Source: an optimization exercise on an open RTL-to-GDS flow (aim: small area, a short achievable clock period and few clock cycles). Production flows keep margins and buffers that such runs may drop.
In this exercise RTL edits were held to simulation tests only and were not proved equivalent to the original.
Some runs may be left out. An edit can pass the tests and still lose a function that they never use.
Power is estimated from default activity; no workload was simulated.

==> flow/config.mk <==
export PLATFORM = sky130hd
export DESIGN_NAME = pipe_noDataHazards_cpu
export DESIGN_NICKNAME = pipe_noDataHazards_cpu
export VERILOG_FILES = /design/flow/design.v
export SDC_FILE = /design/flow/constraint.sdc
export NUM_CORES = 4
export LEC_CHECK = 0
export CAP_MARGIN = 20
export CORE_MARGIN = 2
export CORE_UTILIZATION = 40
export PLACE_DENSITY = 0.6
export SLEW_MARGIN = 20
==> flow/constraint.sdc <==
create_clock -name core_clock -period 8.0 [get_ports {clk}]
set_input_delay 1.6000 -clock core_clock [delete_from_list [all_inputs] [get_ports {clk}]]
set_output_delay 1.6000 -clock core_clock [all_outputs]
set_load 0.01 [all_outputs]
==> flow/design.v <==
`timescale 1ns / 1ps
module pipe_noDataHazards_cpu(clrn,clk,pc,inst,dmem_addr,dmem_wdata,dmem_we,dmem_rdata);
	input clrn,clk;
	output [31:0] pc;
	input [31:0] inst;
	output [31:0] dmem_addr,dmem_wdata;
	output dmem_we;
	input [31:0] dmem_rdata;
	reg [31:2] pcr;             
	reg pend;                   
	reg [31:2] ptgt;            
	reg id_v;                   
	reg [31:0] ir;              
	reg ex_we, ex_ld, ex_st, ex_beq, ex_bne, ex_j, ex_br;
	reg [4:0] ex_wn;
	reg [31:0] ex_a, ex_b, ex_c;
	reg ex_fa_r, ex_fa_m, ex_fa_w;
	reg ex_fb_r, ex_fb_m, ex_fb_w;
	reg ex_fc_r, ex_fc_m, ex_fc_w;
	reg ex_add, ex_and, ex_or, ex_xor, ex_sh, ex_shl, ex_shr, ex_ari;
	reg m_we, m_ld, m_st;
	reg [4:0] m_wn;
	reg [31:0] m_res, m_sd;
	reg w_we;
	reg [4:0] w_wn;
	reg [31:0] w_val;
	wire stall;
	assign pc = {pcr, 2'b00};
	wire [31:2] pc_inc = pcr + 30'd1;
	always @(posedge clk or negedge clrn)
		if (!clrn) pcr <= 30'd0;
		else if (!stall) pcr <= pend ? ptgt : pc_inc;
	always @(posedge clk or negedge clrn)
		if (!clrn) id_v <= 1'b0;
		else if (!stall) id_v <= 1'b1;
	always @(posedge clk)
		if (!stall) ir <= inst;
	wire [11:0] op12 = ir[31:20];
	wire [5:0]  op6  = ir[31:26];
	wire [4:0]  rs = ir[9:5], rt = ir[4:0], rd = ir[14:10];
	wire [15:0] imm = ir[25:10];
	wire d_add  = op12 == 12'h001;
	wire d_and  = op12 == 12'h041;
	wire d_or   = op12 == 12'h042;
	wire d_xor  = op12 == 12'h044;
	wire d_sra  = op12 == 12'h081;
	wire d_srl  = op12 == 12'h082;
	wire d_sll  = op12 == 12'h083;
	wire d_addi = op6 == 6'b000101;
	wire d_andi = op6 == 6'b001001;
	wire d_ori  = op6 == 6'b001010;
	wire d_xori = op6 == 6'b001100;
	wire d_ld   = op6 == 6'b001101;
	wire d_st   = op6 == 6'b001110;
	wire d_beq  = op6 == 6'b001111;
	wire d_bne  = op6 == 6'b010000;
	wire d_j    = op6 == 6'b010010;
	wire d_rr   = d_add | d_and | d_or | d_xor;
	wire d_shf  = d_sra | d_srl | d_sll;
	wire d_imm  = d_addi | d_andi | d_ori | d_xori | d_ld;
	wire d_bb   = d_beq | d_bne;
	wire use_rs = d_rr | d_imm | d_st | d_bb;
	wire use_rt = d_rr | d_shf | d_st | d_bb;
	wire [4:0] wn = (d_rr | d_shf) ? rd : rt;
	wire d_we   = (d_rr | d_shf | d_imm) & (wn != 5'd0);
	assign stall = ex_ld & ((use_rs & (ex_wn == rs)) | (use_rt & (ex_wn == rt)));
	wire go = id_v & ~stall;
	reg [31:1] rv;
	always @(posedge clk or negedge clrn)
		if (!clrn) rv <= 31'd0;
		else if (w_we) rv <= rv | (31'd1 << (w_wn - 5'd1));
	wire [31:0] rf [1:31];
	genvar g;
	generate
		for (g = 1; g < 32; g = g + 1) begin : R
			reg [31:0] q;
			always @(posedge clk)
				if (w_we & (w_wn == g)) q <= w_val;
			assign rf[g] = q;
		end
	endgenerate
	reg [31:0] rfa, rfb;
	integer k;
	always @(*) begin
		rfa = 32'd0;
		rfb = 32'd0;
		for (k = 1; k < 32; k = k + 1) begin
			rfa = rfa | ({32{(rs == k) & rv[k]}} & rf[k]);
			rfb = rfb | ({32{(rt == k) & rv[k]}} & rf[k]);
		end
	end
	wire byp_a = w_we & (w_wn == rs);
	wire byp_b = w_we & (w_wn == rt);
	wire [31:0] qa = byp_a ? w_val : rfa;
	wire [31:0] qb = byp_b ? w_val : rfb;
	wire [31:0] immx = {{16{imm[15] & (d_addi | d_ld | d_st)}}, imm};
	wire [31:2] btgt = pcr + {{14{imm[15]}}, imm};
	wire [31:2] jtgt = {pcr[31:28], ir[25:0]};
	wire b_imm = d_imm | d_st;
	wire em_a = ex_we & (ex_wn == rs);
	wire em_b = ex_we & (ex_wn == rt);
	wire mw_a = m_we & (m_wn == rs);
	wire mw_b = m_we & (m_wn == rt);
	always @(posedge clk or negedge clrn)
		if (!clrn) begin
			ex_we <= 1'b0; ex_ld <= 1'b0; ex_st <= 1'b0;
			ex_beq <= 1'b0; ex_bne <= 1'b0; ex_j <= 1'b0; ex_br <= 1'b0;
		end else begin
			ex_we  <= go & d_we;
			ex_ld  <= go & d_ld & (wn != 5'd0);
			ex_st  <= go & d_st;
			ex_beq <= go & d_beq;
			ex_bne <= go & d_bne;
			ex_j   <= go & d_j;
			ex_br  <= go & (d_bb | d_j);
		end
	always @(posedge clk) begin
		ex_wn <= wn;
		ex_a  <= qa;
		ex_b  <= b_imm ? immx : qb;
		ex_c  <= d_st ? qb : d_bb ? {btgt, 2'b00} : d_j ? {jtgt, 2'b00} : {27'd0, ir[19:15]};
		ex_fa_m <= em_a;
		ex_fa_w <= ~em_a & mw_a;
		ex_fa_r <= ~em_a & ~mw_a;
		ex_fb_m <= ~b_imm & em_b;
		ex_fb_w <= ~b_imm & ~em_b & mw_b;
		ex_fb_r <= b_imm | (~em_b & ~mw_b);
		ex_fc_m <= em_b;
		ex_fc_w <= ~em_b & mw_b;
		ex_fc_r <= ~em_b & ~mw_b;
		ex_add <= d_add | d_addi | d_ld | d_st;
		ex_and <= d_and | d_andi;
		ex_or  <= d_or | d_ori;
		ex_xor <= d_xor | d_xori;
		ex_sh  <= d_shf;
		ex_shl <= d_sll;
		ex_shr <= d_sra | d_srl;
		ex_ari <= d_sra;
	end
	wire [31:0] opa = ({32{ex_fa_r}} & ex_a) | ({32{ex_fa_m}} & m_res) | ({32{ex_fa_w}} & w_val);
	wire [31:0] opb = ({32{ex_fb_r}} & ex_b) | ({32{ex_fb_m}} & m_res) | ({32{ex_fb_w}} & w_val);
	wire [31:0] sdat = ({32{ex_fc_r}} & ex_c) | ({32{ex_fc_m}} & m_res) | ({32{ex_fc_w}} & w_val);
	wire [31:0] sum = opa + opb;
	wire [4:0] sa = ex_c[4:0];
	wire fill = ex_ari & opb[31];
	wire [31:0] s0 = opb;
	wire [31:0] s1, s2, s3, s4, s5;
	function [31:0] shstep;
		input [31:0] x;
		input h, l, r, f;
		input integer n;
		integer j;
		begin
			for (j = 0; j < 32; j = j + 1)
				shstep[j] = (h & x[j]) | (l & ((j >= n) ? x[j-n] : 1'b0))
				          | (r & ((j + n < 32) ? x[j+n] : f));
		end
	endfunction
	assign s1 = shstep(s0, ~sa[0], ex_shl & sa[0], ex_shr & sa[0], fill, 1);
	assign s2 = shstep(s1, ~sa[1], ex_shl & sa[1], ex_shr & sa[1], fill, 2);
	assign s3 = shstep(s2, ~sa[2], ex_shl & sa[2], ex_shr & sa[2], fill, 4);
	assign s4 = shstep(s3, ~sa[3], ex_shl & sa[3], ex_shr & sa[3], fill, 8);
	assign s5 = shstep(s4, ~sa[4], ex_shl & sa[4], ex_shr & sa[4], fill, 16);
	wire [31:0] res = ({32{ex_add}} & sum) | ({32{ex_and}} & (opa & opb)) |
	                  ({32{ex_or}} & (opa | opb)) | ({32{ex_xor}} & (opa ^ opb)) |
	                  ({32{ex_sh}} & s5);
	wire eq = opa == opb;
	wire taken = ex_j | (ex_beq & eq) | (ex_bne & ~eq);
	always @(posedge clk or negedge clrn)
		if (!clrn) pend <= 1'b0;
		else if (taken) pend <= 1'b1;
		else if (!stall) pend <= 1'b0;
	always @(posedge clk)
		if (ex_br) ptgt <= ex_c[31:2];
	always @(posedge clk or negedge clrn)
		if (!clrn) begin
			m_we <= 1'b0; m_ld <= 1'b0; m_st <= 1'b0;
		end else begin
			m_we <= ex_we; m_ld <= ex_ld; m_st <= ex_st;
		end
	always @(posedge clk) begin
		m_wn  <= ex_wn;
		m_res <= res;
		m_sd  <= sdat;
	end
	assign dmem_addr  = m_res;
	assign dmem_wdata = m_sd;
	assign dmem_we    = m_st;
	always @(posedge clk or negedge clrn)
		if (!clrn) w_we <= 1'b0;
		else w_we <= m_we;
	always @(posedge clk) begin
		w_wn  <= m_wn;
		w_val <= m_ld ? dmem_rdata : m_res;
	end
endmodule
==> flow/run.sh <==
#!/bin/bash
# synth_recipe.tcl (not shown) runs the flow's synth.tcl, then flattens the netlist and writes it again
# the make line also repeats each setting of config.mk as NAME=value (left out here)
make -C /OpenROAD-flow-scripts/flow DESIGN_CONFIG=/design/flow/config.mk WORK_HOME=/design/flow/orfs CLKGATE_MAP_FILE= SYNTH_SCRIPT=/design/flow/synth_recipe.tcl finish
run_1/detail.png
The bar under the picture is 20 µm long. Window x 75 to 125, y 275 to 325 µm. Cells in grey, sequential cells in the stronger grey; small squares are vias.
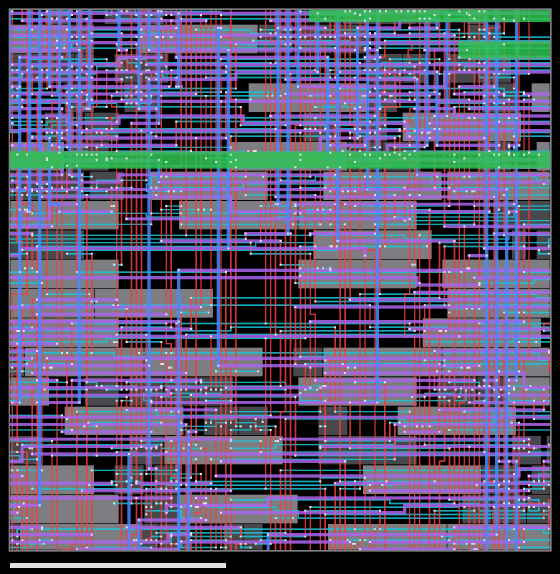
metal 3 -> purple
metal 1 -> cyan
metal 4 -> blue
metal 2 -> red
metal 5 -> green
netlist names of flops here include = R.q (34)
sequential cells in the window = 34
most frequent = edfxtp_1 (34), a221oi_1 (16), a22o_1 (15)
cells with their middle in the window = 92

run_1/placement.png
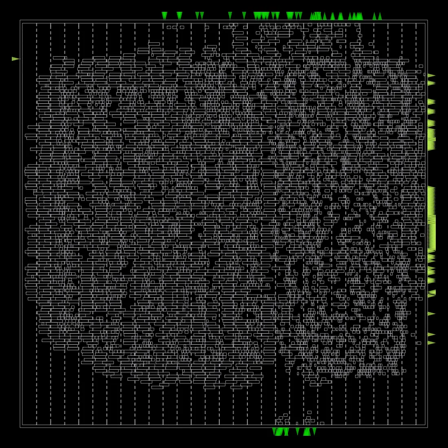
Finished Layout Cells: 7,447
Site Rows: 145
Seq area share: 0.529
n_taps: 2,058

run_1/flops_by_reg.png
The bar under the picture is 100 µm long. Other sequential cells in the stronger grey, the rest of the logic in the fainter grey.
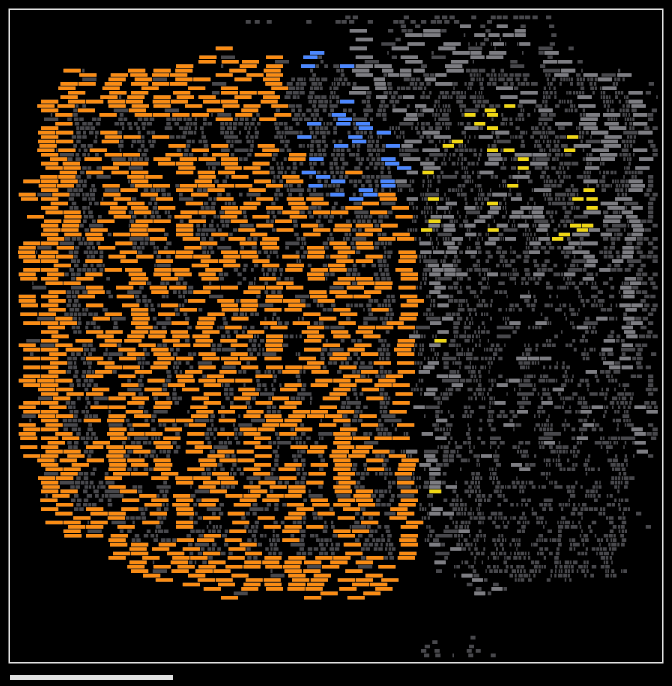
R.q -> orange  # flops 992
ex_c -> yellow  # flops 32, where upper right
rv -> blue  # flops 31, where top centre
not coloured = 297
register area: 0.0380 mm²
Final Core Density: 0.460
Seq group: 7.99 mW

==> results_dict.tcl, run 1 <==
set metrics [dict create \
    status "timing/DRC/antenna clean" \
    reg2reg_from "ex_fb_m" \
    wl_per_cell_um 42.1 \
    nets 5426 \
    synth_area_mm2 0.0628 \
    worst_slack_ps 2620 \
    synth_top_cell_area_share 0.504 \
    inv_count 139 \
    antenna_found_initial 17 \
    firstDrtPassIters 12 \
    synthCells 5212 \
    ant_nets 0 \
    holdCritStartpoint "ex_ld" \
    setup_viol 0 \
    reg2reg_depth 14 \
    io-pin-count 163 \
    hp-class "reg -> reg" \
    worstReg2RegEnd "m_res[28]" \
    layout_min_cycle_time_ps 5380 \
    synth_simple_gate_area_frac 0.0895 \
    ctsResizeCount 0 \
    synth_compound_area_frac 0.232 \
    fmax_mhz 186 \
    cp_num_cells 14 \
    fill_cells 14000 \
    start_util 0.403 \
    multi_input_area_share 0.319 \
    final-max-slew-violation-count 0 \
    fin_crit_sh 0.673 \
    num-clock-buffers 184 \
    die_x_um 400 \
    htreeDepth 4 \
    area_dominant_class "sequential cells" \
    drtIter0Drc 13200 \
    grt_max_degree 75 \
    area_growth_pct 14.4 \
    rsz0062_at_grt "false" \
    port_buffers 160 \
    hold_path_depth 0 \
    buf_share 0.0447 \
    cp_max_fo 32 \
    diodes 10 \
    numCtsBuffers 142 \
    worst_pin_slew_ps 1340 \
    synth.largest_area_cell "edfxtp_1" \
    comb.multi_input.count 3256 \
    ys_dominant_reg_cell "edfxtp_1" \
]
Testbench counts for the RTL of run 1, summed over its fixed seeds: cycles 49,672.
run 1: cell usage in the layout, fill, tap and decap left out, types with 112 or more instances in the layout:
| cell | count |
|---|---|
| edfxtp_1 | 1054 |
| o21ai_0 | 158 |
| nand2_1 | 264 |
| a222oi_1 | 163 |
| a22oi_1 | 361 |
| buf_4 | 210 |
| nand3_1 | 184 |
| nand4_1 | 112 |
| inv_1 | 131 |
| dfxtp_1 | 214 |
| clkbuf_16 | 145 |
| a22o_1 | 284 |
| nor2_1 | 224 |
| a221oi_1 | 308 |
| a21oi_1 | 234 |
| clkdlybuf4s50_1 | 159 |
run 1: where the power goes:
part | switching (mW) | total [mW] | internal, mW
Clock | 2.98 | 6.63 | 3.65
Combinational | 1.12 | 1.77 | 0.649
Sequential | 0.280 | 7.99 | 7.71
Total | 4.38 | 16.4 | 12.0
run 1: metal layers:
metal / routed length, µm / vias to the layer above / global-route usage
met5: 453 / - / 0.00416
met4: 26900 / 31 / 0.245
met1: 105000 / 27000 / 0.459
li1: - / 21400 / -
met3: 51500 / 1673 / 0.156
met2: 130000 / 5906 / 0.546
--- run 2 (changed files replaced; the others as in run 1) ---
==> flow/design.v <==
`timescale 1ns / 1ps
module pipe_noDataHazards_cpu(clrn,clk,pc,inst,dmem_addr,dmem_wdata,dmem_we,dmem_rdata);
	input clrn,clk;
	output [31:0] pc;
	input [31:0] inst;
	output [31:0] dmem_addr,dmem_wdata;
	output dmem_we;
	input [31:0] dmem_rdata;
	reg [31:2] pcr;             
	reg pend;                   
	reg [31:2] ptgt;            
	reg id_v;                   
	reg [31:0] ir;              
	reg ex_we, ex_ld, ex_st, ex_beq, ex_bne, ex_j;
	reg [4:0] ex_wn;
	reg [31:0] ex_an;           
	reg [31:0] ex_b;            
	reg [31:0] ex_cn;           
	reg [4:0] ex_sa;
	reg ex_fa_r, ex_fa_s, ex_fa_o;   
	reg ex_fb_r, ex_fb_s, ex_fb_o;   
	reg ex_fc_r, ex_fc_s, ex_fc_o;   
	reg ex_add, ex_and, ex_or, ex_xor, ex_sh, ex_shl, ex_shr, ex_ari;
	reg m_we, m_ld, m_st, m_add;
	reg [4:0] m_wn;
	reg [31:0] m_sum;           
	reg [31:0] m_oth;           
	reg [31:0] m_sd;
	wire stall;
	assign pc = {pcr, 2'b00};
	wire [31:2] pc_inc = pcr + 30'd1;
	always @(posedge clk or negedge clrn)
		if (!clrn) pcr <= 30'd0;
		else if (!stall) pcr <= pend ? ptgt : pc_inc;
	always @(posedge clk or negedge clrn)
		if (!clrn) id_v <= 1'b0;
		else if (!stall) id_v <= 1'b1;
	always @(posedge clk)
		if (!stall) ir <= inst;
	wire [11:0] op12 = ir[31:20];
	wire [5:0]  op6  = ir[31:26];
	wire [4:0]  rs = ir[9:5], rt = ir[4:0], rd = ir[14:10];
	wire [15:0] imm = ir[25:10];
	wire d_add  = op12 == 12'h001;
	wire d_and  = op12 == 12'h041;
	wire d_or   = op12 == 12'h042;
	wire d_xor  = op12 == 12'h044;
	wire d_sra  = op12 == 12'h081;
	wire d_srl  = op12 == 12'h082;
	wire d_sll  = op12 == 12'h083;
	wire d_addi = op6 == 6'b000101;
	wire d_andi = op6 == 6'b001001;
	wire d_ori  = op6 == 6'b001010;
	wire d_xori = op6 == 6'b001100;
	wire d_ld   = op6 == 6'b001101;
	wire d_st   = op6 == 6'b001110;
	wire d_beq  = op6 == 6'b001111;
	wire d_bne  = op6 == 6'b010000;
	wire d_j    = op6 == 6'b010010;
	wire d_rr   = d_add | d_and | d_or | d_xor;
	wire d_shf  = d_sra | d_srl | d_sll;
	wire d_imm  = d_addi | d_andi | d_ori | d_xori | d_ld;
	wire d_bb   = d_beq | d_bne;
	wire use_rs = d_rr | d_imm | d_st | d_bb;
	wire use_rt = d_rr | d_shf | d_st | d_bb;
	wire [4:0] wn = (d_rr | d_shf) ? rd : rt;
	wire d_we   = (d_rr | d_shf | d_imm) & (wn != 5'd0);
	assign stall = ex_ld & ((use_rs & (ex_wn == rs)) | (use_rt & (ex_wn == rt)));
	wire go = id_v & ~stall;
	wire [31:0] wdata = m_ld ? dmem_rdata : m_add ? m_sum : m_oth;
	reg [31:1] rv;
	always @(posedge clk or negedge clrn)
		if (!clrn) rv <= 31'd0;
		else if (m_we) rv <= rv | (31'd1 << (m_wn - 5'd1));
	reg byp_a, byp_b;
	wire [4:0] rs_nx = stall ? rs : inst[9:5];
	wire [4:0] rt_nx = stall ? rt : inst[4:0];
	always @(posedge clk) begin
		byp_a <= ex_we & (ex_wn == rs_nx);
		byp_b <= ex_we & (ex_wn == rt_nx);
	end
	wire [31:0] sel_a, sel_b;
	wire [31:0] qa_n, qb_n;
	assign sel_a[0] = byp_a;
	assign sel_b[0] = byp_b;
	wire [31:0] rfx [0:31];
	assign rfx[0] = wdata;
	genvar g, b;
	generate
		for (g = 1; g < 32; g = g + 1) begin : R
			reg [31:0] q;
			wire e = m_we & (m_wn == g);
			wire en = ~e;
			wire [31:0] nx;
			for (b = 0; b < 32; b = b + 1) begin : H
				rf_hold h(.e(e), .en(en), .d(wdata[b]), .q(q[b]), .y(nx[b]));
			end
			always @(posedge clk) q <= nx;
			assign rfx[g] = q;
			assign sel_a[g] = (rs == g) & rv[g] & ~byp_a;
			assign sel_b[g] = (rt == g) & rv[g] & ~byp_b;
		end
		for (b = 0; b < 32; b = b + 1) begin : C
			wire [31:0] x;
			for (g = 0; g < 32; g = g + 1) begin : X
				assign x[g] = rfx[g][b];
			end
			rf_read32 ra(.x(x), .s(sel_a), .y(qa_n[b]));
			rf_read32 rb(.x(x), .s(sel_b), .y(qb_n[b]));
		end
	endgenerate
	wire [31:2] btgt = pcr + {{14{imm[15]}}, imm};
	wire [31:2] jtgt = {pcr[31:28], ir[25:0]};
	wire b_imm = d_imm | d_st;
	wire [31:0] immx = {{16{imm[15] & (d_addi | d_ld | d_st)}}, imm};
	wire em_a = ex_we & (ex_wn == rs);
	wire em_b = ex_we & (ex_wn == rt);
	wire ex_isadd = ex_add;
	always @(posedge clk or negedge clrn)
		if (!clrn) begin
			ex_we <= 1'b0; ex_ld <= 1'b0; ex_st <= 1'b0;
			ex_beq <= 1'b0; ex_bne <= 1'b0; ex_j <= 1'b0;
		end else begin
			ex_we  <= go & d_we;
			ex_ld  <= go & d_ld & (wn != 5'd0);
			ex_st  <= go & d_st;
			ex_beq <= go & d_beq;
			ex_bne <= go & d_bne;
			ex_j   <= go & d_j;
		end
	always @(posedge clk)
		if (go & (d_bb | d_j)) ptgt <= d_j ? jtgt : btgt;
	always @(posedge clk) begin
		ex_wn  <= wn;
		ex_an  <= qa_n;
		ex_b   <= b_imm ? immx : ~qb_n;
		ex_cn  <= qb_n;
		ex_sa  <= ir[19:15];
		ex_fa_s <= em_a & ex_isadd;
		ex_fa_o <= em_a & ~ex_isadd;
		ex_fa_r <= ~em_a;
		ex_fb_s <= ~b_imm & em_b & ex_isadd;
		ex_fb_o <= ~b_imm & em_b & ~ex_isadd;
		ex_fb_r <= b_imm | ~em_b;
		ex_fc_s <= em_b & ex_isadd;
		ex_fc_o <= em_b & ~ex_isadd;
		ex_fc_r <= ~em_b;
		ex_add <= d_add | d_addi | d_ld | d_st;
		ex_and <= d_and | d_andi;
		ex_or  <= d_or | d_ori;
		ex_xor <= d_xor | d_xori;
		ex_sh  <= d_shf;
		ex_shl <= d_sll;
		ex_shr <= d_sra | d_srl;
		ex_ari <= d_sra;
	end
	wire [31:0] opa  = ({32{ex_fa_r}} & ~ex_an) | ({32{ex_fa_s}} & m_sum) | ({32{ex_fa_o}} & m_oth);
	wire [31:0] opb  = ({32{ex_fb_r}} & ex_b) | ({32{ex_fb_s}} & m_sum) | ({32{ex_fb_o}} & m_oth);
	wire [31:0] sdat = ({32{ex_fc_r}} & ~ex_cn) | ({32{ex_fc_s}} & m_sum) | ({32{ex_fc_o}} & m_oth);
	wire [31:0] sum = opa + opb;
	wire [4:0] sa = ex_sa;
	wire fill = ex_ari & opb[31];
	function [31:0] shstep;
		input [31:0] x;
		input h, l, r, f;
		input integer n;
		integer j;
		begin
			for (j = 0; j < 32; j = j + 1)
				shstep[j] = (h & x[j]) | (l & ((j >= n) ? x[j-n] : 1'b0))
				          | (r & ((j + n < 32) ? x[j+n] : f));
		end
	endfunction
	wire [31:0] s1 = shstep(opb, ~sa[0], ex_shl & sa[0], ex_shr & sa[0], fill, 1);
	wire [31:0] s2 = shstep(s1,  ~sa[1], ex_shl & sa[1], ex_shr & sa[1], fill, 2);
	wire [31:0] s3 = shstep(s2,  ~sa[2], ex_shl & sa[2], ex_shr & sa[2], fill, 4);
	wire [31:0] s4 = shstep(s3,  ~sa[3], ex_shl & sa[3], ex_shr & sa[3], fill, 8);
	wire [31:0] s5 = shstep(s4,  ~sa[4], ex_shl & sa[4], ex_shr & sa[4], fill, 16);
	wire [31:0] oth = ({32{ex_and}} & (opa & opb)) |
	                  ({32{ex_or}} & (opa | opb)) | ({32{ex_xor}} & (opa ^ opb)) |
	                  ({32{ex_sh}} & s5);
	wire eq = opa == opb;
	wire taken = ex_j | (ex_beq & eq) | (ex_bne & ~eq);
	always @(posedge clk or negedge clrn)
		if (!clrn) pend <= 1'b0;
		else if (taken) pend <= 1'b1;
		else if (!stall) pend <= 1'b0;
	always @(posedge clk or negedge clrn)
		if (!clrn) begin
			m_we <= 1'b0; m_ld <= 1'b0; m_st <= 1'b0;
		end else begin
			m_we <= ex_we; m_ld <= ex_ld; m_st <= ex_st;
		end
	always @(posedge clk) begin
		m_wn  <= ex_wn;
		m_add <= ex_add;
		m_sum <= sum;
		m_oth <= oth;
		m_sd  <= sdat;
	end
	assign dmem_addr  = m_sum;
	assign dmem_wdata = m_sd;
	assign dmem_we    = m_st;
endmodule
module rf_hold(input e, input en, input d, input q, output y);
	assign y = (e & d) | (en & q);
endmodule
module rf_read32(input [31:0] x, input [31:0] s, output y);
	wire [10:0] t;
	wire n0, n1, n2;
	genvar i;
	generate
		for (i = 0; i < 10; i = i + 1) begin : A
			rf_ao222n u(.a0(x[3*i]), .s0(s[3*i]), .a1(x[3*i+1]), .s1(s[3*i+1]), .a2(x[3*i+2]), .s2(s[3*i+2]), .y(t[i]));
		end
	endgenerate
	rf_ao22n u10(.a0(x[30]), .s0(s[30]), .a1(x[31]), .s1(s[31]), .y(t[10]));
	rf_nand4 v0(.a(t[0]), .b(t[1]), .c(t[2]), .d(t[3]), .y(n0));
	rf_nand4 v1(.a(t[4]), .b(t[5]), .c(t[6]), .d(t[7]), .y(n1));
	rf_nand3 v2(.a(t[8]), .b(t[9]), .c(t[10]), .y(n2));
	rf_nor3 w(.a(n0), .b(n1), .c(n2), .y(y));
endmodule
module rf_ao222n(input a0, input s0, input a1, input s1, input a2, input s2, output y);
	assign y = ~((a0 & s0) | (a1 & s1) | (a2 & s2));
endmodule
module rf_ao22n(input a0, input s0, input a1, input s1, output y);
	assign y = ~((a0 & s0) | (a1 & s1));
endmodule
module rf_nand4(input a, input b, input c, input d, output y);
	assign y = ~(a & b & c & d);
endmodule
module rf_nand3(input a, input b, input c, output y);
	assign y = ~(a & b & c);
endmodule
module rf_nor3(input a, input b, input c, output y);
	assign y = ~(a | b | c);
endmodule
==> flow/config.mk <==
export PLATFORM = sky130hd
export DESIGN_NAME = pipe_noDataHazards_cpu
export DESIGN_NICKNAME = pipe_noDataHazards_cpu
export VERILOG_FILES = /design/flow/design.v
export SDC_FILE = /design/flow/constraint.sdc
export NUM_CORES = 4
export LEC_CHECK = 0
export CAP_MARGIN = 20
export CORE_MARGIN = 2
export CORE_UTILIZATION = 40
export PLACE_DENSITY = 0.6
export SETUP_SLACK_MARGIN = 5
export SLEW_MARGIN = 20
export SYNTH_HIERARCHICAL = 1
run_2/placement.png
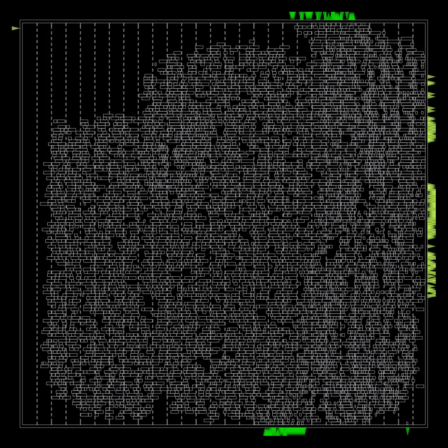
sequential cells: 1,353
Finished Layout Cells: 8,325
n_taps: 1,930
Seq area share: 0.375

run_2/placement_by_type.png
Fill, decap, tap and diode cells in grey.
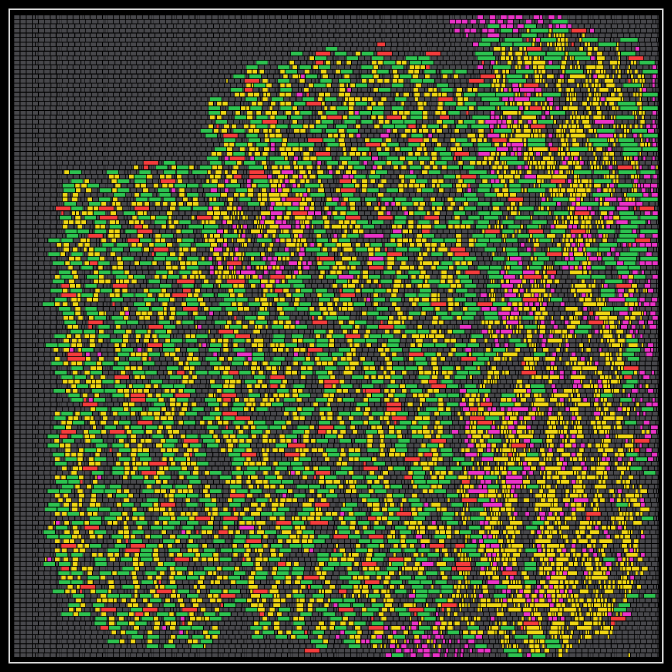
clock drivers and dummy loads -> red  # cells 268
sequential cells -> green  # cells 1,353
remaining buffers and delay cells -> magenta  # cells 678
combinational and other logic -> yellow  # cells 4,090
Site Rows: 141
core area: 0.147 mm²
Final Core Density: 0.510
Final Instance Area: 0.0753 mm²

run_2/wires.png
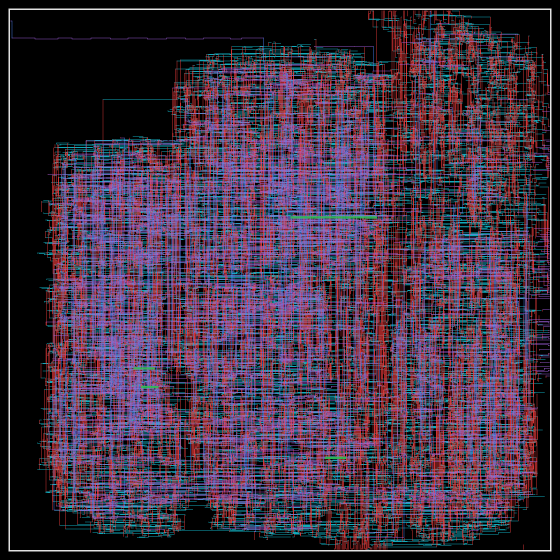
metal 4 -> blue  # wire length 26.7 mm
metal 3 -> purple  # wire length 45.1 mm
metal 1 -> cyan  # wire length 110 mm
metal 5 -> green  # wire length 99.4 µm
metal 2 -> red  # wire length 125 mm
Wirelength per Cell: 36.8 µm
Routed Wire Length: 307 mm

==> results_dict.tcl, run 2 <==
set metrics [dict create \
    status "timing/DRC/antenna clean" \
    area_growth_pct 26.9 \
    synthCells 5615 \
    fill_cells 13100 \
    fin_crit_sh 0.413 \
    reg2reg_from "ex_fb_r" \
    seqCellArea_mm2 0.0283 \
    hold_path_depth 0 \
    reg2reg_depth 14 \
    synth.largest_area_cell "dfxtp_1" \
    p_switching_mw 4.14 \
    ant_nets 0 \
    p_int_mw 11.7 \
    power_frac_seq 0.447 \
    cp_num_cells 14 \
    start_util 0.402 \
    final_cell_mix "dfxtp_1, a22o_1, a222oi_1, buf_4, nand2_1" \
    grt_max_degree 69 \
    firstDrtPassIters 14 \
    rsz0062_at_grt "true" \
    p_comb_frac 0.102 \
    htreeDepth 4 \
    fmax_mhz 303 \
    port_buffers 160 \
    synth_compound_area_frac 0.362 \
    layout_min_cycle_time_ps 3300 \
    holdCritStartpoint "ex_st" \
    p_clk_frac 0.451 \
    cp_max_fo 9 \
    final-max-slew-violation-count 0 \
    antenna_found_initial 9 \
    nets 6432 \
    final_common_cell "dfxtp_1" \
    numCtsBuffers 147 \
]
Testbench counts for the RTL of run 2, summed over its fixed seeds: cycles 49,672.
## run 2: cell types whose count changed after synthesis, moves of 57 or more
cell      change
nor3_2       +64
a22oi_1     -312
edfxtp_1    -992
nor2_1       -92
a221oi_1    -296
a222oi_1    +507
nand2_1      +57
clkbuf_1    -232
dfxtp_1     +995
nand2b_1     +61
a22oi_2      +64
a22o_1      +715
o21ai_0      +75
## run 2: final cells by class
class                           count  area share
Multi-Input combinational cell   3955       0.435
Tap cell                         1930      0.0321
Clock buffer                      210      0.0580
Clock inverter                     58     0.00886
Timing Repair inverter              2    0.000166
Antenna cell                        6    0.000199
Inverter                          133     0.00706
Timing Repair Buffer              678      0.0829
Sequential cell                  1353       0.375
## run 2: power by group through the flow
stage,logic [mW],registers [mW],clock network [mW]
after global routing,1.74,7.09,7.42
after global placement,1.12,7.29,0
after floorplan,0.727,7.23,0
after CTS,1.41,7.07,7.14
final,1.62,7.08,7.15
after detailed placement,1.13,7.29,0
## run 2: metal layers
metal  track usage  vias up  routed length, µm
li1              -    25200                  -
met1         0.470    30100             110000
met2         0.538     5478             125000
met3         0.131     1384              45100
met4         0.249        8              26700
met5       0.00191        -                 99
run_2/detail.png
The bar under the picture is 20 µm long. Window x 72 to 122, y 267 to 317 µm. Cells in grey, sequential cells in the stronger grey; small squares are vias.
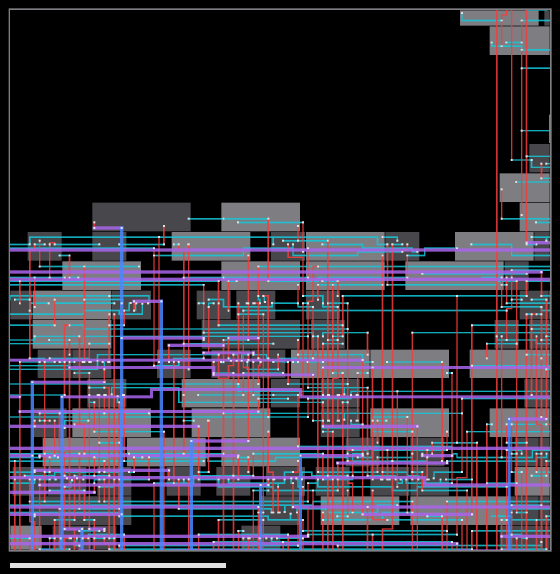

## Run 3: files that changed since run 2, shown whole
==> flow/design.v <==
module ks_add32(input [31:0] a, input [31:0] b, output [31:0] s, output [31:0] ng, output [31:0] np);
	wire w65;
	wire w67;
	wire w69;
	wire w71;
	wire w73;
	wire w75;
	wire w77;
	wire w79;
	wire w81;
	wire w83;
	wire w85;
	wire w87;
	wire w89;
	wire w91;
	wire w93;
	wire w95;
	wire w97;
	wire w99;
	wire w101;
	wire w103;
	wire w105;
	wire w107;
	wire w109;
	wire w111;
	wire w113;
	wire w115;
	wire w117;
	wire w119;
	wire w121;
	wire w123;
	wire w125;
	wire w127;
	wire w129;
	wire w131;
	wire w133;
	wire w135;
	wire w137;
	wire w139;
	wire w141;
	wire w143;
	wire w145;
	wire w147;
	wire w149;
	wire w151;
	wire w153;
	wire w155;
	wire w157;
	wire w159;
	wire w161;
	wire w163;
	wire w165;
	wire w167;
	wire w169;
	wire w171;
	wire w173;
	wire w175;
	wire w177;
	wire w179;
	wire w181;
	wire w183;
	wire w185;
	wire w187;
	wire w189;
	wire w191;
	wire w193;
	wire w195;
	wire w197;
	wire w199;
	wire w201;
	wire w203;
	wire w205;
	wire w207;
	wire w209;
	wire w211;
	wire w213;
	wire w215;
	wire w217;
	wire w219;
	wire w221;
	wire w223;
	wire w225;
	wire w227;
	wire w229;
	wire w231;
	wire w233;
	wire w235;
	wire w237;
	wire w239;
	wire w241;
	wire w243;
	wire w245;
	wire w247;
	wire w249;
	wire w251;
	wire w253;
	wire w255;
	wire w257;
	wire w259;
	wire w261;
	wire w263;
	wire w265;
	wire w267;
	wire w269;
	wire w271;
	wire w273;
	wire w275;
	wire w277;
	wire w279;
	wire w281;
	wire w283;
	wire w285;
	wire w287;
	wire w289;
	wire w291;
	wire w293;
	wire w295;
	wire w297;
	wire w299;
	wire w301;
	wire w303;
	wire w305;
	wire w307;
	wire w309;
	wire w311;
	wire w313;
	wire w315;
	wire w317;
	wire w319;
	wire w321;
	wire w323;
	wire w325;
	wire w327;
	wire w329;
	wire w331;
	wire w333;
	wire w335;
	wire w337;
	wire w339;
	wire w341;
	wire w343;
	wire w345;
	wire w347;
	wire w349;
	wire w351;
	wire w353;
	wire w355;
	wire w357;
	wire w359;
	wire w361;
	wire w363;
	wire w365;
	wire w367;
	wire w369;
	wire w371;
	wire w373;
	wire w375;
	wire w377;
	wire w379;
	wire w381;
	wire w383;
	wire w385;
	wire w387;
	wire w389;
	wire w391;
	wire w393;
	wire w395;
	wire w397;
	wire w399;
	wire w401;
	wire w403;
	wire w405;
	wire w407;
	wire w409;
	wire w411;
	wire w413;
	wire w415;
	wire w417;
	wire w419;
	wire w421;
	wire w423;
	wire w425;
	wire w427;
	wire w429;
	wire w431;
	wire w433;
	wire w435;
	wire w437;
	wire w439;
	wire w441;
	wire w443;
	wire w445;
	wire w447;
	wire w449;
	wire w451;
	wire w453;
	wire w455;
	wire w457;
	wire w459;
	wire w461;
	wire w463;
	wire w465;
	wire w467;
	wire w469;
	wire w471;
	wire w473;
	wire w475;
	wire w477;
	wire w479;
	wire w481;
	wire w483;
	wire w485;
	wire w487;
	wire w489;
	wire w491;
	wire w493;
	wire w495;
	wire w497;
	wire w499;
	wire w501;
	wire w503;
	wire w505;
	wire w507;
	wire w509;
	wire w511;
	wire w513;
	wire w515;
	wire w517;
	wire w519;
	wire w521;
	wire w523;
	wire w525;
	wire w527;
	wire w529;
	wire w531;
	wire w533;
	wire w535;
	wire w537;
	ks_nand2 u1(.a(a[0]), .b(b[0]), .y(ng[0]));
	ks_xnor2 u2(.a(a[0]), .b(b[0]), .y(np[0]));
	ks_nand2 u3(.a(a[1]), .b(b[1]), .y(ng[1]));
	ks_xnor2 u4(.a(a[1]), .b(b[1]), .y(np[1]));
	ks_nand2 u5(.a(a[2]), .b(b[2]), .y(ng[2]));
	ks_xnor2 u6(.a(a[2]), .b(b[2]), .y(np[2]));
	ks_nand2 u7(.a(a[3]), .b(b[3]), .y(ng[3]));
	ks_xnor2 u8(.a(a[3]), .b(b[3]), .y(np[3]));
	ks_nand2 u9(.a(a[4]), .b(b[4]), .y(ng[4]));
	ks_xnor2 u10(.a(a[4]), .b(b[4]), .y(np[4]));
	ks_nand2 u11(.a(a[5]), .b(b[5]), .y(ng[5]));
	ks_xnor2 u12(.a(a[5]), .b(b[5]), .y(np[5]));
	ks_nand2 u13(.a(a[6]), .b(b[6]), .y(ng[6]));
	ks_xnor2 u14(.a(a[6]), .b(b[6]), .y(np[6]));
	ks_nand2 u15(.a(a[7]), .b(b[7]), .y(ng[7]));
	ks_xnor2 u16(.a(a[7]), .b(b[7]), .y(np[7]));
	ks_nand2 u17(.a(a[8]), .b(b[8]), .y(ng[8]));
	ks_xnor2 u18(.a(a[8]), .b(b[8]), .y(np[8]));
	ks_nand2 u19(.a(a[9]), .b(b[9]), .y(ng[9]));
	ks_xnor2 u20(.a(a[9]), .b(b[9]), .y(np[9]));
	ks_nand2 u21(.a(a[10]), .b(b[10]), .y(ng[10]));
	ks_xnor2 u22(.a(a[10]), .b(b[10]), .y(np[10]));
	ks_nand2 u23(.a(a[11]), .b(b[11]), .y(ng[11]));
	ks_xnor2 u24(.a(a[11]), .b(b[11]), .y(np[11]));
	ks_nand2 u25(.a(a[12]), .b(b[12]), .y(ng[12]));
	ks_xnor2 u26(.a(a[12]), .b(b[12]), .y(np[12]));
	ks_nand2 u27(.a(a[13]), .b(b[13]), .y(ng[13]));
	ks_xnor2 u28(.a(a[13]), .b(b[13]), .y(np[13]));
	ks_nand2 u29(.a(a[14]), .b(b[14]), .y(ng[14]));
	ks_xnor2 u30(.a(a[14]), .b(b[14]), .y(np[14]));
	ks_nand2 u31(.a(a[15]), .b(b[15]), .y(ng[15]));
	ks_xnor2 u32(.a(a[15]), .b(b[15]), .y(np[15]));
	ks_nand2 u33(.a(a[16]), .b(b[16]), .y(ng[16]));
	ks_xnor2 u34(.a(a[16]), .b(b[16]), .y(np[16]));
	ks_nand2 u35(.a(a[17]), .b(b[17]), .y(ng[17]));
	ks_xnor2 u36(.a(a[17]), .b(b[17]), .y(np[17]));
	ks_nand2 u37(.a(a[18]), .b(b[18]), .y(ng[18]));
	ks_xnor2 u38(.a(a[18]), .b(b[18]), .y(np[18]));
	ks_nand2 u39(.a(a[19]), .b(b[19]), .y(ng[19]));
	ks_xnor2 u40(.a(a[19]), .b(b[19]), .y(np[19]));
	ks_nand2 u41(.a(a[20]), .b(b[20]), .y(ng[20]));
	ks_xnor2 u42(.a(a[20]), .b(b[20]), .y(np[20]));
	ks_nand2 u43(.a(a[21]), .b(b[21]), .y(ng[21]));
	ks_xnor2 u44(.a(a[21]), .b(b[21]), .y(np[21]));
	ks_nand2 u45(.a(a[22]), .b(b[22]), .y(ng[22]));
	ks_xnor2 u46(.a(a[22]), .b(b[22]), .y(np[22]));
	ks_nand2 u47(.a(a[23]), .b(b[23]), .y(ng[23]));
	ks_xnor2 u48(.a(a[23]), .b(b[23]), .y(np[23]));
	ks_nand2 u49(.a(a[24]), .b(b[24]), .y(ng[24]));
	ks_xnor2 u50(.a(a[24]), .b(b[24]), .y(np[24]));
	ks_nand2 u51(.a(a[25]), .b(b[25]), .y(ng[25]));
	ks_xnor2 u52(.a(a[25]), .b(b[25]), .y(np[25]));
	ks_nand2 u53(.a(a[26]), .b(b[26]), .y(ng[26]));
	ks_xnor2 u54(.a(a[26]), .b(b[26]), .y(np[26]));
	ks_nand2 u55(.a(a[27]), .b(b[27]), .y(ng[27]));
	ks_xnor2 u56(.a(a[27]), .b(b[27]), .y(np[27]));
	ks_nand2 u57(.a(a[28]), .b(b[28]), .y(ng[28]));
	ks_xnor2 u58(.a(a[28]), .b(b[28]), .y(np[28]));
	ks_nand2 u59(.a(a[29]), .b(b[29]), .y(ng[29]));
	ks_xnor2 u60(.a(a[29]), .b(b[29]), .y(np[29]));
	ks_nand2 u61(.a(a[30]), .b(b[30]), .y(ng[30]));
	ks_xnor2 u62(.a(a[30]), .b(b[30]), .y(np[30]));
	ks_nand2 u63(.a(a[31]), .b(b[31]), .y(ng[31]));
	ks_xnor2 u64(.a(a[31]), .b(b[31]), .y(np[31]));
	ks_oai21 u66(.a1(np[31]), .a2(ng[30]), .b1(ng[31]), .y(w65));
	ks_nor2 u68(.a(np[31]), .b(np[30]), .y(w67));
	ks_oai21 u70(.a1(np[30]), .a2(ng[29]), .b1(ng[30]), .y(w69));
	ks_nor2 u72(.a(np[30]), .b(np[29]), .y(w71));
	ks_oai21 u74(.a1(np[29]), .a2(ng[28]), .b1(ng[29]), .y(w73));
	ks_nor2 u76(.a(np[29]), .b(np[28]), .y(w75));
	ks_oai21 u78(.a1(np[28]), .a2(ng[27]), .b1(ng[28]), .y(w77));
	ks_nor2 u80(.a(np[28]), .b(np[27]), .y(w79));
	ks_oai21 u82(.a1(np[27]), .a2(ng[26]), .b1(ng[27]), .y(w81));
	ks_nor2 u84(.a(np[27]), .b(np[26]), .y(w83));
	ks_oai21 u86(.a1(np[26]), .a2(ng[25]), .b1(ng[26]), .y(w85));
	ks_nor2 u88(.a(np[26]), .b(np[25]), .y(w87));
	ks_oai21 u90(.a1(np[25]), .a2(ng[24]), .b1(ng[25]), .y(w89));
	ks_nor2 u92(.a(np[25]), .b(np[24]), .y(w91));
	ks_oai21 u94(.a1(np[24]), .a2(ng[23]), .b1(ng[24]), .y(w93));
	ks_nor2 u96(.a(np[24]), .b(np[23]), .y(w95));
	ks_oai21 u98(.a1(np[23]), .a2(ng[22]), .b1(ng[23]), .y(w97));
	ks_nor2 u100(.a(np[23]), .b(np[22]), .y(w99));
	ks_oai21 u102(.a1(np[22]), .a2(ng[21]), .b1(ng[22]), .y(w101));
	ks_nor2 u104(.a(np[22]), .b(np[21]), .y(w103));
	ks_oai21 u106(.a1(np[21]), .a2(ng[20]), .b1(ng[21]), .y(w105));
	ks_nor2 u108(.a(np[21]), .b(np[20]), .y(w107));
	ks_oai21 u110(.a1(np[20]), .a2(ng[19]), .b1(ng[20]), .y(w109));
	ks_nor2 u112(.a(np[20]), .b(np[19]), .y(w111));
	ks_oai21 u114(.a1(np[19]), .a2(ng[18]), .b1(ng[19]), .y(w113));
	ks_nor2 u116(.a(np[19]), .b(np[18]), .y(w115));
	ks_oai21 u118(.a1(np[18]), .a2(ng[17]), .b1(ng[18]), .y(w117));
	ks_nor2 u120(.a(np[18]), .b(np[17]), .y(w119));
	ks_oai21 u122(.a1(np[17]), .a2(ng[16]), .b1(ng[17]), .y(w121));
	ks_nor2 u124(.a(np[17]), .b(np[16]), .y(w123));
	ks_oai21 u126(.a1(np[16]), .a2(ng[15]), .b1(ng[16]), .y(w125));
	ks_nor2 u128(.a(np[16]), .b(np[15]), .y(w127));
	ks_oai21 u130(.a1(np[15]), .a2(ng[14]), .b1(ng[15]), .y(w129));
	ks_nor2 u132(.a(np[15]), .b(np[14]), .y(w131));
	ks_oai21 u134(.a1(np[14]), .a2(ng[13]), .b1(ng[14]), .y(w133));
	ks_nor2 u136(.a(np[14]), .b(np[13]), .y(w135));
	ks_oai21 u138(.a1(np[13]), .a2(ng[12]), .b1(ng[13]), .y(w137));
	ks_nor2 u140(.a(np[13]), .b(np[12]), .y(w139));
	ks_oai21 u142(.a1(np[12]), .a2(ng[11]), .b1(ng[12]), .y(w141));
	ks_nor2 u144(.a(np[12]), .b(np[11]), .y(w143));
	ks_oai21 u146(.a1(np[11]), .a2(ng[10]), .b1(ng[11]), .y(w145));
	ks_nor2 u148(.a(np[11]), .b(np[10]), .y(w147));
	ks_oai21 u150(.a1(np[10]), .a2(ng[9]), .b1(ng[10]), .y(w149));
	ks_nor2 u152(.a(np[10]), .b(np[9]), .y(w151));
	ks_oai21 u154(.a1(np[9]), .a2(ng[8]), .b1(ng[9]), .y(w153));
	ks_nor2 u156(.a(np[9]), .b(np[8]), .y(w155));
	ks_oai21 u158(.a1(np[8]), .a2(ng[7]), .b1(ng[8]), .y(w157));
	ks_nor2 u160(.a(np[8]), .b(np[7]), .y(w159));
	ks_oai21 u162(.a1(np[7]), .a2(ng[6]), .b1(ng[7]), .y(w161));
	ks_nor2 u164(.a(np[7]), .b(np[6]), .y(w163));
	ks_oai21 u166(.a1(np[6]), .a2(ng[5]), .b1(ng[6]), .y(w165));
	ks_nor2 u168(.a(np[6]), .b(np[5]), .y(w167));
	ks_oai21 u170(.a1(np[5]), .a2(ng[4]), .b1(ng[5]), .y(w169));
	ks_nor2 u172(.a(np[5]), .b(np[4]), .y(w171));
	ks_oai21 u174(.a1(np[4]), .a2(ng[3]), .b1(ng[4]), .y(w173));
	ks_nor2 u176(.a(np[4]), .b(np[3]), .y(w175));
	ks_oai21 u178(.a1(np[3]), .a2(ng[2]), .b1(ng[3]), .y(w177));
	ks_nor2 u180(.a(np[3]), .b(np[2]), .y(w179));
	ks_oai21 u182(.a1(np[2]), .a2(ng[1]), .b1(ng[2]), .y(w181));
	ks_nor2 u184(.a(np[2]), .b(np[1]), .y(w183));
	ks_oai21 u186(.a1(np[1]), .a2(ng[0]), .b1(ng[1]), .y(w185));
	ks_aoi21 u188(.a1(w67), .a2(w73), .b1(w65), .y(w187));
	ks_nand2 u190(.a(w67), .b(w75), .y(w189));
	ks_aoi21 u192(.a1(w71), .a2(w77), .b1(w69), .y(w191));
	ks_nand2 u194(.a(w71), .b(w79), .y(w193));
	ks_aoi21 u196(.a1(w75), .a2(w81), .b1(w73), .y(w195));
	ks_nand2 u198(.a(w75), .b(w83), .y(w197));
	ks_aoi21 u200(.a1(w79), .a2(w85), .b1(w77), .y(w199));
	ks_nand2 u202(.a(w79), .b(w87), .y(w201));
	ks_aoi21 u204(.a1(w83), .a2(w89), .b1(w81), .y(w203));
	ks_nand2 u206(.a(w83), .b(w91), .y(w205));
	ks_aoi21 u208(.a1(w87), .a2(w93), .b1(w85), .y(w207));
	ks_nand2 u210(.a(w87), .b(w95), .y(w209));
	ks_aoi21 u212(.a1(w91), .a2(w97), .b1(w89), .y(w211));
	ks_nand2 u214(.a(w91), .b(w99), .y(w213));
	ks_aoi21 u216(.a1(w95), .a2(w101), .b1(w93), .y(w215));
	ks_nand2 u218(.a(w95), .b(w103), .y(w217));
	ks_aoi21 u220(.a1(w99), .a2(w105), .b1(w97), .y(w219));
	ks_nand2 u222(.a(w99), .b(w107), .y(w221));
	ks_aoi21 u224(.a1(w103), .a2(w109), .b1(w101), .y(w223));
	ks_nand2 u226(.a(w103), .b(w111), .y(w225));
	ks_aoi21 u228(.a1(w107), .a2(w113), .b1(w105), .y(w227));
	ks_nand2 u230(.a(w107), .b(w115), .y(w229));
	ks_aoi21 u232(.a1(w111), .a2(w117), .b1(w109), .y(w231));
	ks_nand2 u234(.a(w111), .b(w119), .y(w233));
	ks_aoi21 u236(.a1(w115), .a2(w121), .b1(w113), .y(w235));
	ks_nand2 u238(.a(w115), .b(w123), .y(w237));
	ks_aoi21 u240(.a1(w119), .a2(w125), .b1(w117), .y(w239));
	ks_nand2 u242(.a(w119), .b(w127), .y(w241));
	ks_aoi21 u244(.a1(w123), .a2(w129), .b1(w121), .y(w243));
	ks_nand2 u246(.a(w123), .b(w131), .y(w245));
	ks_aoi21 u248(.a1(w127), .a2(w133), .b1(w125), .y(w247));
	ks_nand2 u250(.a(w127), .b(w135), .y(w249));
	ks_aoi21 u252(.a1(w131), .a2(w137), .b1(w129), .y(w251));
	ks_nand2 u254(.a(w131), .b(w139), .y(w253));
	ks_aoi21 u256(.a1(w135), .a2(w141), .b1(w133), .y(w255));
	ks_nand2 u258(.a(w135), .b(w143), .y(w257));
	ks_aoi21 u260(.a1(w139), .a2(w145), .b1(w137), .y(w259));
	ks_nand2 u262(.a(w139), .b(w147), .y(w261));
	ks_aoi21 u264(.a1(w143), .a2(w149), .b1(w141), .y(w263));
	ks_nand2 u266(.a(w143), .b(w151), .y(w265));
	ks_aoi21 u268(.a1(w147), .a2(w153), .b1(w145), .y(w267));
	ks_nand2 u270(.a(w147), .b(w155), .y(w269));
	ks_aoi21 u272(.a1(w151), .a2(w157), .b1(w149), .y(w271));
	ks_nand2 u274(.a(w151), .b(w159), .y(w273));
	ks_aoi21 u276(.a1(w155), .a2(w161), .b1(w153), .y(w275));
	ks_nand2 u278(.a(w155), .b(w163), .y(w277));
	ks_aoi21 u280(.a1(w159), .a2(w165), .b1(w157), .y(w279));
	ks_nand2 u282(.a(w159), .b(w167), .y(w281));
	ks_aoi21 u284(.a1(w163), .a2(w169), .b1(w161), .y(w283));
	ks_nand2 u286(.a(w163), .b(w171), .y(w285));
	ks_aoi21 u288(.a1(w167), .a2(w173), .b1(w165), .y(w287));
	ks_nand2 u290(.a(w167), .b(w175), .y(w289));
	ks_aoi21 u292(.a1(w171), .a2(w177), .b1(w169), .y(w291));
	ks_nand2 u294(.a(w171), .b(w179), .y(w293));
	ks_aoi21 u296(.a1(w175), .a2(w181), .b1(w173), .y(w295));
	ks_nand2 u298(.a(w175), .b(w183), .y(w297));
	ks_aoi21 u300(.a1(w179), .a2(w185), .b1(w177), .y(w299));
	ks_inv u302(.a(ng[0]), .y(w301));
	ks_aoi21 u304(.a1(w183), .a2(w301), .b1(w181), .y(w303));
	ks_oai21 u306(.a1(w189), .a2(w203), .b1(w187), .y(w305));
	ks_nor2 u308(.a(w189), .b(w205), .y(w307));
	ks_oai21 u310(.a1(w193), .a2(w207), .b1(w191), .y(w309));
	ks_nor2 u312(.a(w193), .b(w209), .y(w311));
	ks_oai21 u314(.a1(w197), .a2(w211), .b1(w195), .y(w313));
	ks_nor2 u316(.a(w197), .b(w213), .y(w315));
	ks_oai21 u318(.a1(w201), .a2(w215), .b1(w199), .y(w317));
	ks_nor2 u320(.a(w201), .b(w217), .y(w319));
	ks_oai21 u322(.a1(w205), .a2(w219), .b1(w203), .y(w321));
	ks_nor2 u324(.a(w205), .b(w221), .y(w323));
	ks_oai21 u326(.a1(w209), .a2(w223), .b1(w207), .y(w325));
	ks_nor2 u328(.a(w209), .b(w225), .y(w327));
	ks_oai21 u330(.a1(w213), .a2(w227), .b1(w211), .y(w329));
	ks_nor2 u332(.a(w213), .b(w229), .y(w331));
	ks_oai21 u334(.a1(w217), .a2(w231), .b1(w215), .y(w333));
	ks_nor2 u336(.a(w217), .b(w233), .y(w335));
	ks_oai21 u338(.a1(w221), .a2(w235), .b1(w219), .y(w337));
	ks_nor2 u340(.a(w221), .b(w237), .y(w339));
	ks_oai21 u342(.a1(w225), .a2(w239), .b1(w223), .y(w341));
	ks_nor2 u344(.a(w225), .b(w241), .y(w343));
	ks_oai21 u346(.a1(w229), .a2(w243), .b1(w227), .y(w345));
	ks_nor2 u348(.a(w229), .b(w245), .y(w347));
	ks_oai21 u350(.a1(w233), .a2(w247), .b1(w231), .y(w349));
	ks_nor2 u352(.a(w233), .b(w249), .y(w351));
	ks_oai21 u354(.a1(w237), .a2(w251), .b1(w235), .y(w353));
	ks_nor2 u356(.a(w237), .b(w253), .y(w355));
	ks_oai21 u358(.a1(w241), .a2(w255), .b1(w239), .y(w357));
	ks_nor2 u360(.a(w241), .b(w257), .y(w359));
	ks_oai21 u362(.a1(w245), .a2(w259), .b1(w243), .y(w361));
	ks_nor2 u364(.a(w245), .b(w261), .y(w363));
	ks_oai21 u366(.a1(w249), .a2(w263), .b1(w247), .y(w365));
	ks_nor2 u368(.a(w249), .b(w265), .y(w367));
	ks_oai21 u370(.a1(w253), .a2(w267), .b1(w251), .y(w369));
	ks_nor2 u372(.a(w253), .b(w269), .y(w371));
	ks_oai21 u374(.a1(w257), .a2(w271), .b1(w255), .y(w373));
	ks_nor2 u376(.a(w257), .b(w273), .y(w375));
	ks_oai21 u378(.a1(w261), .a2(w275), .b1(w259), .y(w377));
	ks_nor2 u380(.a(w261), .b(w277), .y(w379));
	ks_oai21 u382(.a1(w265), .a2(w279), .b1(w263), .y(w381));
	ks_nor2 u384(.a(w265), .b(w281), .y(w383));
	ks_oai21 u386(.a1(w269), .a2(w283), .b1(w267), .y(w385));
	ks_nor2 u388(.a(w269), .b(w285), .y(w387));
	ks_oai21 u390(.a1(w273), .a2(w287), .b1(w271), .y(w389));
	ks_nor2 u392(.a(w273), .b(w289), .y(w391));
	ks_oai21 u394(.a1(w277), .a2(w291), .b1(w275), .y(w393));
	ks_nor2 u396(.a(w277), .b(w293), .y(w395));
	ks_oai21 u398(.a1(w281), .a2(w295), .b1(w279), .y(w397));
	ks_nor2 u400(.a(w281), .b(w297), .y(w399));
	ks_oai21 u402(.a1(w285), .a2(w299), .b1(w283), .y(w401));
	ks_oai21 u404(.a1(w289), .a2(w303), .b1(w287), .y(w403));
	ks_inv u406(.a(w185), .y(w405));
	ks_oai21 u408(.a1(w293), .a2(w405), .b1(w291), .y(w407));
	ks_oai21 u410(.a1(w297), .a2(ng[0]), .b1(w295), .y(w409));
	ks_aoi21 u412(.a1(w307), .a2(w337), .b1(w305), .y(w411));
	ks_nand2 u414(.a(w307), .b(w339), .y(w413));
	ks_aoi21 u416(.a1(w311), .a2(w341), .b1(w309), .y(w415));
	ks_nand2 u418(.a(w311), .b(w343), .y(w417));
	ks_aoi21 u420(.a1(w315), .a2(w345), .b1(w313), .y(w419));
	ks_nand2 u422(.a(w315), .b(w347), .y(w421));
	ks_aoi21 u424(.a1(w319), .a2(w349), .b1(w317), .y(w423));
	ks_nand2 u426(.a(w319), .b(w351), .y(w425));
	ks_aoi21 u428(.a1(w323), .a2(w353), .b1(w321), .y(w427));
	ks_nand2 u430(.a(w323), .b(w355), .y(w429));
	ks_aoi21 u432(.a1(w327), .a2(w357), .b1(w325), .y(w431));
	ks_nand2 u434(.a(w327), .b(w359), .y(w433));
	ks_aoi21 u436(.a1(w331), .a2(w361), .b1(w329), .y(w435));
	ks_nand2 u438(.a(w331), .b(w363), .y(w437));
	ks_aoi21 u440(.a1(w335), .a2(w365), .b1(w333), .y(w439));
	ks_nand2 u442(.a(w335), .b(w367), .y(w441));
	ks_aoi21 u444(.a1(w339), .a2(w369), .b1(w337), .y(w443));
	ks_nand2 u446(.a(w339), .b(w371), .y(w445));
	ks_aoi21 u448(.a1(w343), .a2(w373), .b1(w341), .y(w447));
	ks_nand2 u450(.a(w343), .b(w375), .y(w449));
	ks_aoi21 u452(.a1(w347), .a2(w377), .b1(w345), .y(w451));
	ks_nand2 u454(.a(w347), .b(w379), .y(w453));
	ks_aoi21 u456(.a1(w351), .a2(w381), .b1(w349), .y(w455));
	ks_nand2 u458(.a(w351), .b(w383), .y(w457));
	ks_aoi21 u460(.a1(w355), .a2(w385), .b1(w353), .y(w459));
	ks_nand2 u462(.a(w355), .b(w387), .y(w461));
	ks_aoi21 u464(.a1(w359), .a2(w389), .b1(w357), .y(w463));
	ks_nand2 u466(.a(w359), .b(w391), .y(w465));
	ks_aoi21 u468(.a1(w363), .a2(w393), .b1(w361), .y(w467));
	ks_nand2 u470(.a(w363), .b(w395), .y(w469));
	ks_aoi21 u472(.a1(w367), .a2(w397), .b1(w365), .y(w471));
	ks_nand2 u474(.a(w367), .b(w399), .y(w473));
	ks_aoi21 u476(.a1(w371), .a2(w401), .b1(w369), .y(w475));
	ks_aoi21 u478(.a1(w375), .a2(w403), .b1(w373), .y(w477));
	ks_aoi21 u480(.a1(w379), .a2(w407), .b1(w377), .y(w479));
	ks_aoi21 u482(.a1(w383), .a2(w409), .b1(w381), .y(w481));
	ks_inv u484(.a(w299), .y(w483));
	ks_aoi21 u486(.a1(w387), .a2(w483), .b1(w385), .y(w485));
	ks_inv u488(.a(w303), .y(w487));
	ks_aoi21 u490(.a1(w391), .a2(w487), .b1(w389), .y(w489));
	ks_aoi21 u492(.a1(w395), .a2(w185), .b1(w393), .y(w491));
	ks_inv u494(.a(ng[0]), .y(w493));
	ks_aoi21 u496(.a1(w399), .a2(w493), .b1(w397), .y(w495));
	ks_oai21 u498(.a1(w413), .a2(w475), .b1(w411), .y(w497));
	ks_oai21 u500(.a1(w417), .a2(w477), .b1(w415), .y(w499));
	ks_oai21 u502(.a1(w421), .a2(w479), .b1(w419), .y(w501));
	ks_oai21 u504(.a1(w425), .a2(w481), .b1(w423), .y(w503));
	ks_oai21 u506(.a1(w429), .a2(w485), .b1(w427), .y(w505));
	ks_oai21 u508(.a1(w433), .a2(w489), .b1(w431), .y(w507));
	ks_oai21 u510(.a1(w437), .a2(w491), .b1(w435), .y(w509));
	ks_oai21 u512(.a1(w441), .a2(w495), .b1(w439), .y(w511));
	ks_inv u514(.a(w401), .y(w513));
	ks_oai21 u516(.a1(w445), .a2(w513), .b1(w443), .y(w515));
	ks_inv u518(.a(w403), .y(w517));
	ks_oai21 u520(.a1(w449), .a2(w517), .b1(w447), .y(w519));
	ks_inv u522(.a(w407), .y(w521));
	ks_oai21 u524(.a1(w453), .a2(w521), .b1(w451), .y(w523));
	ks_inv u526(.a(w409), .y(w525));
	ks_oai21 u528(.a1(w457), .a2(w525), .b1(w455), .y(w527));
	ks_oai21 u530(.a1(w461), .a2(w299), .b1(w459), .y(w529));
	ks_oai21 u532(.a1(w465), .a2(w303), .b1(w463), .y(w531));
	ks_inv u534(.a(w185), .y(w533));
	ks_oai21 u536(.a1(w469), .a2(w533), .b1(w467), .y(w535));
	ks_oai21 u538(.a1(w473), .a2(ng[0]), .b1(w471), .y(w537));
	ks_inv u539(.a(np[0]), .y(s[0]));
	ks_xor2 u540(.a(np[1]), .b(ng[0]), .y(s[1]));
	ks_xnor2 u541(.a(np[2]), .b(w185), .y(s[2]));
	ks_xor2 u542(.a(np[3]), .b(w303), .y(s[3]));
	ks_xor2 u543(.a(np[4]), .b(w299), .y(s[4]));
	ks_xnor2 u544(.a(np[5]), .b(w409), .y(s[5]));
	ks_xnor2 u545(.a(np[6]), .b(w407), .y(s[6]));
	ks_xnor2 u546(.a(np[7]), .b(w403), .y(s[7]));
	ks_xnor2 u547(.a(np[8]), .b(w401), .y(s[8]));
	ks_xor2 u548(.a(np[9]), .b(w495), .y(s[9]));
	ks_xor2 u549(.a(np[10]), .b(w491), .y(s[10]));
	ks_xor2 u550(.a(np[11]), .b(w489), .y(s[11]));
	ks_xor2 u551(.a(np[12]), .b(w485), .y(s[12]));
	ks_xor2 u552(.a(np[13]), .b(w481), .y(s[13]));
	ks_xor2 u553(.a(np[14]), .b(w479), .y(s[14]));
	ks_xor2 u554(.a(np[15]), .b(w477), .y(s[15]));
	ks_xor2 u555(.a(np[16]), .b(w475), .y(s[16]));
	ks_xnor2 u556(.a(np[17]), .b(w537), .y(s[17]));
	ks_xnor2 u557(.a(np[18]), .b(w535), .y(s[18]));
	ks_xnor2 u558(.a(np[19]), .b(w531), .y(s[19]));
	ks_xnor2 u559(.a(np[20]), .b(w529), .y(s[20]));
	ks_xnor2 u560(.a(np[21]), .b(w527), .y(s[21]));
	ks_xnor2 u561(.a(np[22]), .b(w523), .y(s[22]));
	ks_xnor2 u562(.a(np[23]), .b(w519), .y(s[23]));
	ks_xnor2 u563(.a(np[24]), .b(w515), .y(s[24]));
	ks_xnor2 u564(.a(np[25]), .b(w511), .y(s[25]));
	ks_xnor2 u565(.a(np[26]), .b(w509), .y(s[26]));
	ks_xnor2 u566(.a(np[27]), .b(w507), .y(s[27]));
	ks_xnor2 u567(.a(np[28]), .b(w505), .y(s[28]));
	ks_xnor2 u568(.a(np[29]), .b(w503), .y(s[29]));
	ks_xnor2 u569(.a(np[30]), .b(w501), .y(s[30]));
	ks_xnor2 u570(.a(np[31]), .b(w499), .y(s[31]));
endmodule
module ks_nand2(input a, input b, output y);
	assign y = ~(a & b);
endmodule
module ks_nor2(input a, input b, output y);
	assign y = ~(a | b);
endmodule
module ks_xnor2(input a, input b, output y);
	assign y = ~(a ^ b);
endmodule
module ks_xor2(input a, input b, output y);
	assign y = a ^ b;
endmodule
module ks_inv(input a, output y);
	assign y = ~a;
endmodule
module ks_aoi21(input a1, input a2, input b1, output y);
	assign y = ~((a1 & a2) | b1);
endmodule
module ks_oai21(input a1, input a2, input b1, output y);
	assign y = ~((a1 | a2) & b1);
endmodule
module ks_nand3(input a, input b, input c, output y);
	assign y = ~(a & b & c);
endmodule
module ks_ornb(input a, input b, output y);
	assign y = a | ~b;
endmodule
module ks_and2(input a, input b, output y);
	assign y = a & b;
endmodule
`timescale 1ns / 1ps
module pipe_noDataHazards_cpu(clrn,clk,pc,inst,dmem_addr,dmem_wdata,dmem_we,dmem_rdata);
	input clrn,clk;
	output [31:0] pc;
	input [31:0] inst;
	output [31:0] dmem_addr,dmem_wdata;
	output dmem_we;
	input [31:0] dmem_rdata;
	reg [31:2] pcr;             
	reg pend;                   
	reg [31:2] ptgt;            
	reg id_v;                   
	reg [31:0] ir;              
	reg ex_we, ex_ld, ex_st, ex_beq, ex_bne, ex_j;
	reg [4:0] ex_wn;
	reg [31:0] ex_an;           
	reg [31:0] ex_b;            
	reg [31:0] ex_cn;           
	reg [4:0] ex_sa;
	reg ex_fa_r, ex_fa_s, ex_fa_o;   
	reg ex_fb_r, ex_fb_s, ex_fb_o;   
	reg ex_fc_r, ex_fc_s, ex_fc_o;   
	reg ex_add, ex_and, ex_or, ex_xor, ex_sh, ex_shl, ex_shr, ex_ari;
	reg m_we, m_ld, m_st, m_add;
	reg [4:0] m_wn;
	reg [31:0] m_sum;           
	reg [31:0] m_oth;           
	reg [31:0] m_sd;
	wire stall;
	assign pc = {pcr, 2'b00};
	wire [31:2] pc_inc = pcr + 30'd1;
	always @(posedge clk or negedge clrn)
		if (!clrn) pcr <= 30'd0;
		else if (!stall) pcr <= pend ? ptgt : pc_inc;
	always @(posedge clk or negedge clrn)
		if (!clrn) id_v <= 1'b0;
		else if (!stall) id_v <= 1'b1;
	always @(posedge clk)
		if (!stall) ir <= inst;
	wire [11:0] op12 = ir[31:20];
	wire [5:0]  op6  = ir[31:26];
	wire [4:0]  rs = ir[9:5], rt = ir[4:0], rd = ir[14:10];
	wire [15:0] imm = ir[25:10];
	wire d_add  = op12 == 12'h001;
	wire d_and  = op12 == 12'h041;
	wire d_or   = op12 == 12'h042;
	wire d_xor  = op12 == 12'h044;
	wire d_sra  = op12 == 12'h081;
	wire d_srl  = op12 == 12'h082;
	wire d_sll  = op12 == 12'h083;
	wire d_addi = op6 == 6'b000101;
	wire d_andi = op6 == 6'b001001;
	wire d_ori  = op6 == 6'b001010;
	wire d_xori = op6 == 6'b001100;
	wire d_ld   = op6 == 6'b001101;
	wire d_st   = op6 == 6'b001110;
	wire d_beq  = op6 == 6'b001111;
	wire d_bne  = op6 == 6'b010000;
	wire d_j    = op6 == 6'b010010;
	wire d_rr   = d_add | d_and | d_or | d_xor;
	wire d_shf  = d_sra | d_srl | d_sll;
	wire d_imm  = d_addi | d_andi | d_ori | d_xori | d_ld;
	wire d_bb   = d_beq | d_bne;
	wire use_rs = d_rr | d_imm | d_st | d_bb;
	wire use_rt = d_rr | d_shf | d_st | d_bb;
	wire [4:0] wn = (d_rr | d_shf) ? rd : rt;
	wire d_we   = (d_rr | d_shf | d_imm) & (wn != 5'd0);
	assign stall = ex_ld & ((use_rs & (ex_wn == rs)) | (use_rt & (ex_wn == rt)));
	wire go = id_v & ~stall;
	wire [31:0] wdata = m_ld ? dmem_rdata : m_add ? m_sum : m_oth;
	reg [31:1] rv;
	always @(posedge clk or negedge clrn)
		if (!clrn) rv <= 31'd0;
		else if (m_we) rv <= rv | (31'd1 << (m_wn - 5'd1));
	reg byp_a, byp_b;
	wire [4:0] rs_nx = stall ? rs : inst[9:5];
	wire [4:0] rt_nx = stall ? rt : inst[4:0];
	always @(posedge clk) begin
		byp_a <= ex_we & (ex_wn == rs_nx);
		byp_b <= ex_we & (ex_wn == rt_nx);
	end
	wire [31:0] sel_a, sel_b;
	wire [31:0] qa_n, qb_n;
	assign sel_a[0] = byp_a;
	assign sel_b[0] = byp_b;
	wire [31:0] rfx [0:31];
	wire [3:0] wlo;
	wire [7:0] whi;
	genvar wi;
	generate
		for (wi = 0; wi < 4; wi = wi + 1) begin : WL
			assign wlo[wi] = m_we & (m_wn[1:0] == wi);
		end
		for (wi = 0; wi < 8; wi = wi + 1) begin : WH
			assign whi[wi] = (m_wn[4:2] == wi);
		end
	endgenerate
	assign rfx[0] = wdata;
	genvar g, b;
	generate
		for (g = 1; g < 32; g = g + 1) begin : R
			reg [31:0] q;
			wire e, en;
			ks_and2  we_a(.a(wlo[g % 4]), .b(whi[g / 4]), .y(e));
			ks_nand2 we_n(.a(wlo[g % 4]), .b(whi[g / 4]), .y(en));
			wire [31:0] nx;
			for (b = 0; b < 32; b = b + 1) begin : H
				rf_hold h(.e(e), .en(en), .d(wdata[b]), .q(q[b]), .y(nx[b]));
			end
			always @(posedge clk) q <= nx;
			assign rfx[g] = q;
			assign sel_a[g] = (rs == g) & rv[g] & ~byp_a;
			assign sel_b[g] = (rt == g) & rv[g] & ~byp_b;
		end
		for (b = 0; b < 32; b = b + 1) begin : C
			wire [31:0] x;
			for (g = 0; g < 32; g = g + 1) begin : X
				assign x[g] = rfx[g][b];
			end
			rf_read32 ra(.x(x), .s(sel_a), .y(qa_n[b]));
			rf_read32 rb(.x(x), .s(sel_b), .y(qb_n[b]));
		end
	endgenerate
	wire [31:2] btgt = pcr + {{14{imm[15]}}, imm};
	wire [31:2] jtgt = {pcr[31:28], ir[25:0]};
	wire b_imm = d_imm | d_st;
	wire [31:0] immx = {{16{imm[15] & (d_addi | d_ld | d_st)}}, imm};
	wire em_a = ex_we & (ex_wn == rs);
	wire em_b = ex_we & (ex_wn == rt);
	wire ex_isadd = ex_add;
	always @(posedge clk or negedge clrn)
		if (!clrn) begin
			ex_we <= 1'b0; ex_ld <= 1'b0; ex_st <= 1'b0;
			ex_beq <= 1'b0; ex_bne <= 1'b0; ex_j <= 1'b0;
		end else begin
			ex_we  <= go & d_we;
			ex_ld  <= go & d_ld & (wn != 5'd0);
			ex_st  <= go & d_st;
			ex_beq <= go & d_beq;
			ex_bne <= go & d_bne;
			ex_j   <= go & d_j;
		end
	always @(posedge clk)
		if (id_v & (d_bb | d_j)) ptgt <= d_j ? jtgt : btgt;
	always @(posedge clk) begin
		ex_wn  <= wn;
		ex_an  <= qa_n;
		ex_b   <= b_imm ? immx : ~qb_n;
		ex_cn  <= qb_n;
		ex_sa  <= ir[19:15];
		ex_fa_s <= em_a & ex_isadd;
		ex_fa_o <= em_a & ~ex_isadd;
		ex_fa_r <= ~em_a;
		ex_fb_s <= ~b_imm & em_b & ex_isadd;
		ex_fb_o <= ~b_imm & em_b & ~ex_isadd;
		ex_fb_r <= b_imm | ~em_b;
		ex_fc_s <= em_b & ex_isadd;
		ex_fc_o <= em_b & ~ex_isadd;
		ex_fc_r <= ~em_b;
		ex_add <= d_add | d_addi | d_ld | d_st;
		ex_and <= d_and | d_andi;
		ex_or  <= d_or | d_ori;
		ex_xor <= d_xor | d_xori;
		ex_sh  <= d_shf;
		ex_shl <= d_sll;
		ex_shr <= d_sra | d_srl;
		ex_ari <= d_sra;
	end
	wire [31:0] opa, opb;
	genvar fi;
	generate
		for (fi = 0; fi < 32; fi = fi + 1) begin : F
			wire a0, a1, a2, b0, b1, b2;
			ks_ornb   ua0(.a(ex_an[fi]), .b(ex_fa_r), .y(a0));
			ks_nand2  ua1(.a(ex_fa_s), .b(m_sum[fi]), .y(a1));
			ks_nand2  ua2(.a(ex_fa_o), .b(m_oth[fi]), .y(a2));
			ks_nand3  ua3(.a(a0), .b(a1), .c(a2), .y(opa[fi]));
			ks_nand2  ub0(.a(ex_fb_r), .b(ex_b[fi]), .y(b0));
			ks_nand2  ub1(.a(ex_fb_s), .b(m_sum[fi]), .y(b1));
			ks_nand2  ub2(.a(ex_fb_o), .b(m_oth[fi]), .y(b2));
			ks_nand3  ub3(.a(b0), .b(b1), .c(b2), .y(opb[fi]));
		end
	endgenerate
	wire [31:0] sdat = ({32{ex_fc_r}} & ~ex_cn) | ({32{ex_fc_s}} & m_sum) | ({32{ex_fc_o}} & m_oth);
	wire [31:0] sum, ng, np;
	ks_add32 adder(.a(opa), .b(opb), .s(sum), .ng(ng), .np(np));
	wire [4:0] sa = ex_sa;
	wire fill = ex_ari & opb[31];
	function [31:0] shstep;
		input [31:0] x;
		input h, l, r, f;
		input integer n;
		integer j;
		begin
			for (j = 0; j < 32; j = j + 1)
				shstep[j] = (h & x[j]) | (l & ((j >= n) ? x[j-n] : 1'b0))
				          | (r & ((j + n < 32) ? x[j+n] : f));
		end
	endfunction
	wire [31:0] s1 = shstep(opb, ~sa[0], ex_shl & sa[0], ex_shr & sa[0], fill, 1);
	wire [31:0] s2 = shstep(s1,  ~sa[1], ex_shl & sa[1], ex_shr & sa[1], fill, 2);
	wire [31:0] s3 = shstep(s2,  ~sa[2], ex_shl & sa[2], ex_shr & sa[2], fill, 4);
	wire [31:0] s4 = shstep(s3,  ~sa[3], ex_shl & sa[3], ex_shr & sa[3], fill, 8);
	wire [31:0] s5 = shstep(s4,  ~sa[4], ex_shl & sa[4], ex_shr & sa[4], fill, 16);
	wire [31:0] oth = ({32{ex_and}} & ~ng) |
	                  ({32{ex_or}} & ~(ng & np)) | ({32{ex_xor}} & ~np) |
	                  ({32{ex_sh}} & s5);
	wire eq = &np;
	wire taken = ex_j | (ex_beq & eq) | (ex_bne & ~eq);
	always @(posedge clk or negedge clrn)
		if (!clrn) pend <= 1'b0;
		else if (taken) pend <= 1'b1;
		else if (!stall) pend <= 1'b0;
	always @(posedge clk or negedge clrn)
		if (!clrn) begin
			m_we <= 1'b0; m_ld <= 1'b0; m_st <= 1'b0;
		end else begin
			m_we <= ex_we; m_ld <= ex_ld; m_st <= ex_st;
		end
	always @(posedge clk) begin
		m_wn  <= ex_wn;
		m_add <= ex_add;
		m_sum <= sum;
		m_oth <= oth;
		m_sd  <= sdat;
	end
	assign dmem_addr  = m_sum;
	assign dmem_wdata = m_sd;
	assign dmem_we    = m_st;
endmodule
module rf_hold(input e, input en, input d, input q, output y);
	assign y = (e & d) | (en & q);
endmodule
module rf_read32(input [31:0] x, input [31:0] s, output y);
	wire [10:0] t;
	wire n0, n1, n2;
	genvar i;
	generate
		for (i = 0; i < 10; i = i + 1) begin : A
			rf_ao222n u(.a0(x[3*i]), .s0(s[3*i]), .a1(x[3*i+1]), .s1(s[3*i+1]), .a2(x[3*i+2]), .s2(s[3*i+2]), .y(t[i]));
		end
	endgenerate
	rf_ao22n u10(.a0(x[30]), .s0(s[30]), .a1(x[31]), .s1(s[31]), .y(t[10]));
	rf_nand4 v0(.a(t[0]), .b(t[1]), .c(t[2]), .d(t[3]), .y(n0));
	rf_nand4 v1(.a(t[4]), .b(t[5]), .c(t[6]), .d(t[7]), .y(n1));
	rf_nand3 v2(.a(t[8]), .b(t[9]), .c(t[10]), .y(n2));
	rf_nor3 w(.a(n0), .b(n1), .c(n2), .y(y));
endmodule
module rf_ao222n(input a0, input s0, input a1, input s1, input a2, input s2, output y);
	assign y = ~((a0 & s0) | (a1 & s1) | (a2 & s2));
endmodule
module rf_ao22n(input a0, input s0, input a1, input s1, output y);
	assign y = ~((a0 & s0) | (a1 & s1));
endmodule
module rf_nand4(input a, input b, input c, input d, output y);
	assign y = ~(a & b & c & d);
endmodule
module rf_nand3(input a, input b, input c, output y);
	assign y = ~(a & b & c);
endmodule
module rf_nor3(input a, input b, input c, output y);
	assign y = ~(a | b | c);
endmodule
==> flow/config.mk <==
export PLATFORM = sky130hd
export DESIGN_NAME = pipe_noDataHazards_cpu
export DESIGN_NICKNAME = pipe_noDataHazards_cpu
export VERILOG_FILES = /design/flow/design.v
export SDC_FILE = /design/flow/constraint.sdc
export NUM_CORES = 4
export LEC_CHECK = 0
export CAP_MARGIN = 20
export CELL_PAD_IN_SITES_DETAIL_PLACEMENT = 1
export CORE_MARGIN = 2
export CORE_UTILIZATION = 40
export PLACE_DENSITY = 0.6
export SETUP_SLACK_MARGIN = 5
export SLEW_MARGIN = 20
export SYNTH_HIERARCHICAL = 1
export TNS_END_PERCENT = 50
run_3/detail.png
The bar under the picture is 20 µm long. Window x 72 to 122, y 267 to 317 µm. Cells in grey, sequential cells in the stronger grey; small squares are vias.
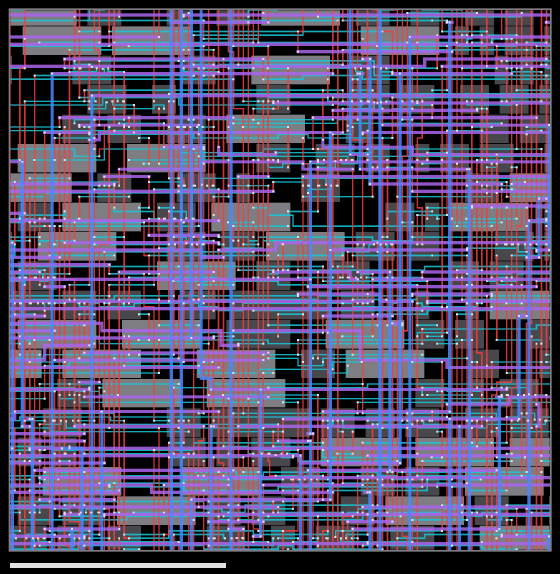
metal 3 -> purple
metal 1 -> cyan
metal 2 -> red
metal 4 -> blue
most frequent = a22o_1 (36), dfxtp_1 (35), a222oi_1 (24)
sequential cells in the window = 35
cells with their middle in the window = 135
netlist names of flops here include = R.q (35)

run_3/placement_by_type.png
Fill, decap, tap and diode cells in grey.
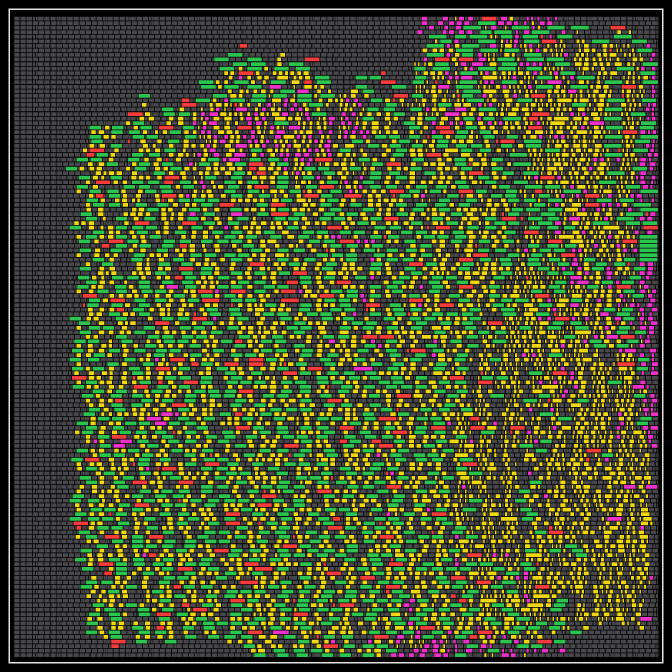
remaining buffers and delay cells -> magenta  # cells 492
sequential cells -> green  # cells 1,353
clock drivers and dummy loads -> red  # cells 259
combinational and other logic -> yellow  # cells 4,253
core area: 0.148 mm²
Final Core Density: 0.491
Final Instance Area: 0.0725 mm²

==> results_dict.tcl, run 3 <==
set metrics [dict create \
    top_layer_used "met5" \
    grt_max_degree 110 \
    synth.largest_area_cell "dfxtp_1" \
    synthCells 5745 \
    final_cell_mix "dfxtp_1, a22o_1, a222oi_1, nand2_1, buf_4" \
    grtUsageMet3 0.138 \
    nets 6342 \
    antenna_found_initial 15 \
    routed_wl_mm 322 \
    area_growth_pct 21.7 \
    htreeDepth 4 \
    start_util 0.403 \
    final-max-slew-violation-count 0 \
    layout_min_cycle_time_ps 3180 \
    fmax_mhz 314 \
    firstDrtPassIters 13 \
    wl_met3_mm 44.7 \
    instances_no_fill 8294 \
    met1_length_mm 112 \
    fin_crit_sh 0.397 \
    port_buffers 160 \
    grt-busiest-layer "met2" \
    grt_use_met2 0.587 \
    numCtsBuffers 145 \
    ant_nets 0 \
    cp_max_fo 10 \
    status "timing/DRC/antenna clean" \
]
Testbench counts for the RTL of run 3, summed over its fixed seeds: cycles 49,672.
run_3/wires.png
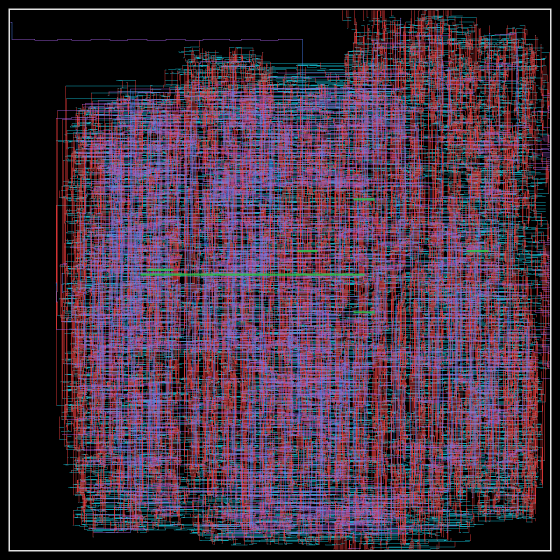
metal 5 -> green  # wire length 232 µm
metal 4 -> blue  # wire length 27.1 mm
metal 2 -> red  # wire length 138 mm
metal 1 -> cyan  # wire length 112 mm
metal 3 -> purple  # wire length 44.7 mm
Wirelength per Cell: 38.9 µm
Total GRT Usage: 0.391

## run 3: changes by cell type in the layout (fill, tap and decap cells not counted), moves of 36 or more
cell | before | now
a21oi_2 | 24 | 60
buf_4 | 421 | 275
buf_6 | 61 | 24
inv_1 | 105 | 57
nand2_1 | 294 | 467
nor2_1 | 135 | 224
o211ai_1 | 53 | 11
o21ai_1 | 26 | 84
## run 3: final cells by class
cell class,instances,area (µm²)
fill,15900,75300
clock buffer,209,4230
timing repair inverter,1,7.51
tap,1930,2410
timing repair buffer,492,4400
multi-input combinational,4188,32400
sequential,1353,28200
inverter,64,253
antenna,7,17.5
clock inverter,50,594
## run 3: worst paths after layout
check / startpoint / end / slack, ps / cells past startpoint
min in group asynchronous: clrn / pcr[18] / 670 / 1
max reg2reg: ir[4] / ex_b[23] / 4820 / 11
min reg2reg: ex_st / m_st / 350 / 0
min: ex_st / m_st / 350 / 0
max: ir[4] / ex_b[23] / 4820 / 11
max in group asynchronous: clrn / pcr[4] / 6210 / 2
## run 3: report_power, final
part	switching (mW)	internal (mW)	total (mW)
combinational	0.957	0.664	1.62
sequential	0.135	6.94	7.08
clock	3.03	3.98	7.01
==> run 4: changes to the inputs <==
--- a/flow/design.v
+++ b/flow/design.v
@@ -676,9 +676,11 @@
 		else if (m_we) rv <= rv | (31'd1 << (m_wn - 5'd1));
 	reg byp_a, byp_b;
-	wire [4:0] rs_nx = stall ? rs : inst[9:5];
-	wire [4:0] rt_nx = stall ? rt : inst[4:0];
+	wire byp_a_id = ex_we & (ex_wn == rs);
+	wire byp_b_id = ex_we & (ex_wn == rt);
+	wire byp_a_if = ex_we & (ex_wn == inst[9:5]);
+	wire byp_b_if = ex_we & (ex_wn == inst[4:0]);
 	always @(posedge clk) begin
-		byp_a <= ex_we & (ex_wn == rs_nx);
-		byp_b <= ex_we & (ex_wn == rt_nx);
+		byp_a <= stall ? byp_a_id : byp_a_if;
+		byp_b <= stall ? byp_b_id : byp_b_if;
 	end
 	wire [31:0] sel_a, sel_b;
--- a/flow/config.mk
+++ b/flow/config.mk
@@ -10,7 +10,8 @@
 export CORE_MARGIN = 2
 export CORE_UTILIZATION = 40
+export CTS_CLUSTER_DIAMETER = 100
+export CTS_CLUSTER_SIZE = 24
 export PLACE_DENSITY = 0.6
 export SETUP_SLACK_MARGIN = 5
 export SLEW_MARGIN = 20
 export SYNTH_HIERARCHICAL = 1
-export TNS_END_PERCENT = 50
==> results_dict.tcl, run 4 <==
set metrics [dict create \
    status "timing/DRC/antenna clean" \
    p_comb_frac 0.150 \
    ant_nets 0 \
    clk_share 0.0277 \
    power_frac_seq 0.540 \
    nets 6275 \
    met1_length_mm 114 \
    n_sequential_cell 1353 \
    final_cell_mix "dfxtp_1, a22o_1, a222oi_1, nand2_1, buf_4" \
    fmax_mhz 314 \
    buf_share 0.0650 \
    synthCells 5767 \
    synth.largest_area_cell "dfxtp_1" \
    signal_buffers 486 \
    port_buffers 160 \
    p_clk_frac 0.311 \
    area_dominant_class "multi-input combinational cells" \
    grt_max_degree 115 \
    multi_input_area_share 0.466 \
    top_layer_used "met5" \
    sw_frac_of_total 0.284 \
    diodes 12 \
    start_util 0.404 \
    hold_path_depth 0 \
    grt_use_met2 0.588 \
    layout_min_cycle_time_ps 3180 \
    final-max-slew-violation-count 0 \
    n_tap_cell 1930 \
    grtUsageMet3 0.165 \
    power_leader "sequential cells" \
    reg2reg_depth 8 \
    inv_count 50 \
    grt-busiest-layer "met2" \
    p_switching_mw 3.72 \
    numCtsBuffers 68 \
    comb.multi_input.count 4219 \
    p_int_mw 9.40 \
    ys_seq_elements 1353 \
    fin_crit_sh 0.398 \
    num-clock-buffers 78 \
    firstDrtPassIters 14 \
]
Testbench counts for the RTL of run 4, summed over its fixed seeds: cycles 49,672.
[run 4: cell count changes after synthesis, sizes merged, moves of 13 or more]
| cell | previous run | this run |
|---|---|---|
| nand2 | 472 | 510 |
| nor3 | 124 | 103 |
| a21oi | 173 | 192 |
| inv | 63 | 48 |
| a311oi | 22 | 9 |
| nor2 | 247 | 234 |
[run 4: worst paths after layout]
check | start | end | slack [ps]
min in group asynchronous | clrn | pcr[30] | 1000
max | ir[3] | ex_b[9] | 4820
min reg2reg | ex_st | m_st | 430
min | ex_st | m_st | 430
max in group asynchronous | clrn | m_ld | 6230
max reg2reg | ir[3] | ex_b[9] | 4820
[run 4: worst max-delay path, cell delays in order (launching register included)]
cell and delay [ps]:
edfxtp_1 510, nand2b_1 200, nor2_1 160, and3_2 280
buf_12 180, a222oi_1 420, nand4_1 590, nor3_4 470
o21ai_0 140
[run 4: through the flow]
stage / hold WS (ps) / cell area (µm²)
2_1_floorplan: 331 / 59900
3_3_place_gp: 393 / 64800
3_5_place_dp: 390 / 64800
4_1_cts: 418 / 68100
5_1_grt: 421 / 69900
6_report: 429 / 69900
run_4/wires.png
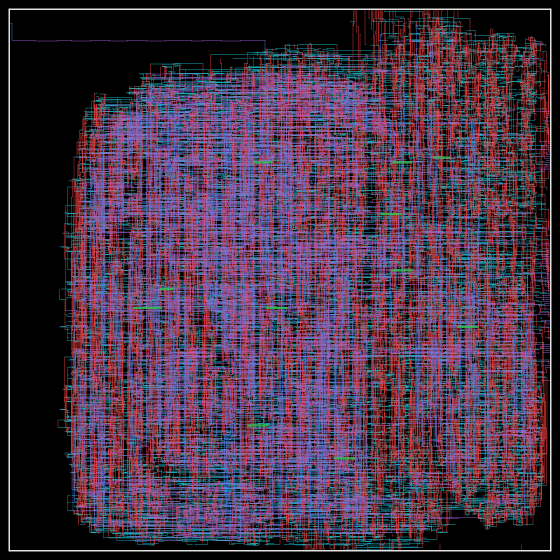
metal 1 -> cyan  # wire length 114 mm
metal 2 -> red  # wire length 136 mm
metal 3 -> purple  # wire length 49.2 mm
metal 4 -> blue  # wire length 28.6 mm
metal 5 -> green  # wire length 147 µm
Routed Wire Length: 328 mm
Total GRT Usage: 0.403
Wirelength per Cell: 40.3 µm
Via Count: 63,800

run_4/flops_by_reg.png
The bar under the picture is 100 µm long. Other sequential cells in the stronger grey, the rest of the logic in the fainter grey.
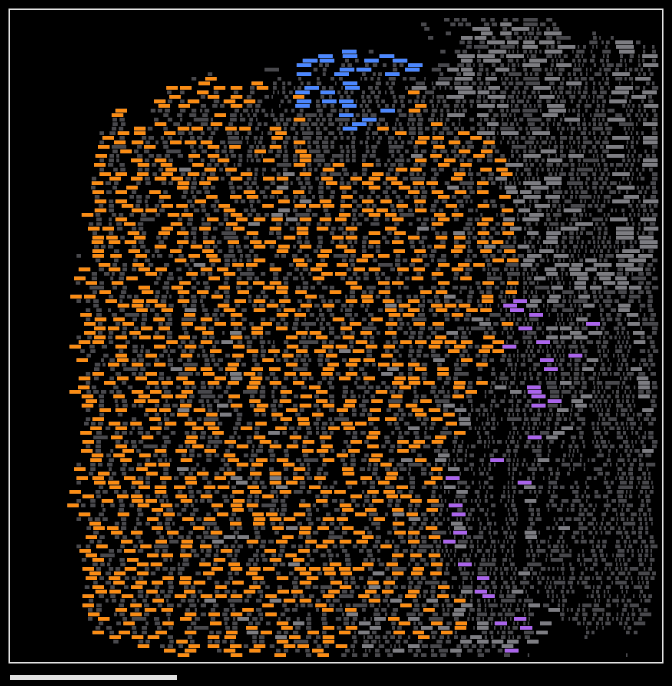
R.q -> orange  # flops 992
m_sum -> purple  # flops 32
rv -> blue  # flops 31, where top centre
not coloured = 298
Seq area share: 0.404
Final Core Density: 0.472
Seq group: 7.08 mW
register area: 0.0282 mm²

run_4/placement.png
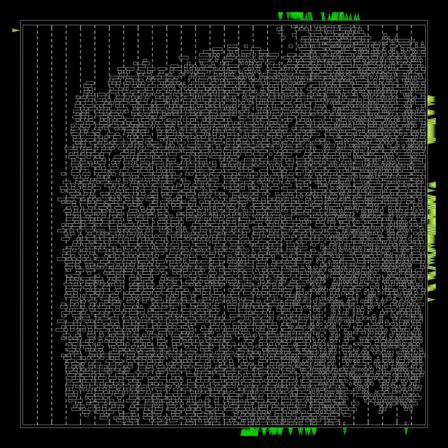
FILL cells: 16,100
Finished Layout Cells: 8,141
core area: 0.148 mm²

==> run 5: changes to the inputs <==
--- a/flow/design.v
+++ b/flow/design.v
@@ -624,6 +624,7 @@
 	reg ex_fc_r, ex_fc_s, ex_fc_o;   
 	reg ex_add, ex_and, ex_or, ex_xor, ex_sh, ex_shl, ex_shr, ex_ari;
-	reg m_we, m_ld, m_st, m_add;
-	reg [4:0] m_wn;
+	reg m_ld, m_st, m_add;
+	reg [3:0] m_wlo;            
+	reg [7:0] m_whi;            
 	reg [31:0] m_sum;           
 	reg [31:0] m_oth;           
@@ -638,6 +639,14 @@
 		if (!clrn) id_v <= 1'b0;
 		else if (!stall) id_v <= 1'b1;
+	reg [3:0] id_alo, id_blo;
+	reg [7:0] id_ahi, id_bhi;
 	always @(posedge clk)
-		if (!stall) ir <= inst;
+		if (!stall) begin
+			ir <= inst;
+			id_alo <= 4'd1 << inst[6:5];
+			id_ahi <= 8'd1 << inst[9:7];
+			id_blo <= 4'd1 << inst[1:0];
+			id_bhi <= 8'd1 << inst[4:2];
+		end
 	wire [11:0] op12 = ir[31:20];
 	wire [5:0]  op6  = ir[31:26];
@@ -674,5 +683,5 @@
 	always @(posedge clk or negedge clrn)
 		if (!clrn) rv <= 31'd0;
-		else if (m_we) rv <= rv | (31'd1 << (m_wn - 5'd1));
+		else rv <= rv | ewr;
 	reg byp_a, byp_b;
 	wire byp_a_id = ex_we & (ex_wn == rs);
@@ -689,15 +698,7 @@
 	assign sel_b[0] = byp_b;
 	wire [31:0] rfx [0:31];
-	wire [3:0] wlo;
-	wire [7:0] whi;
-	genvar wi;
-	generate
-		for (wi = 0; wi < 4; wi = wi + 1) begin : WL
-			assign wlo[wi] = m_we & (m_wn[1:0] == wi);
-		end
-		for (wi = 0; wi < 8; wi = wi + 1) begin : WH
-			assign whi[wi] = (m_wn[4:2] == wi);
-		end
-	endgenerate
+	wire [3:0] wlo = m_wlo;
+	wire [7:0] whi = m_whi;
+	wire [31:1] ewr;
 	assign rfx[0] = wdata;
 	genvar g, b;
@@ -714,6 +715,7 @@
 			always @(posedge clk) q <= nx;
 			assign rfx[g] = q;
-			assign sel_a[g] = (rs == g) & rv[g] & ~byp_a;
-			assign sel_b[g] = (rt == g) & rv[g] & ~byp_b;
+			assign ewr[g] = e;
+			assign sel_a[g] = id_alo[g % 4] & id_ahi[g / 4] & rv[g] & ~byp_a;
+			assign sel_b[g] = id_blo[g % 4] & id_bhi[g / 4] & rv[g] & ~byp_b;
 		end
 		for (b = 0; b < 32; b = b + 1) begin : C
@@ -818,10 +820,11 @@
 	always @(posedge clk or negedge clrn)
 		if (!clrn) begin
-			m_we <= 1'b0; m_ld <= 1'b0; m_st <= 1'b0;
+			m_wlo <= 4'd0; m_ld <= 1'b0; m_st <= 1'b0;
 		end else begin
-			m_we <= ex_we; m_ld <= ex_ld; m_st <= ex_st;
+			m_wlo <= {4{ex_we}} & (4'd1 << ex_wn[1:0]);
+			m_ld <= ex_ld; m_st <= ex_st;
 		end
 	always @(posedge clk) begin
-		m_wn  <= ex_wn;
+		m_whi <= 8'd1 << ex_wn[4:2];
 		m_add <= ex_add;
 		m_sum <= sum;
==> results_dict.tcl, run 5 <==
set metrics [dict create \
    diodes 2 \
    grt_max_degree 84 \
    power_leader "sequential cells" \
    fmax_mhz 318 \
    worst-path-buf-inv 2 \
    routed_wl_mm 313 \
    synth.largest_area_cell "dfxtp_1" \
    final_cell_mix "dfxtp_1, a22o_1, a222oi_1, nand2_1, buf_4" \
    nets 6171 \
    multi_input_area_share 0.455 \
    seqCellArea_mm2 0.0291 \
    inv_count 61 \
    fin_crit_sh 0.394 \
    crit_path_top_delay_cell "and3_1" \
    via_count 62000 \
    crit_end "ex_an[20]" \
    num-clock-buffers 82 \
    synthCells 5690 \
    cp_num_cells 7 \
    final-max-slew-violation-count 0 \
    clk_share 0.0290 \
    sw_frac_of_total 0.273 \
    grt_usage 0.387 \
    p_switching_mw 3.54 \
    core_mm2 0.150 \
    ant_nets 0 \
    ys_seq_elements 1383 \
    holdWs_ps 370 \
    powerSeq_mw 7.23 \
    post_dp_cell_area_mm2 0.0652 \
    buf_share 0.0563 \
    regToRegSetupSlack_ps 4850 \
    p_comb_frac 0.118 \
    signal_buffers 450 \
    worstReg2RegEnd "ex_an[20]" \
    status "timing/DRC/antenna clean" \
    layout_min_cycle_time_ps 3150 \
    reg2reg_depth 7 \
    seq_share 0.420 \
    fill_cells 16400 \
    numCtsBuffers 71 \
]
Testbench counts for the RTL of run 5, summed over its fixed seeds: cycles 49,672.
run 5: changes by cell type after synthesis, sizes merged, moves of 13 or more:
cell	change
a211o	+15
a21o	-13
a21oi	-37
a311oi	+13
clkbuf	-20
edfxtp	+24
nand2	-53
or2	+32
run 5: per-layer routing:
layer,vias to the layer above,GRT usage,part of all wire
met5,-,0,0.00022
met3,1192,0.124,0.14
met4,12,0.238,0.073
met2,5127,0.544,0.41
li1,24700,-,-
met1,31000,0.513,0.38
run 5: cells by family (layout without fill, tap and decap cells):
logic type,Yosys count,count (layout)
flip-flops,1383,1383
adder cells (fa/ha/maj),31,31
multiplexers,46,46
AND/OR/NAND/NOR,1398,1398
AO/OA/AOI/OAI,2528,2528
other,1,4
buffers and inverters,201,607
XOR/XNOR,102,102
run 5: how the worst min path moves through the flow:
| stage | endpoint | slack (ps) | startpoint |
|---|---|---|---|
| floorplan | m_st | 330 | ex_st |
| global placement | m_st | 330 | ex_st |
| detailed placement | m_st | 350 | ex_st |
| CTS | m_st | 380 | ex_st |
| global route | m_st | 380 | ex_st |
| finish | m_st | 370 | ex_st |
run_5/detail.png
The bar under the picture is 20 µm long. Window x 73 to 123, y 269 to 319 µm. Cells in grey, sequential cells in the stronger grey; small squares are vias.
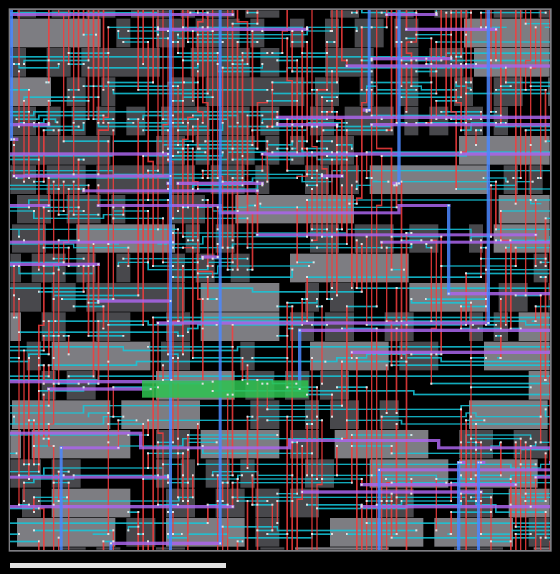
metal 3 -> purple
metal 2 -> red
metal 4 -> blue
metal 5 -> green
metal 1 -> cyan
cells with their middle in the window = 153
sequential cells in the window = 31
most frequent = dfxtp_1 (15), nand2_1 (14), nor2_1 (14)
netlist names of flops here include = m_whi (6), R.q (4), m_wlo (4)

run_5/placement_by_type.png
Fill, decap, tap and diode cells in grey.
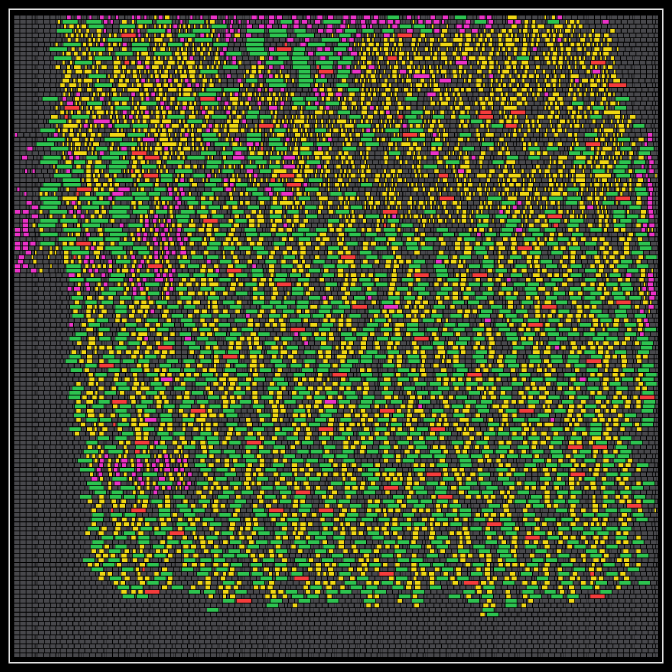
sequential cells -> green  # cells 1,383
remaining buffers and delay cells -> magenta  # cells 450
clock drivers and dummy loads -> red  # cells 96
combinational and other logic -> yellow  # cells 4,168
Final Core Density: 0.464
Final Instance Area: 0.0694 mm²

run_5/placement.png
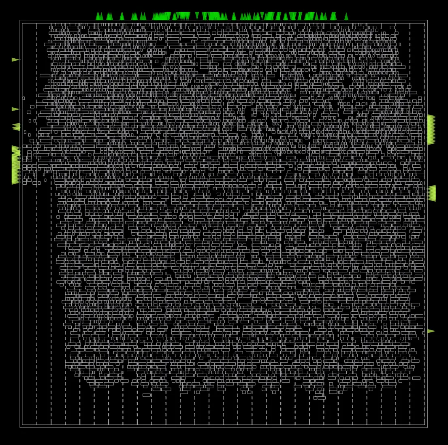
n_taps: 2,016
Site Rows: 142
sequential cells: 1,383

==> run 6: changes to the inputs <==
--- a/flow/design.v
+++ b/flow/design.v
@@ -728,5 +728,7 @@
 		end
 	endgenerate
-	wire [31:2] btgt = pcr + {{14{imm[15]}}, imm};
+	wire [31:0] bsum, bsum_ng, bsum_np;
+	ks_add32 badd(.a({2'b00, pcr}), .b({{16{imm[15]}}, imm}), .s(bsum), .ng(bsum_ng), .np(bsum_np));
+	wire [31:2] btgt = bsum[29:0];
 	wire [31:2] jtgt = {pcr[31:28], ir[25:0]};
 	wire b_imm = d_imm | d_st;
run_6/flops_by_reg.png
The bar under the picture is 100 µm long. Other sequential cells in the stronger grey, the rest of the logic in the fainter grey.
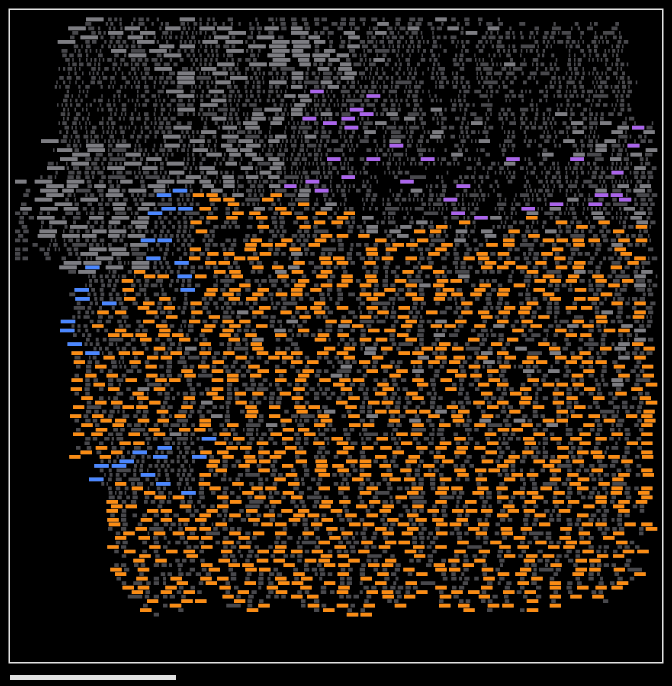
rv -> blue  # flops 31, where middle left
R.q -> orange  # flops 992
m_sum -> purple  # flops 32
not coloured = 328
Final Core Density: 0.464
Seq area share: 0.418
register area: 0.0291 mm²
Seq group: 7.26 mW

run_6/detail.png
The bar under the picture is 20 µm long. Window x 73 to 123, y 270 to 320 µm. Cells in grey, sequential cells in the stronger grey; small squares are vias.
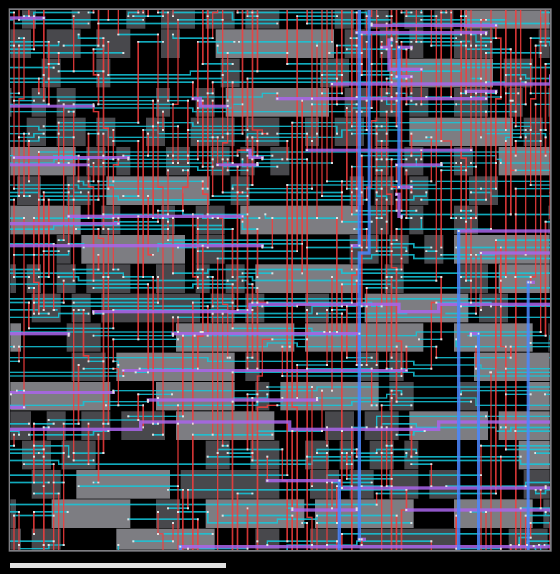
metal 4 -> blue
metal 2 -> red
metal 3 -> purple
metal 1 -> cyan
netlist names of flops here include = pcr (10), ptgt (5), rv (5)
most frequent = buf_4 (18), o21ai_0 (14), nand2_1 (13)
cells with their middle in the window = 151
sequential cells in the window = 31

run_6/wires.png
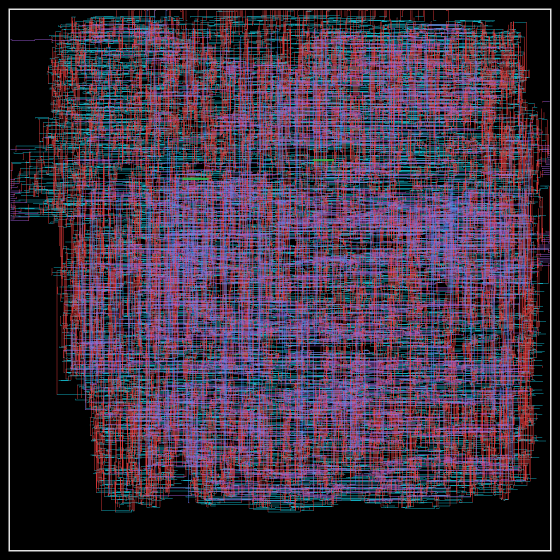
metal 2 -> red  # wire length 123 mm
metal 4 -> blue  # wire length 22.3 mm
metal 5 -> green  # wire length 31.3 µm
metal 1 -> cyan  # wire length 119 mm
metal 3 -> purple  # wire length 46.7 mm
Via Count: 62,500
Total GRT Usage: 0.382

==> results_dict.tcl, run 6 <==
set metrics [dict create \
    regToRegSetupSlack_ps 4930 \
    crit_end "m_oth[9]" \
    worst-path-buf-inv 3 \
    dr_wl_met2_mm 123 \
    numCtsBuffers 70 \
    cp_num_cells 10 \
    synth_area_mm2 0.0606 \
    cap_violations 0 \
    multiInputGateArea_mm2 0.0320 \
    top_layer_used "met5" \
    final_cell_mix "dfxtp_1, a22o_1, a222oi_1, nand2_1, nor2_1" \
    nets 6241 \
    wl_met3_mm 46.7 \
    sw_frac_of_total 0.279 \
    end_kind "flop" \
    reg2reg_depth 10 \
    fin_crit_sh 0.384 \
    relSlewSlack 0.167 \
    die_y_um 393 \
    p_switching_mw 3.65 \
    grt_use_met2 0.523 \
    min_to "m_sd[28]" \
    status "timing/DRC/antenna clean" \
    fill_cells 16400 \
    final-max-slew-violation-count 0 \
    worstReg2RegEnd "m_oth[9]" \
    p_comb_frac 0.126 \
    power.total_mw 13.1 \
    holdCritStartpoint "ex_cn[28]" \
    powerDensity_mw_per_mm2 188 \
    met1_length_mm 119 \
    fmax_mhz 326 \
    area_growth_pct 15.0 \
    rsz0062_at_grt "true" \
    start_kind "flop" \
    routed_wl_mm 311 \
    layout_min_cycle_time_ps 3070 \
    cts-root-buf "clkbuf_16" \
    std_cell_rows 142 \
    antenna_found_initial 5 \
    grtUsageMet1 0.518 \
    holdWs_ps 419 \
    synthCells 5808 \
    cts_tree "yes" \
    crit_path_top_delay_cell "buf_6" \
    core_mm2 0.150 \
    tns_ps 0 \
    grt-busiest-layer "met2" \
    grtUsageMet3 0.125 \
]
Testbench counts for the RTL of run 6, summed over its fixed seeds: cycles 49,672.
[run 6: power groups by stage]
stage | Sequential [mW] | Clock, mW | Combinational [mW]
after global routing | 7.26 | 4.42 | 1.76
after CTS | 7.25 | 4.20 | 1.58
final | 7.26 | 4.21 | 1.65
after detailed placement | 7.51 | 0 | 1.40
after global placement | 7.50 | 0 | 1.38
after floorplan | 7.42 | 0 | 0.881
[run 6: cell type report]
| class | instances | area share |
|---|---|---|
| antenna | 1 | 0.0000359 |
| timing repair inverter | 2 | 0.000269 |
| timing repair buffer | 420 | 0.0535 |
| tap | 2016 | 0.0362 |
| clock inverter | 11 | 0.00174 |
| clock buffer | 90 | 0.0277 |
| inverter | 56 | 0.00345 |
| multi-input combinational | 4241 | 0.459 |
| sequential | 1383 | 0.418 |
[run 6: metrics by stage]
stage           util  cell area [µm²]  setup WS (ps)
4_1_cts        0.458            68700           4880
6_report       0.464            69700           4930
3_5_place_dp   0.438            65700           3850
5_1_grt        0.464            69700           4860
2_1_floorplan      -            60700           4880
3_3_place_gp   0.438            65700           3900
==> run 7: changes to the inputs <==
--- a/flow/config.mk
+++ b/flow/config.mk
@@ -9,8 +9,8 @@
 export CELL_PAD_IN_SITES_DETAIL_PLACEMENT = 1
 export CORE_MARGIN = 2
-export CORE_UTILIZATION = 40
+export CORE_UTILIZATION = 45
 export CTS_CLUSTER_DIAMETER = 100
-export CTS_CLUSTER_SIZE = 24
-export PLACE_DENSITY = 0.6
+export CTS_CLUSTER_SIZE = 22
+export PLACE_DENSITY = 0.68
 export SETUP_SLACK_MARGIN = 5
 export SLEW_MARGIN = 20
run_7/placement.png
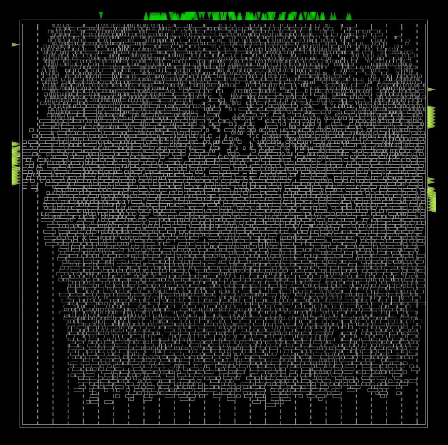
core area: 0.134 mm²
n_taps: 1,768
Site Rows: 134
FILL cells: 14,400
Seq area share: 0.417

run_7/placement_by_type.png
Fill, decap, tap and diode cells in grey.
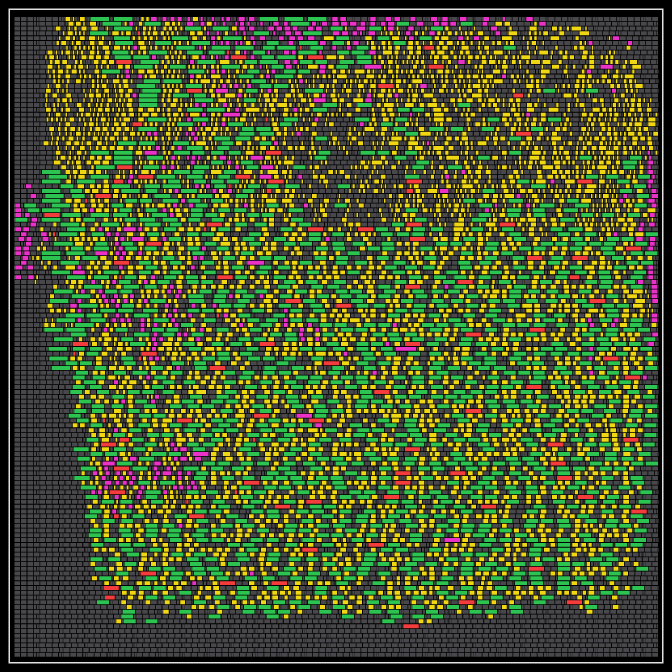
remaining buffers and delay cells -> magenta  # cells 433
clock drivers and dummy loads -> red  # cells 105
combinational and other logic -> yellow  # cells 4,301
sequential cells -> green  # cells 1,383
Final Instance Area: 0.0697 mm²
Final Core Density: 0.522

run_7/detail.png
The bar under the picture is 20 µm long. Window x 68 to 118, y 253 to 303 µm. Cells in grey, sequential cells in the stronger grey; small squares are vias.
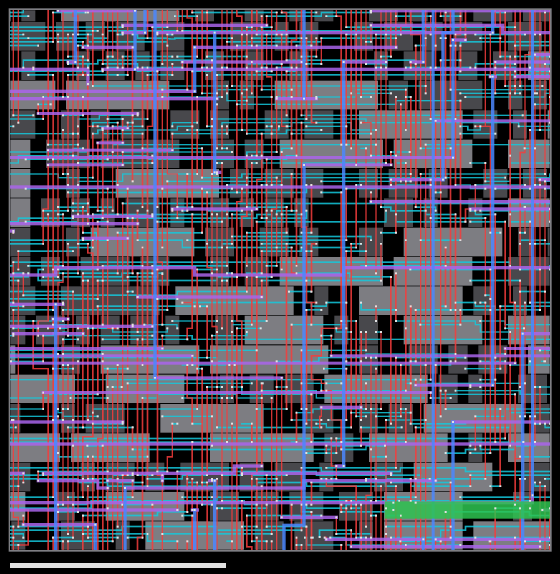
metal 5 -> green
metal 2 -> red
metal 3 -> purple
metal 1 -> cyan
metal 4 -> blue
cells with their middle in the window = 169
sequential cells in the window = 35
most frequent = buf_4 (22), o21ai_0 (18), nor2_1 (16)
netlist names of flops here include = pcr (11), R.q (4), ex_cn (3)

==> results_dict.tcl, run 7 <==
set metrics [dict create \
    fin_crit_sh 0.392 \
    grtUsageMet1 0.565 \
    tns_ps 0 \
    final_cell_mix "dfxtp_1, a22o_1, a222oi_1, nand2_1, buf_4" \
    grt_usage 0.444 \
    worstReg2RegEnd "ex_an[27]" \
    cts_tree "yes" \
    area_growth_pct 15.1 \
    layout_min_cycle_time_ps 3130 \
    cp_num_cells 7 \
    grt-busiest-layer "met2" \
    die_y_um 371 \
    nets 6261 \
    cap_violations 0 \
    worst-path-buf-inv 2 \
    power.total_mw 13.3 \
    start_kind "flop" \
    holdWs_ps 387 \
    status "timing/DRC/antenna clean" \
    grt_use_met2 0.604 \
    post_dp_cell_area_mm2 0.0654 \
    holdCritStartpoint "ex_st" \
    crit_end "ex_an[27]" \
    top_layer_used "met5" \
    wl_met3_mm 54.2 \
    fmax_mhz 319 \
]
==> run 7: final cells by class <==
| cell class | count | area, µm² | area share |
|---|---|---|---|
| well taps | 1768 | 2210 | 0.0317 |
| diodes | 5 | 12.5 | 0.000179 |
| inverters | 56 | 229 | 0.00328 |
| clock buffers | 95 | 2020 | 0.0289 |
| repair inverters | 1 | 7.51 | 0.000108 |
| flip-flops and latches | 1383 | 29100 | 0.417 |
| multi-input cells | 4244 | 32200 | 0.462 |
| clock inverters | 10 | 143 | 0.00205 |
| repair buffers | 433 | 3800 | 0.0545 |
==> run 7: power breakdown <==
group,total (mW),switching (mW),internal (mW)
Sequential,7.26,0.151,7.11
Clock,4.32,2.51,1.81
Combinational,1.71,1.11,0.607
Total,13.3,3.77,9.53
==> run 7: timing repair <==
item,in CTS,in global routing
gates cloned,7,7
endpoints found under the setup margin,305,167
gates resized for setup,453,194
pin swaps,20,44
setup buffers,51,43
==> run 7: stage by stage <==
| stage | cells | setup WS, ps |
|---|---|---|
| 2_1_floorplan | 5809 | 4880 |
| 3_3_place_gp | 7776 | 4050 |
| 3_5_place_dp | 7776 | 4010 |
| 4_1_cts | 7939 | 4920 |
| 5_1_grt | 7990 | 4910 |
| 6_report | 7995 | 4870 |
==> run 8: changes to the inputs <==
==> flow/flow/run.sh (new file) <==
#!/bin/bash
set -e
sed -e 's/SETUP_SLACK_MARGIN=5 /SETUP_SLACK_MARGIN=5.25 /' standard.sh > standard_m.sh
grep -q 'SETUP_SLACK_MARGIN=5.25 ' standard_m.sh
bash standard_m.sh > standard.log 2>&1
==> flow/standard.sh (new file) <==
#!/bin/bash
# synth_recipe.tcl (not shown) runs the flow's synth.tcl, then flattens the netlist and writes it again
# the make line also repeats each setting of config.mk as NAME=value (left out here)
make -C /OpenROAD-flow-scripts/flow DESIGN_CONFIG=/design/flow/config.mk WORK_HOME=/design/flow/orfs CLKGATE_MAP_FILE= SYNTH_SCRIPT=/design/flow/synth_recipe.tcl "${@:-finish}"
--- a/flow/config.mk
+++ b/flow/config.mk
@@ -9,8 +9,8 @@
 export CELL_PAD_IN_SITES_DETAIL_PLACEMENT = 1
 export CORE_MARGIN = 2
-export CORE_UTILIZATION = 45
+export CORE_UTILIZATION = 40
 export CTS_CLUSTER_DIAMETER = 100
-export CTS_CLUSTER_SIZE = 22
-export PLACE_DENSITY = 0.68
+export CTS_CLUSTER_SIZE = 24
+export PLACE_DENSITY = 0.6
 export SETUP_SLACK_MARGIN = 5
 export SLEW_MARGIN = 20
removed: flow/run.sh
==> results_dict.tcl, run 8 <==
set metrics [dict create \
    cp_num_cells 13 \
    final_cell_mix "dfxtp_1, a22o_1, a222oi_1, nand2_1, buf_4" \
    firstDrtPassIters 14 \
    start_kind "flop" \
    path_clk_slew_ps 110 \
    inv_count 56 \
    cp_cell_sequence "buf_6, buf_12, nand2_4, nand3_4, nor2_4, a311o_1, o31ai_1, a21o_2, buf_12, a21oi_2, nor3_1, a211o_1, a221o_1" \
    placed_cells 8022 \
    worst-path-buf-inv 3 \
    fin_crit_sh 0.379 \
    cts_tree "yes" \
    diodes 2 \
    fill_cells 16100 \
    std_cell_rows 142 \
    instances_no_fill 8418 \
    buf_share 0.0838 \
    n_sequential_cell 1383 \
    comb.multi_input.count 4257 \
    core_mm2 0.150 \
    cp_common_cell "buf_12" \
    largest_reg_flops 992 \
    seqCellArea_mm2 0.0291 \
    wl_met3_mm 56.9 \
    num-clock-buffers 85 \
    die_y_um 393 \
    post_cts_buffers 130 \
    crit_end "m_oth[15]" \
    cap_violations 0 \
    status "timing/DRC/antenna clean" \
    die_x_um 393 \
    layout_min_cycle_time_ps 3030 \
    ctsResizeCount 1012 \
    fmax_mhz 330 \
    multiInputGateArea_mm2 0.0343 \
    grtUsageMet1 0.541 \
    top_layer_used "met5" \
    clk_share 0.0279 \
    grtUsageMet3 0.163 \
    tns_ps 0 \
    antenna_found_initial 11 \
    worstReg2RegEnd "m_oth[15]" \
    grt-busiest-layer "met2" \
    nets 6441 \
    seq_share 0.391 \
    cts-root-buf "clkbuf_16" \
    grt_use_met2 0.558 \
    signal_buffers 605 \
    final-max-slew-violation-count 0 \
    worstPathArrival_ps 3650 \
    leakagePower_nw 26.5 \
    multi_input_area_share 0.460 \
    area_dominant_class "multi-input combinational cells" \
]
run 8: stage by stage:
step	power (mW)	cell area [µm²]	hold slack, ps	setup slack (ps)	utilization
after detailed placement	8.89	65700	388	3940	0.438
final	13.4	74500	424	4970	0.496
after CTS	13.2	71500	413	5010	0.476
after floorplan	8.30	60800	331	5170	-
after global placement	8.85	65700	411	3970	0.438
after global routing	13.7	74500	419	4960	0.496
run 8: worst min path at each step:
| stage | from | to | slack (ps) |
|---|---|---|---|
| floorplan | ex_st | m_st | 330 |
| global placement | ex_st | m_st | 410 |
| detailed placement | ex_st | m_st | 390 |
| CTS | ex_st | m_st | 410 |
| global route | ex_st | m_st | 420 |
| finish | ex_st | m_st | 420 |
run 8: report_power, final:
group / total [mW] / switching [mW] / internal (mW)
sequential: 7.27 / 0.158 / 7.11
combinational: 1.86 / 1.11 / 0.746
clock: 4.29 / 2.57 / 1.72
run 8: worst reg2reg max path, delay by kind of cell (launching register included):
family / cells / cell delay, ps
flops: 1 / 430
simple gates: 4 / 540
buf+inv: 3 / 470
compound gates: 6 / 1490
run_8/placement.png
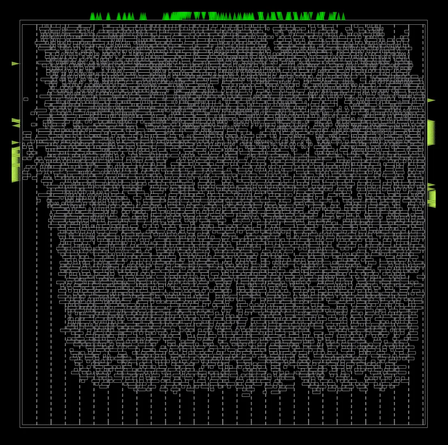
n_taps: 2,016
Final Core Density: 0.496

run_8/wires.png
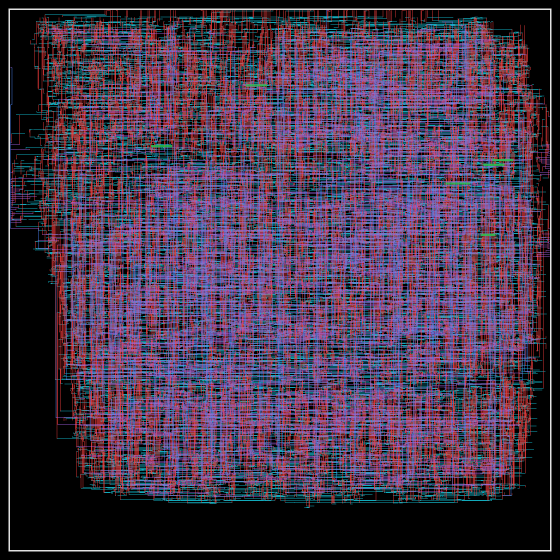
metal 1 -> cyan  # wire length 124 mm
metal 3 -> purple  # wire length 56.9 mm
metal 5 -> green  # wire length 81.0 µm
metal 4 -> blue  # wire length 31.3 mm
metal 2 -> red  # wire length 134 mm
Wirelength per Cell: 41.2 µm
Via Count: 65,800
Routed Wire Length: 347 mm
Total GRT Usage: 0.416

run_8/detail.png
The bar under the picture is 20 µm long. Window x 73 to 123, y 270 to 320 µm. Cells in grey, sequential cells in the stronger grey; small squares are vias.
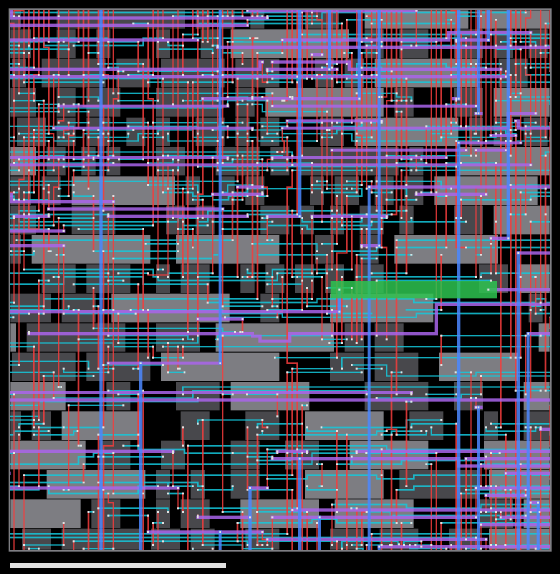
metal 2 -> red
metal 4 -> blue
metal 1 -> cyan
metal 5 -> green
metal 3 -> purple
cells with their middle in the window = 158
most frequent = buf_4 (20), nand2_1 (17), o21ai_0 (13)
netlist names of flops here include = R.q (8), pcr (8), ptgt (6)
sequential cells in the window = 32

==> run 9: changes to the inputs <==
--- a/flow/design.v
+++ b/flow/design.v
@@ -694,12 +694,14 @@
 	end
 	wire [31:0] sel_a, sel_b;
-	wire [31:0] qa_n, qb_n;
-	assign sel_a[0] = byp_a;
-	assign sel_b[0] = byp_b;
+	wire [31:0] qa_t, qb_t;      
+	wire [31:0] qa_n = byp_a ? ~wdata : qa_t;
+	wire [31:0] qb_n = byp_b ? ~wdata : qb_t;
+	assign sel_a[0] = 1'b0;
+	assign sel_b[0] = 1'b0;
 	wire [31:0] rfx [0:31];
 	wire [3:0] wlo = m_wlo;
 	wire [7:0] whi = m_whi;
 	wire [31:1] ewr;
-	assign rfx[0] = wdata;
+	assign rfx[0] = 32'd0;
 	genvar g, b;
 	generate
@@ -716,6 +718,6 @@
 			assign rfx[g] = q;
 			assign ewr[g] = e;
-			assign sel_a[g] = id_alo[g % 4] & id_ahi[g / 4] & rv[g] & ~byp_a;
-			assign sel_b[g] = id_blo[g % 4] & id_bhi[g / 4] & rv[g] & ~byp_b;
+			assign sel_a[g] = id_alo[g % 4] & id_ahi[g / 4] & rv[g];
+			assign sel_b[g] = id_blo[g % 4] & id_bhi[g / 4] & rv[g];
 		end
 		for (b = 0; b < 32; b = b + 1) begin : C
@@ -724,6 +726,6 @@
 				assign x[g] = rfx[g][b];
 			end
-			rf_read32 ra(.x(x), .s(sel_a), .y(qa_n[b]));
-			rf_read32 rb(.x(x), .s(sel_b), .y(qb_n[b]));
+			rf_read31 ra(.x(x[31:1]), .s(sel_a[31:1]), .y(qa_t[b]));
+			rf_read31 rb(.x(x[31:1]), .s(sel_b[31:1]), .y(qb_t[b]));
 		end
 	endgenerate
@@ -841,5 +843,5 @@
 	assign y = (e & d) | (en & q);
 endmodule
-module rf_read32(input [31:0] x, input [31:0] s, output y);
+module rf_read31(input [31:1] x, input [31:1] s, output y);
 	wire [10:0] t;
 	wire n0, n1, n2;
@@ -847,8 +849,8 @@
 	generate
 		for (i = 0; i < 10; i = i + 1) begin : A
-			rf_ao222n u(.a0(x[3*i]), .s0(s[3*i]), .a1(x[3*i+1]), .s1(s[3*i+1]), .a2(x[3*i+2]), .s2(s[3*i+2]), .y(t[i]));
+			rf_ao222n u(.a0(x[3*i+1]), .s0(s[3*i+1]), .a1(x[3*i+2]), .s1(s[3*i+2]), .a2(x[3*i+3]), .s2(s[3*i+3]), .y(t[i]));
 		end
 	endgenerate
-	rf_ao22n u10(.a0(x[30]), .s0(s[30]), .a1(x[31]), .s1(s[31]), .y(t[10]));
+	rf_nand2 u10(.a(x[31]), .b(s[31]), .y(t[10]));
 	rf_nand4 v0(.a(t[0]), .b(t[1]), .c(t[2]), .d(t[3]), .y(n0));
 	rf_nand4 v1(.a(t[4]), .b(t[5]), .c(t[6]), .d(t[7]), .y(n1));
@@ -859,6 +861,6 @@
 	assign y = ~((a0 & s0) | (a1 & s1) | (a2 & s2));
 endmodule
-module rf_ao22n(input a0, input s0, input a1, input s1, output y);
-	assign y = ~((a0 & s0) | (a1 & s1));
+module rf_nand2(input a, input b, output y);
+	assign y = ~(a & b);
 endmodule
 module rf_nand4(input a, input b, input c, input d, output y);
==> flow/run.sh (new file) <==
#!/bin/bash
# synth_recipe.tcl (not shown) runs the flow's synth.tcl, then flattens the netlist and writes it again
# the make line also repeats each setting of config.mk as NAME=value (left out here)
make -C /OpenROAD-flow-scripts/flow DESIGN_CONFIG=/design/flow/config.mk WORK_HOME=/design/flow/orfs CLKGATE_MAP_FILE= SYNTH_SCRIPT=/design/flow/synth_recipe.tcl finish
removed: flow/flow/run.sh
removed: flow/standard.sh
==> results_dict.tcl, run 9 <==
set metrics [dict create \
    die_x_um 393 \
    core_mm2 0.150 \
    worstPathArrival_ps 3790 \
    synthCells 5931 \
    clockBufferDepth 3 \
    die_y_um 393 \
    critPathKind "reg -> reg" \
    final-max-slew-violation-count 0 \
    cts-root-buf "clkbuf_16" \
    placed_cells 8131 \
    clock_skew_ps 56.2 \
    path_clk_slew_ps 100 \
    reg2reg_from "id_bhi[3]" \
    cts.sinks 1383 \
    dp_worst_setup_slack_ps 4480 \
    layout_min_cycle_time_ps 3230 \
    status "timing/DRC/antenna clean" \
    firstDrtPassIters 14 \
    std_cell_rows 142 \
    final_common_cell "dfxtp_1" \
    cts_tree "yes" \
    start_util 0.403 \
    ctsResizeCount 428 \
    largest_reg_flops 992 \
    overflow 0 \
    cp_cell_sequence "buf_4, and3_1, buf_6, a222oi_1, nand4_1, nor3_4, nor2_2, a21oi_2, o21ai_0" \
    die-area_mm2 0.155 \
    fmax_mhz 309 \
    power.total_mw 13.3 \
    post_cts_buffers 55 \
    largest-register "R.q" \
    instances_no_fill 8329 \
    routed_wl_mm 319 \
    start_kind "flop" \
    leakagePower_nw 24.9 \
    cap_violations 0 \
    cp_num_cells 9 \
    holdBufCountCts 0 \
    worst_slack_ps 4770 \
    antenna_found_initial 10 \
    crit_path_start "id_bhi[3]" \
    holdWs_ps 370 \
    worst-path-buf-inv 2 \
    tns_ps 0 \
    holdCritStartpoint "ex_st" \
    fin_crit_sh 0.404 \
    area_growth_pct 15.7 \
    cp_slowest_stage_delay_ps 630 \
    final_cell_mix "dfxtp_1, a22o_1, a222oi_1, nand2_1, nor2_1" \
    nets 6352 \
]
Testbench counts for the RTL of run 9, summed over its fixed seeds: cycles 49,672.
## run 9: final cells by class
cell class,instances,area [µm²]
flip-flops and latches,1383,29100
repair buffers,428,3930
clock buffers,84,1850
inverters,57,228
multi-input cells,4345,32300
fillers,16500,80000
diodes,4,10.0
clock inverters,12,209
well taps,2016,2520
## run 9: worst paths after layout
path / to / slack, ps
min reg2reg: m_st / 370
min: m_st / 370
max in group asynchronous: m_ld / 5990
max reg2reg: ex_b[27] / 4770
min in group asynchronous: m_st / 770
max: ex_b[27] / 4770
## run 9: where the power goes
| group | internal (mW) | switching [mW] | leakage [nW] |
|---|---|---|---|
| clock | 1.73 | 2.52 | 0.995 |
| combinational | 0.686 | 1.11 | 12.2 |
| sequential | 7.13 | 0.144 | 11.7 |
| total | 9.55 | 3.77 | 24.9 |
## run 9: metrics by stage
step	instance area (µm²)	util
6_report	70100	0.467
3_3_place_gp	65700	0.438
2_1_floorplan	60600	-
3_5_place_dp	65900	0.439
5_1_grt	70100	0.467
4_1_cts	68900	0.459
## run 9: metal layers
layer / track usage / part of all wire
met5: 0.0169 / 0.0013
met4: 0.235 / 0.070
met3: 0.160 / 0.15
met2: 0.558 / 0.41
met1: 0.498 / 0.37
run_9/wires.png
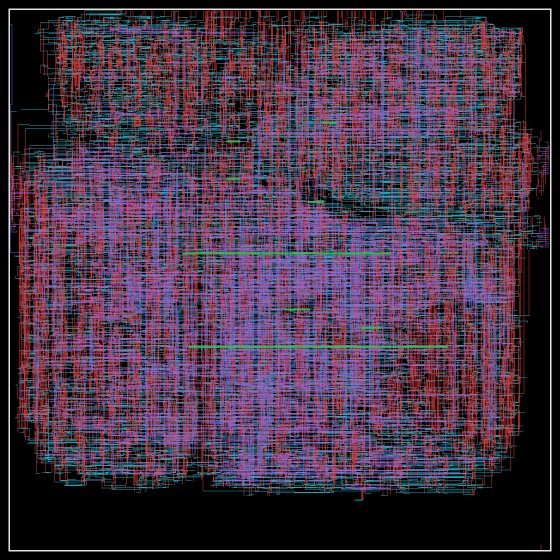
metal 4 -> blue  # wire length 22.5 mm
metal 2 -> red  # wire length 130 mm
metal 3 -> purple  # wire length 48.4 mm
metal 1 -> cyan  # wire length 118 mm
metal 5 -> green  # wire length 402 µm
Wirelength per Cell: 38.3 µm
Total GRT Usage: 0.394
Via Count: 63,100

run_9/detail.png
The bar under the picture is 20 µm long. Window x 73 to 123, y 270 to 320 µm. Cells in grey, sequential cells in the stronger grey; small squares are vias.
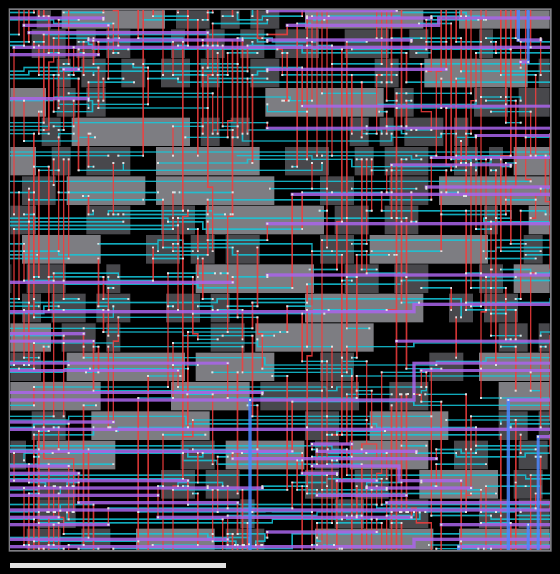
metal 2 -> red
metal 1 -> cyan
metal 4 -> blue
metal 3 -> purple
sequential cells in the window = 32
cells with their middle in the window = 129
most frequent = edfxtp_1 (16), dfxtp_1 (11), xnor2_1 (10)
netlist names of flops here include = R.q (8), ir (5), ptgt (5)

run_9/flops_by_reg.png
The bar under the picture is 100 µm long. Other sequential cells in the stronger grey, the rest of the logic in the fainter grey.
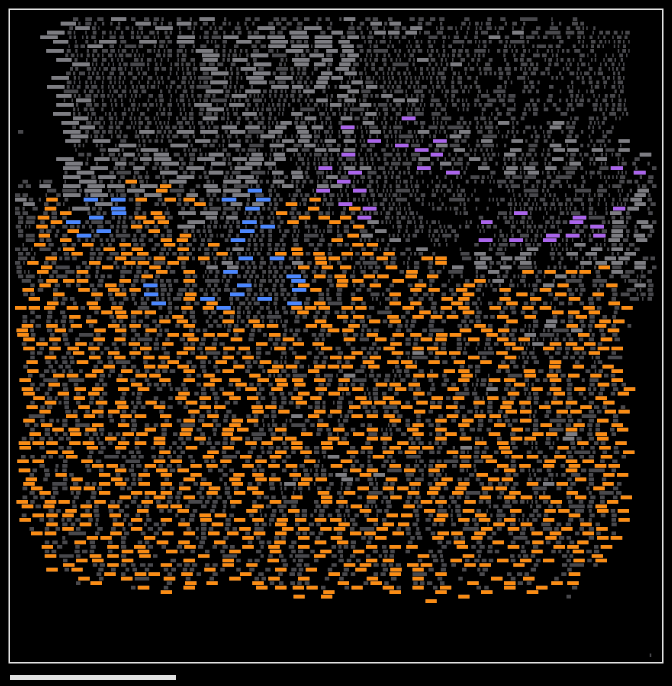
R.q -> orange  # flops 992
rv -> blue  # flops 31
m_sum -> purple  # flops 32
Seq area share: 0.415
Seq group: 7.28 mW
Final Core Density: 0.467
register area: 0.0291 mm²

afterwards: timing with drivers on the ports:
How much do the figures lean on ideal ports? The routed layouts below were timed once more, with nothing changed but the port constraints. Step 1 sets driving cells, clkbuf_16 on the clock port and buf_2 on the other inputs (assumed; they add their load-dependent delay and slew). Step 2 moves the port delays by t, midway between the first and last clock arrival at a register: inputs arrive t later, outputs are due t later. That takes back most of the time a late clock gives input paths. a / b / c = no drivers / after step 1 / after step 2; a / b = the first two.
run	t, ns	slack for setup (ns)	hold slack, ns	cell pins on the clock port's net
run 1	0.897	2.617 / 2.617 / 2.617	0.387 / 0.387 / 0.387	1
run 2	0.906	4.695 / 4.695 / 4.060	0.352 / 0.352 / 0.352	1
run 3	0.884	4.820 / 4.820 / 4.089	0.348 / 0.348 / 0.348	1
run 4	0.813	4.820 / 4.792 / 4.248	0.429 / 0.429 / 0.429	1
run 5	0.804	4.851 / 4.851 / 4.238	0.370 / 0.370 / 0.370	1
run 6	0.818	4.928 / 4.925 / 4.244	0.419 / 0.419 / 0.419	1
run 7	0.801	4.866 / 4.866 / 4.173	0.387 / 0.387 / 0.387	1
run 8	0.812	4.967 / 4.949 / 4.359	0.424 / 0.424 / 0.424	1
run 9	0.809	4.768 / 4.768 / 4.560	0.370 / 0.370 / 0.370	1
After both steps every run listed still meets setup and hold. For run 3, which loses most, drivers alone change the setup slack by 0.000 ns; drivers and shift together by -0.731 ns.
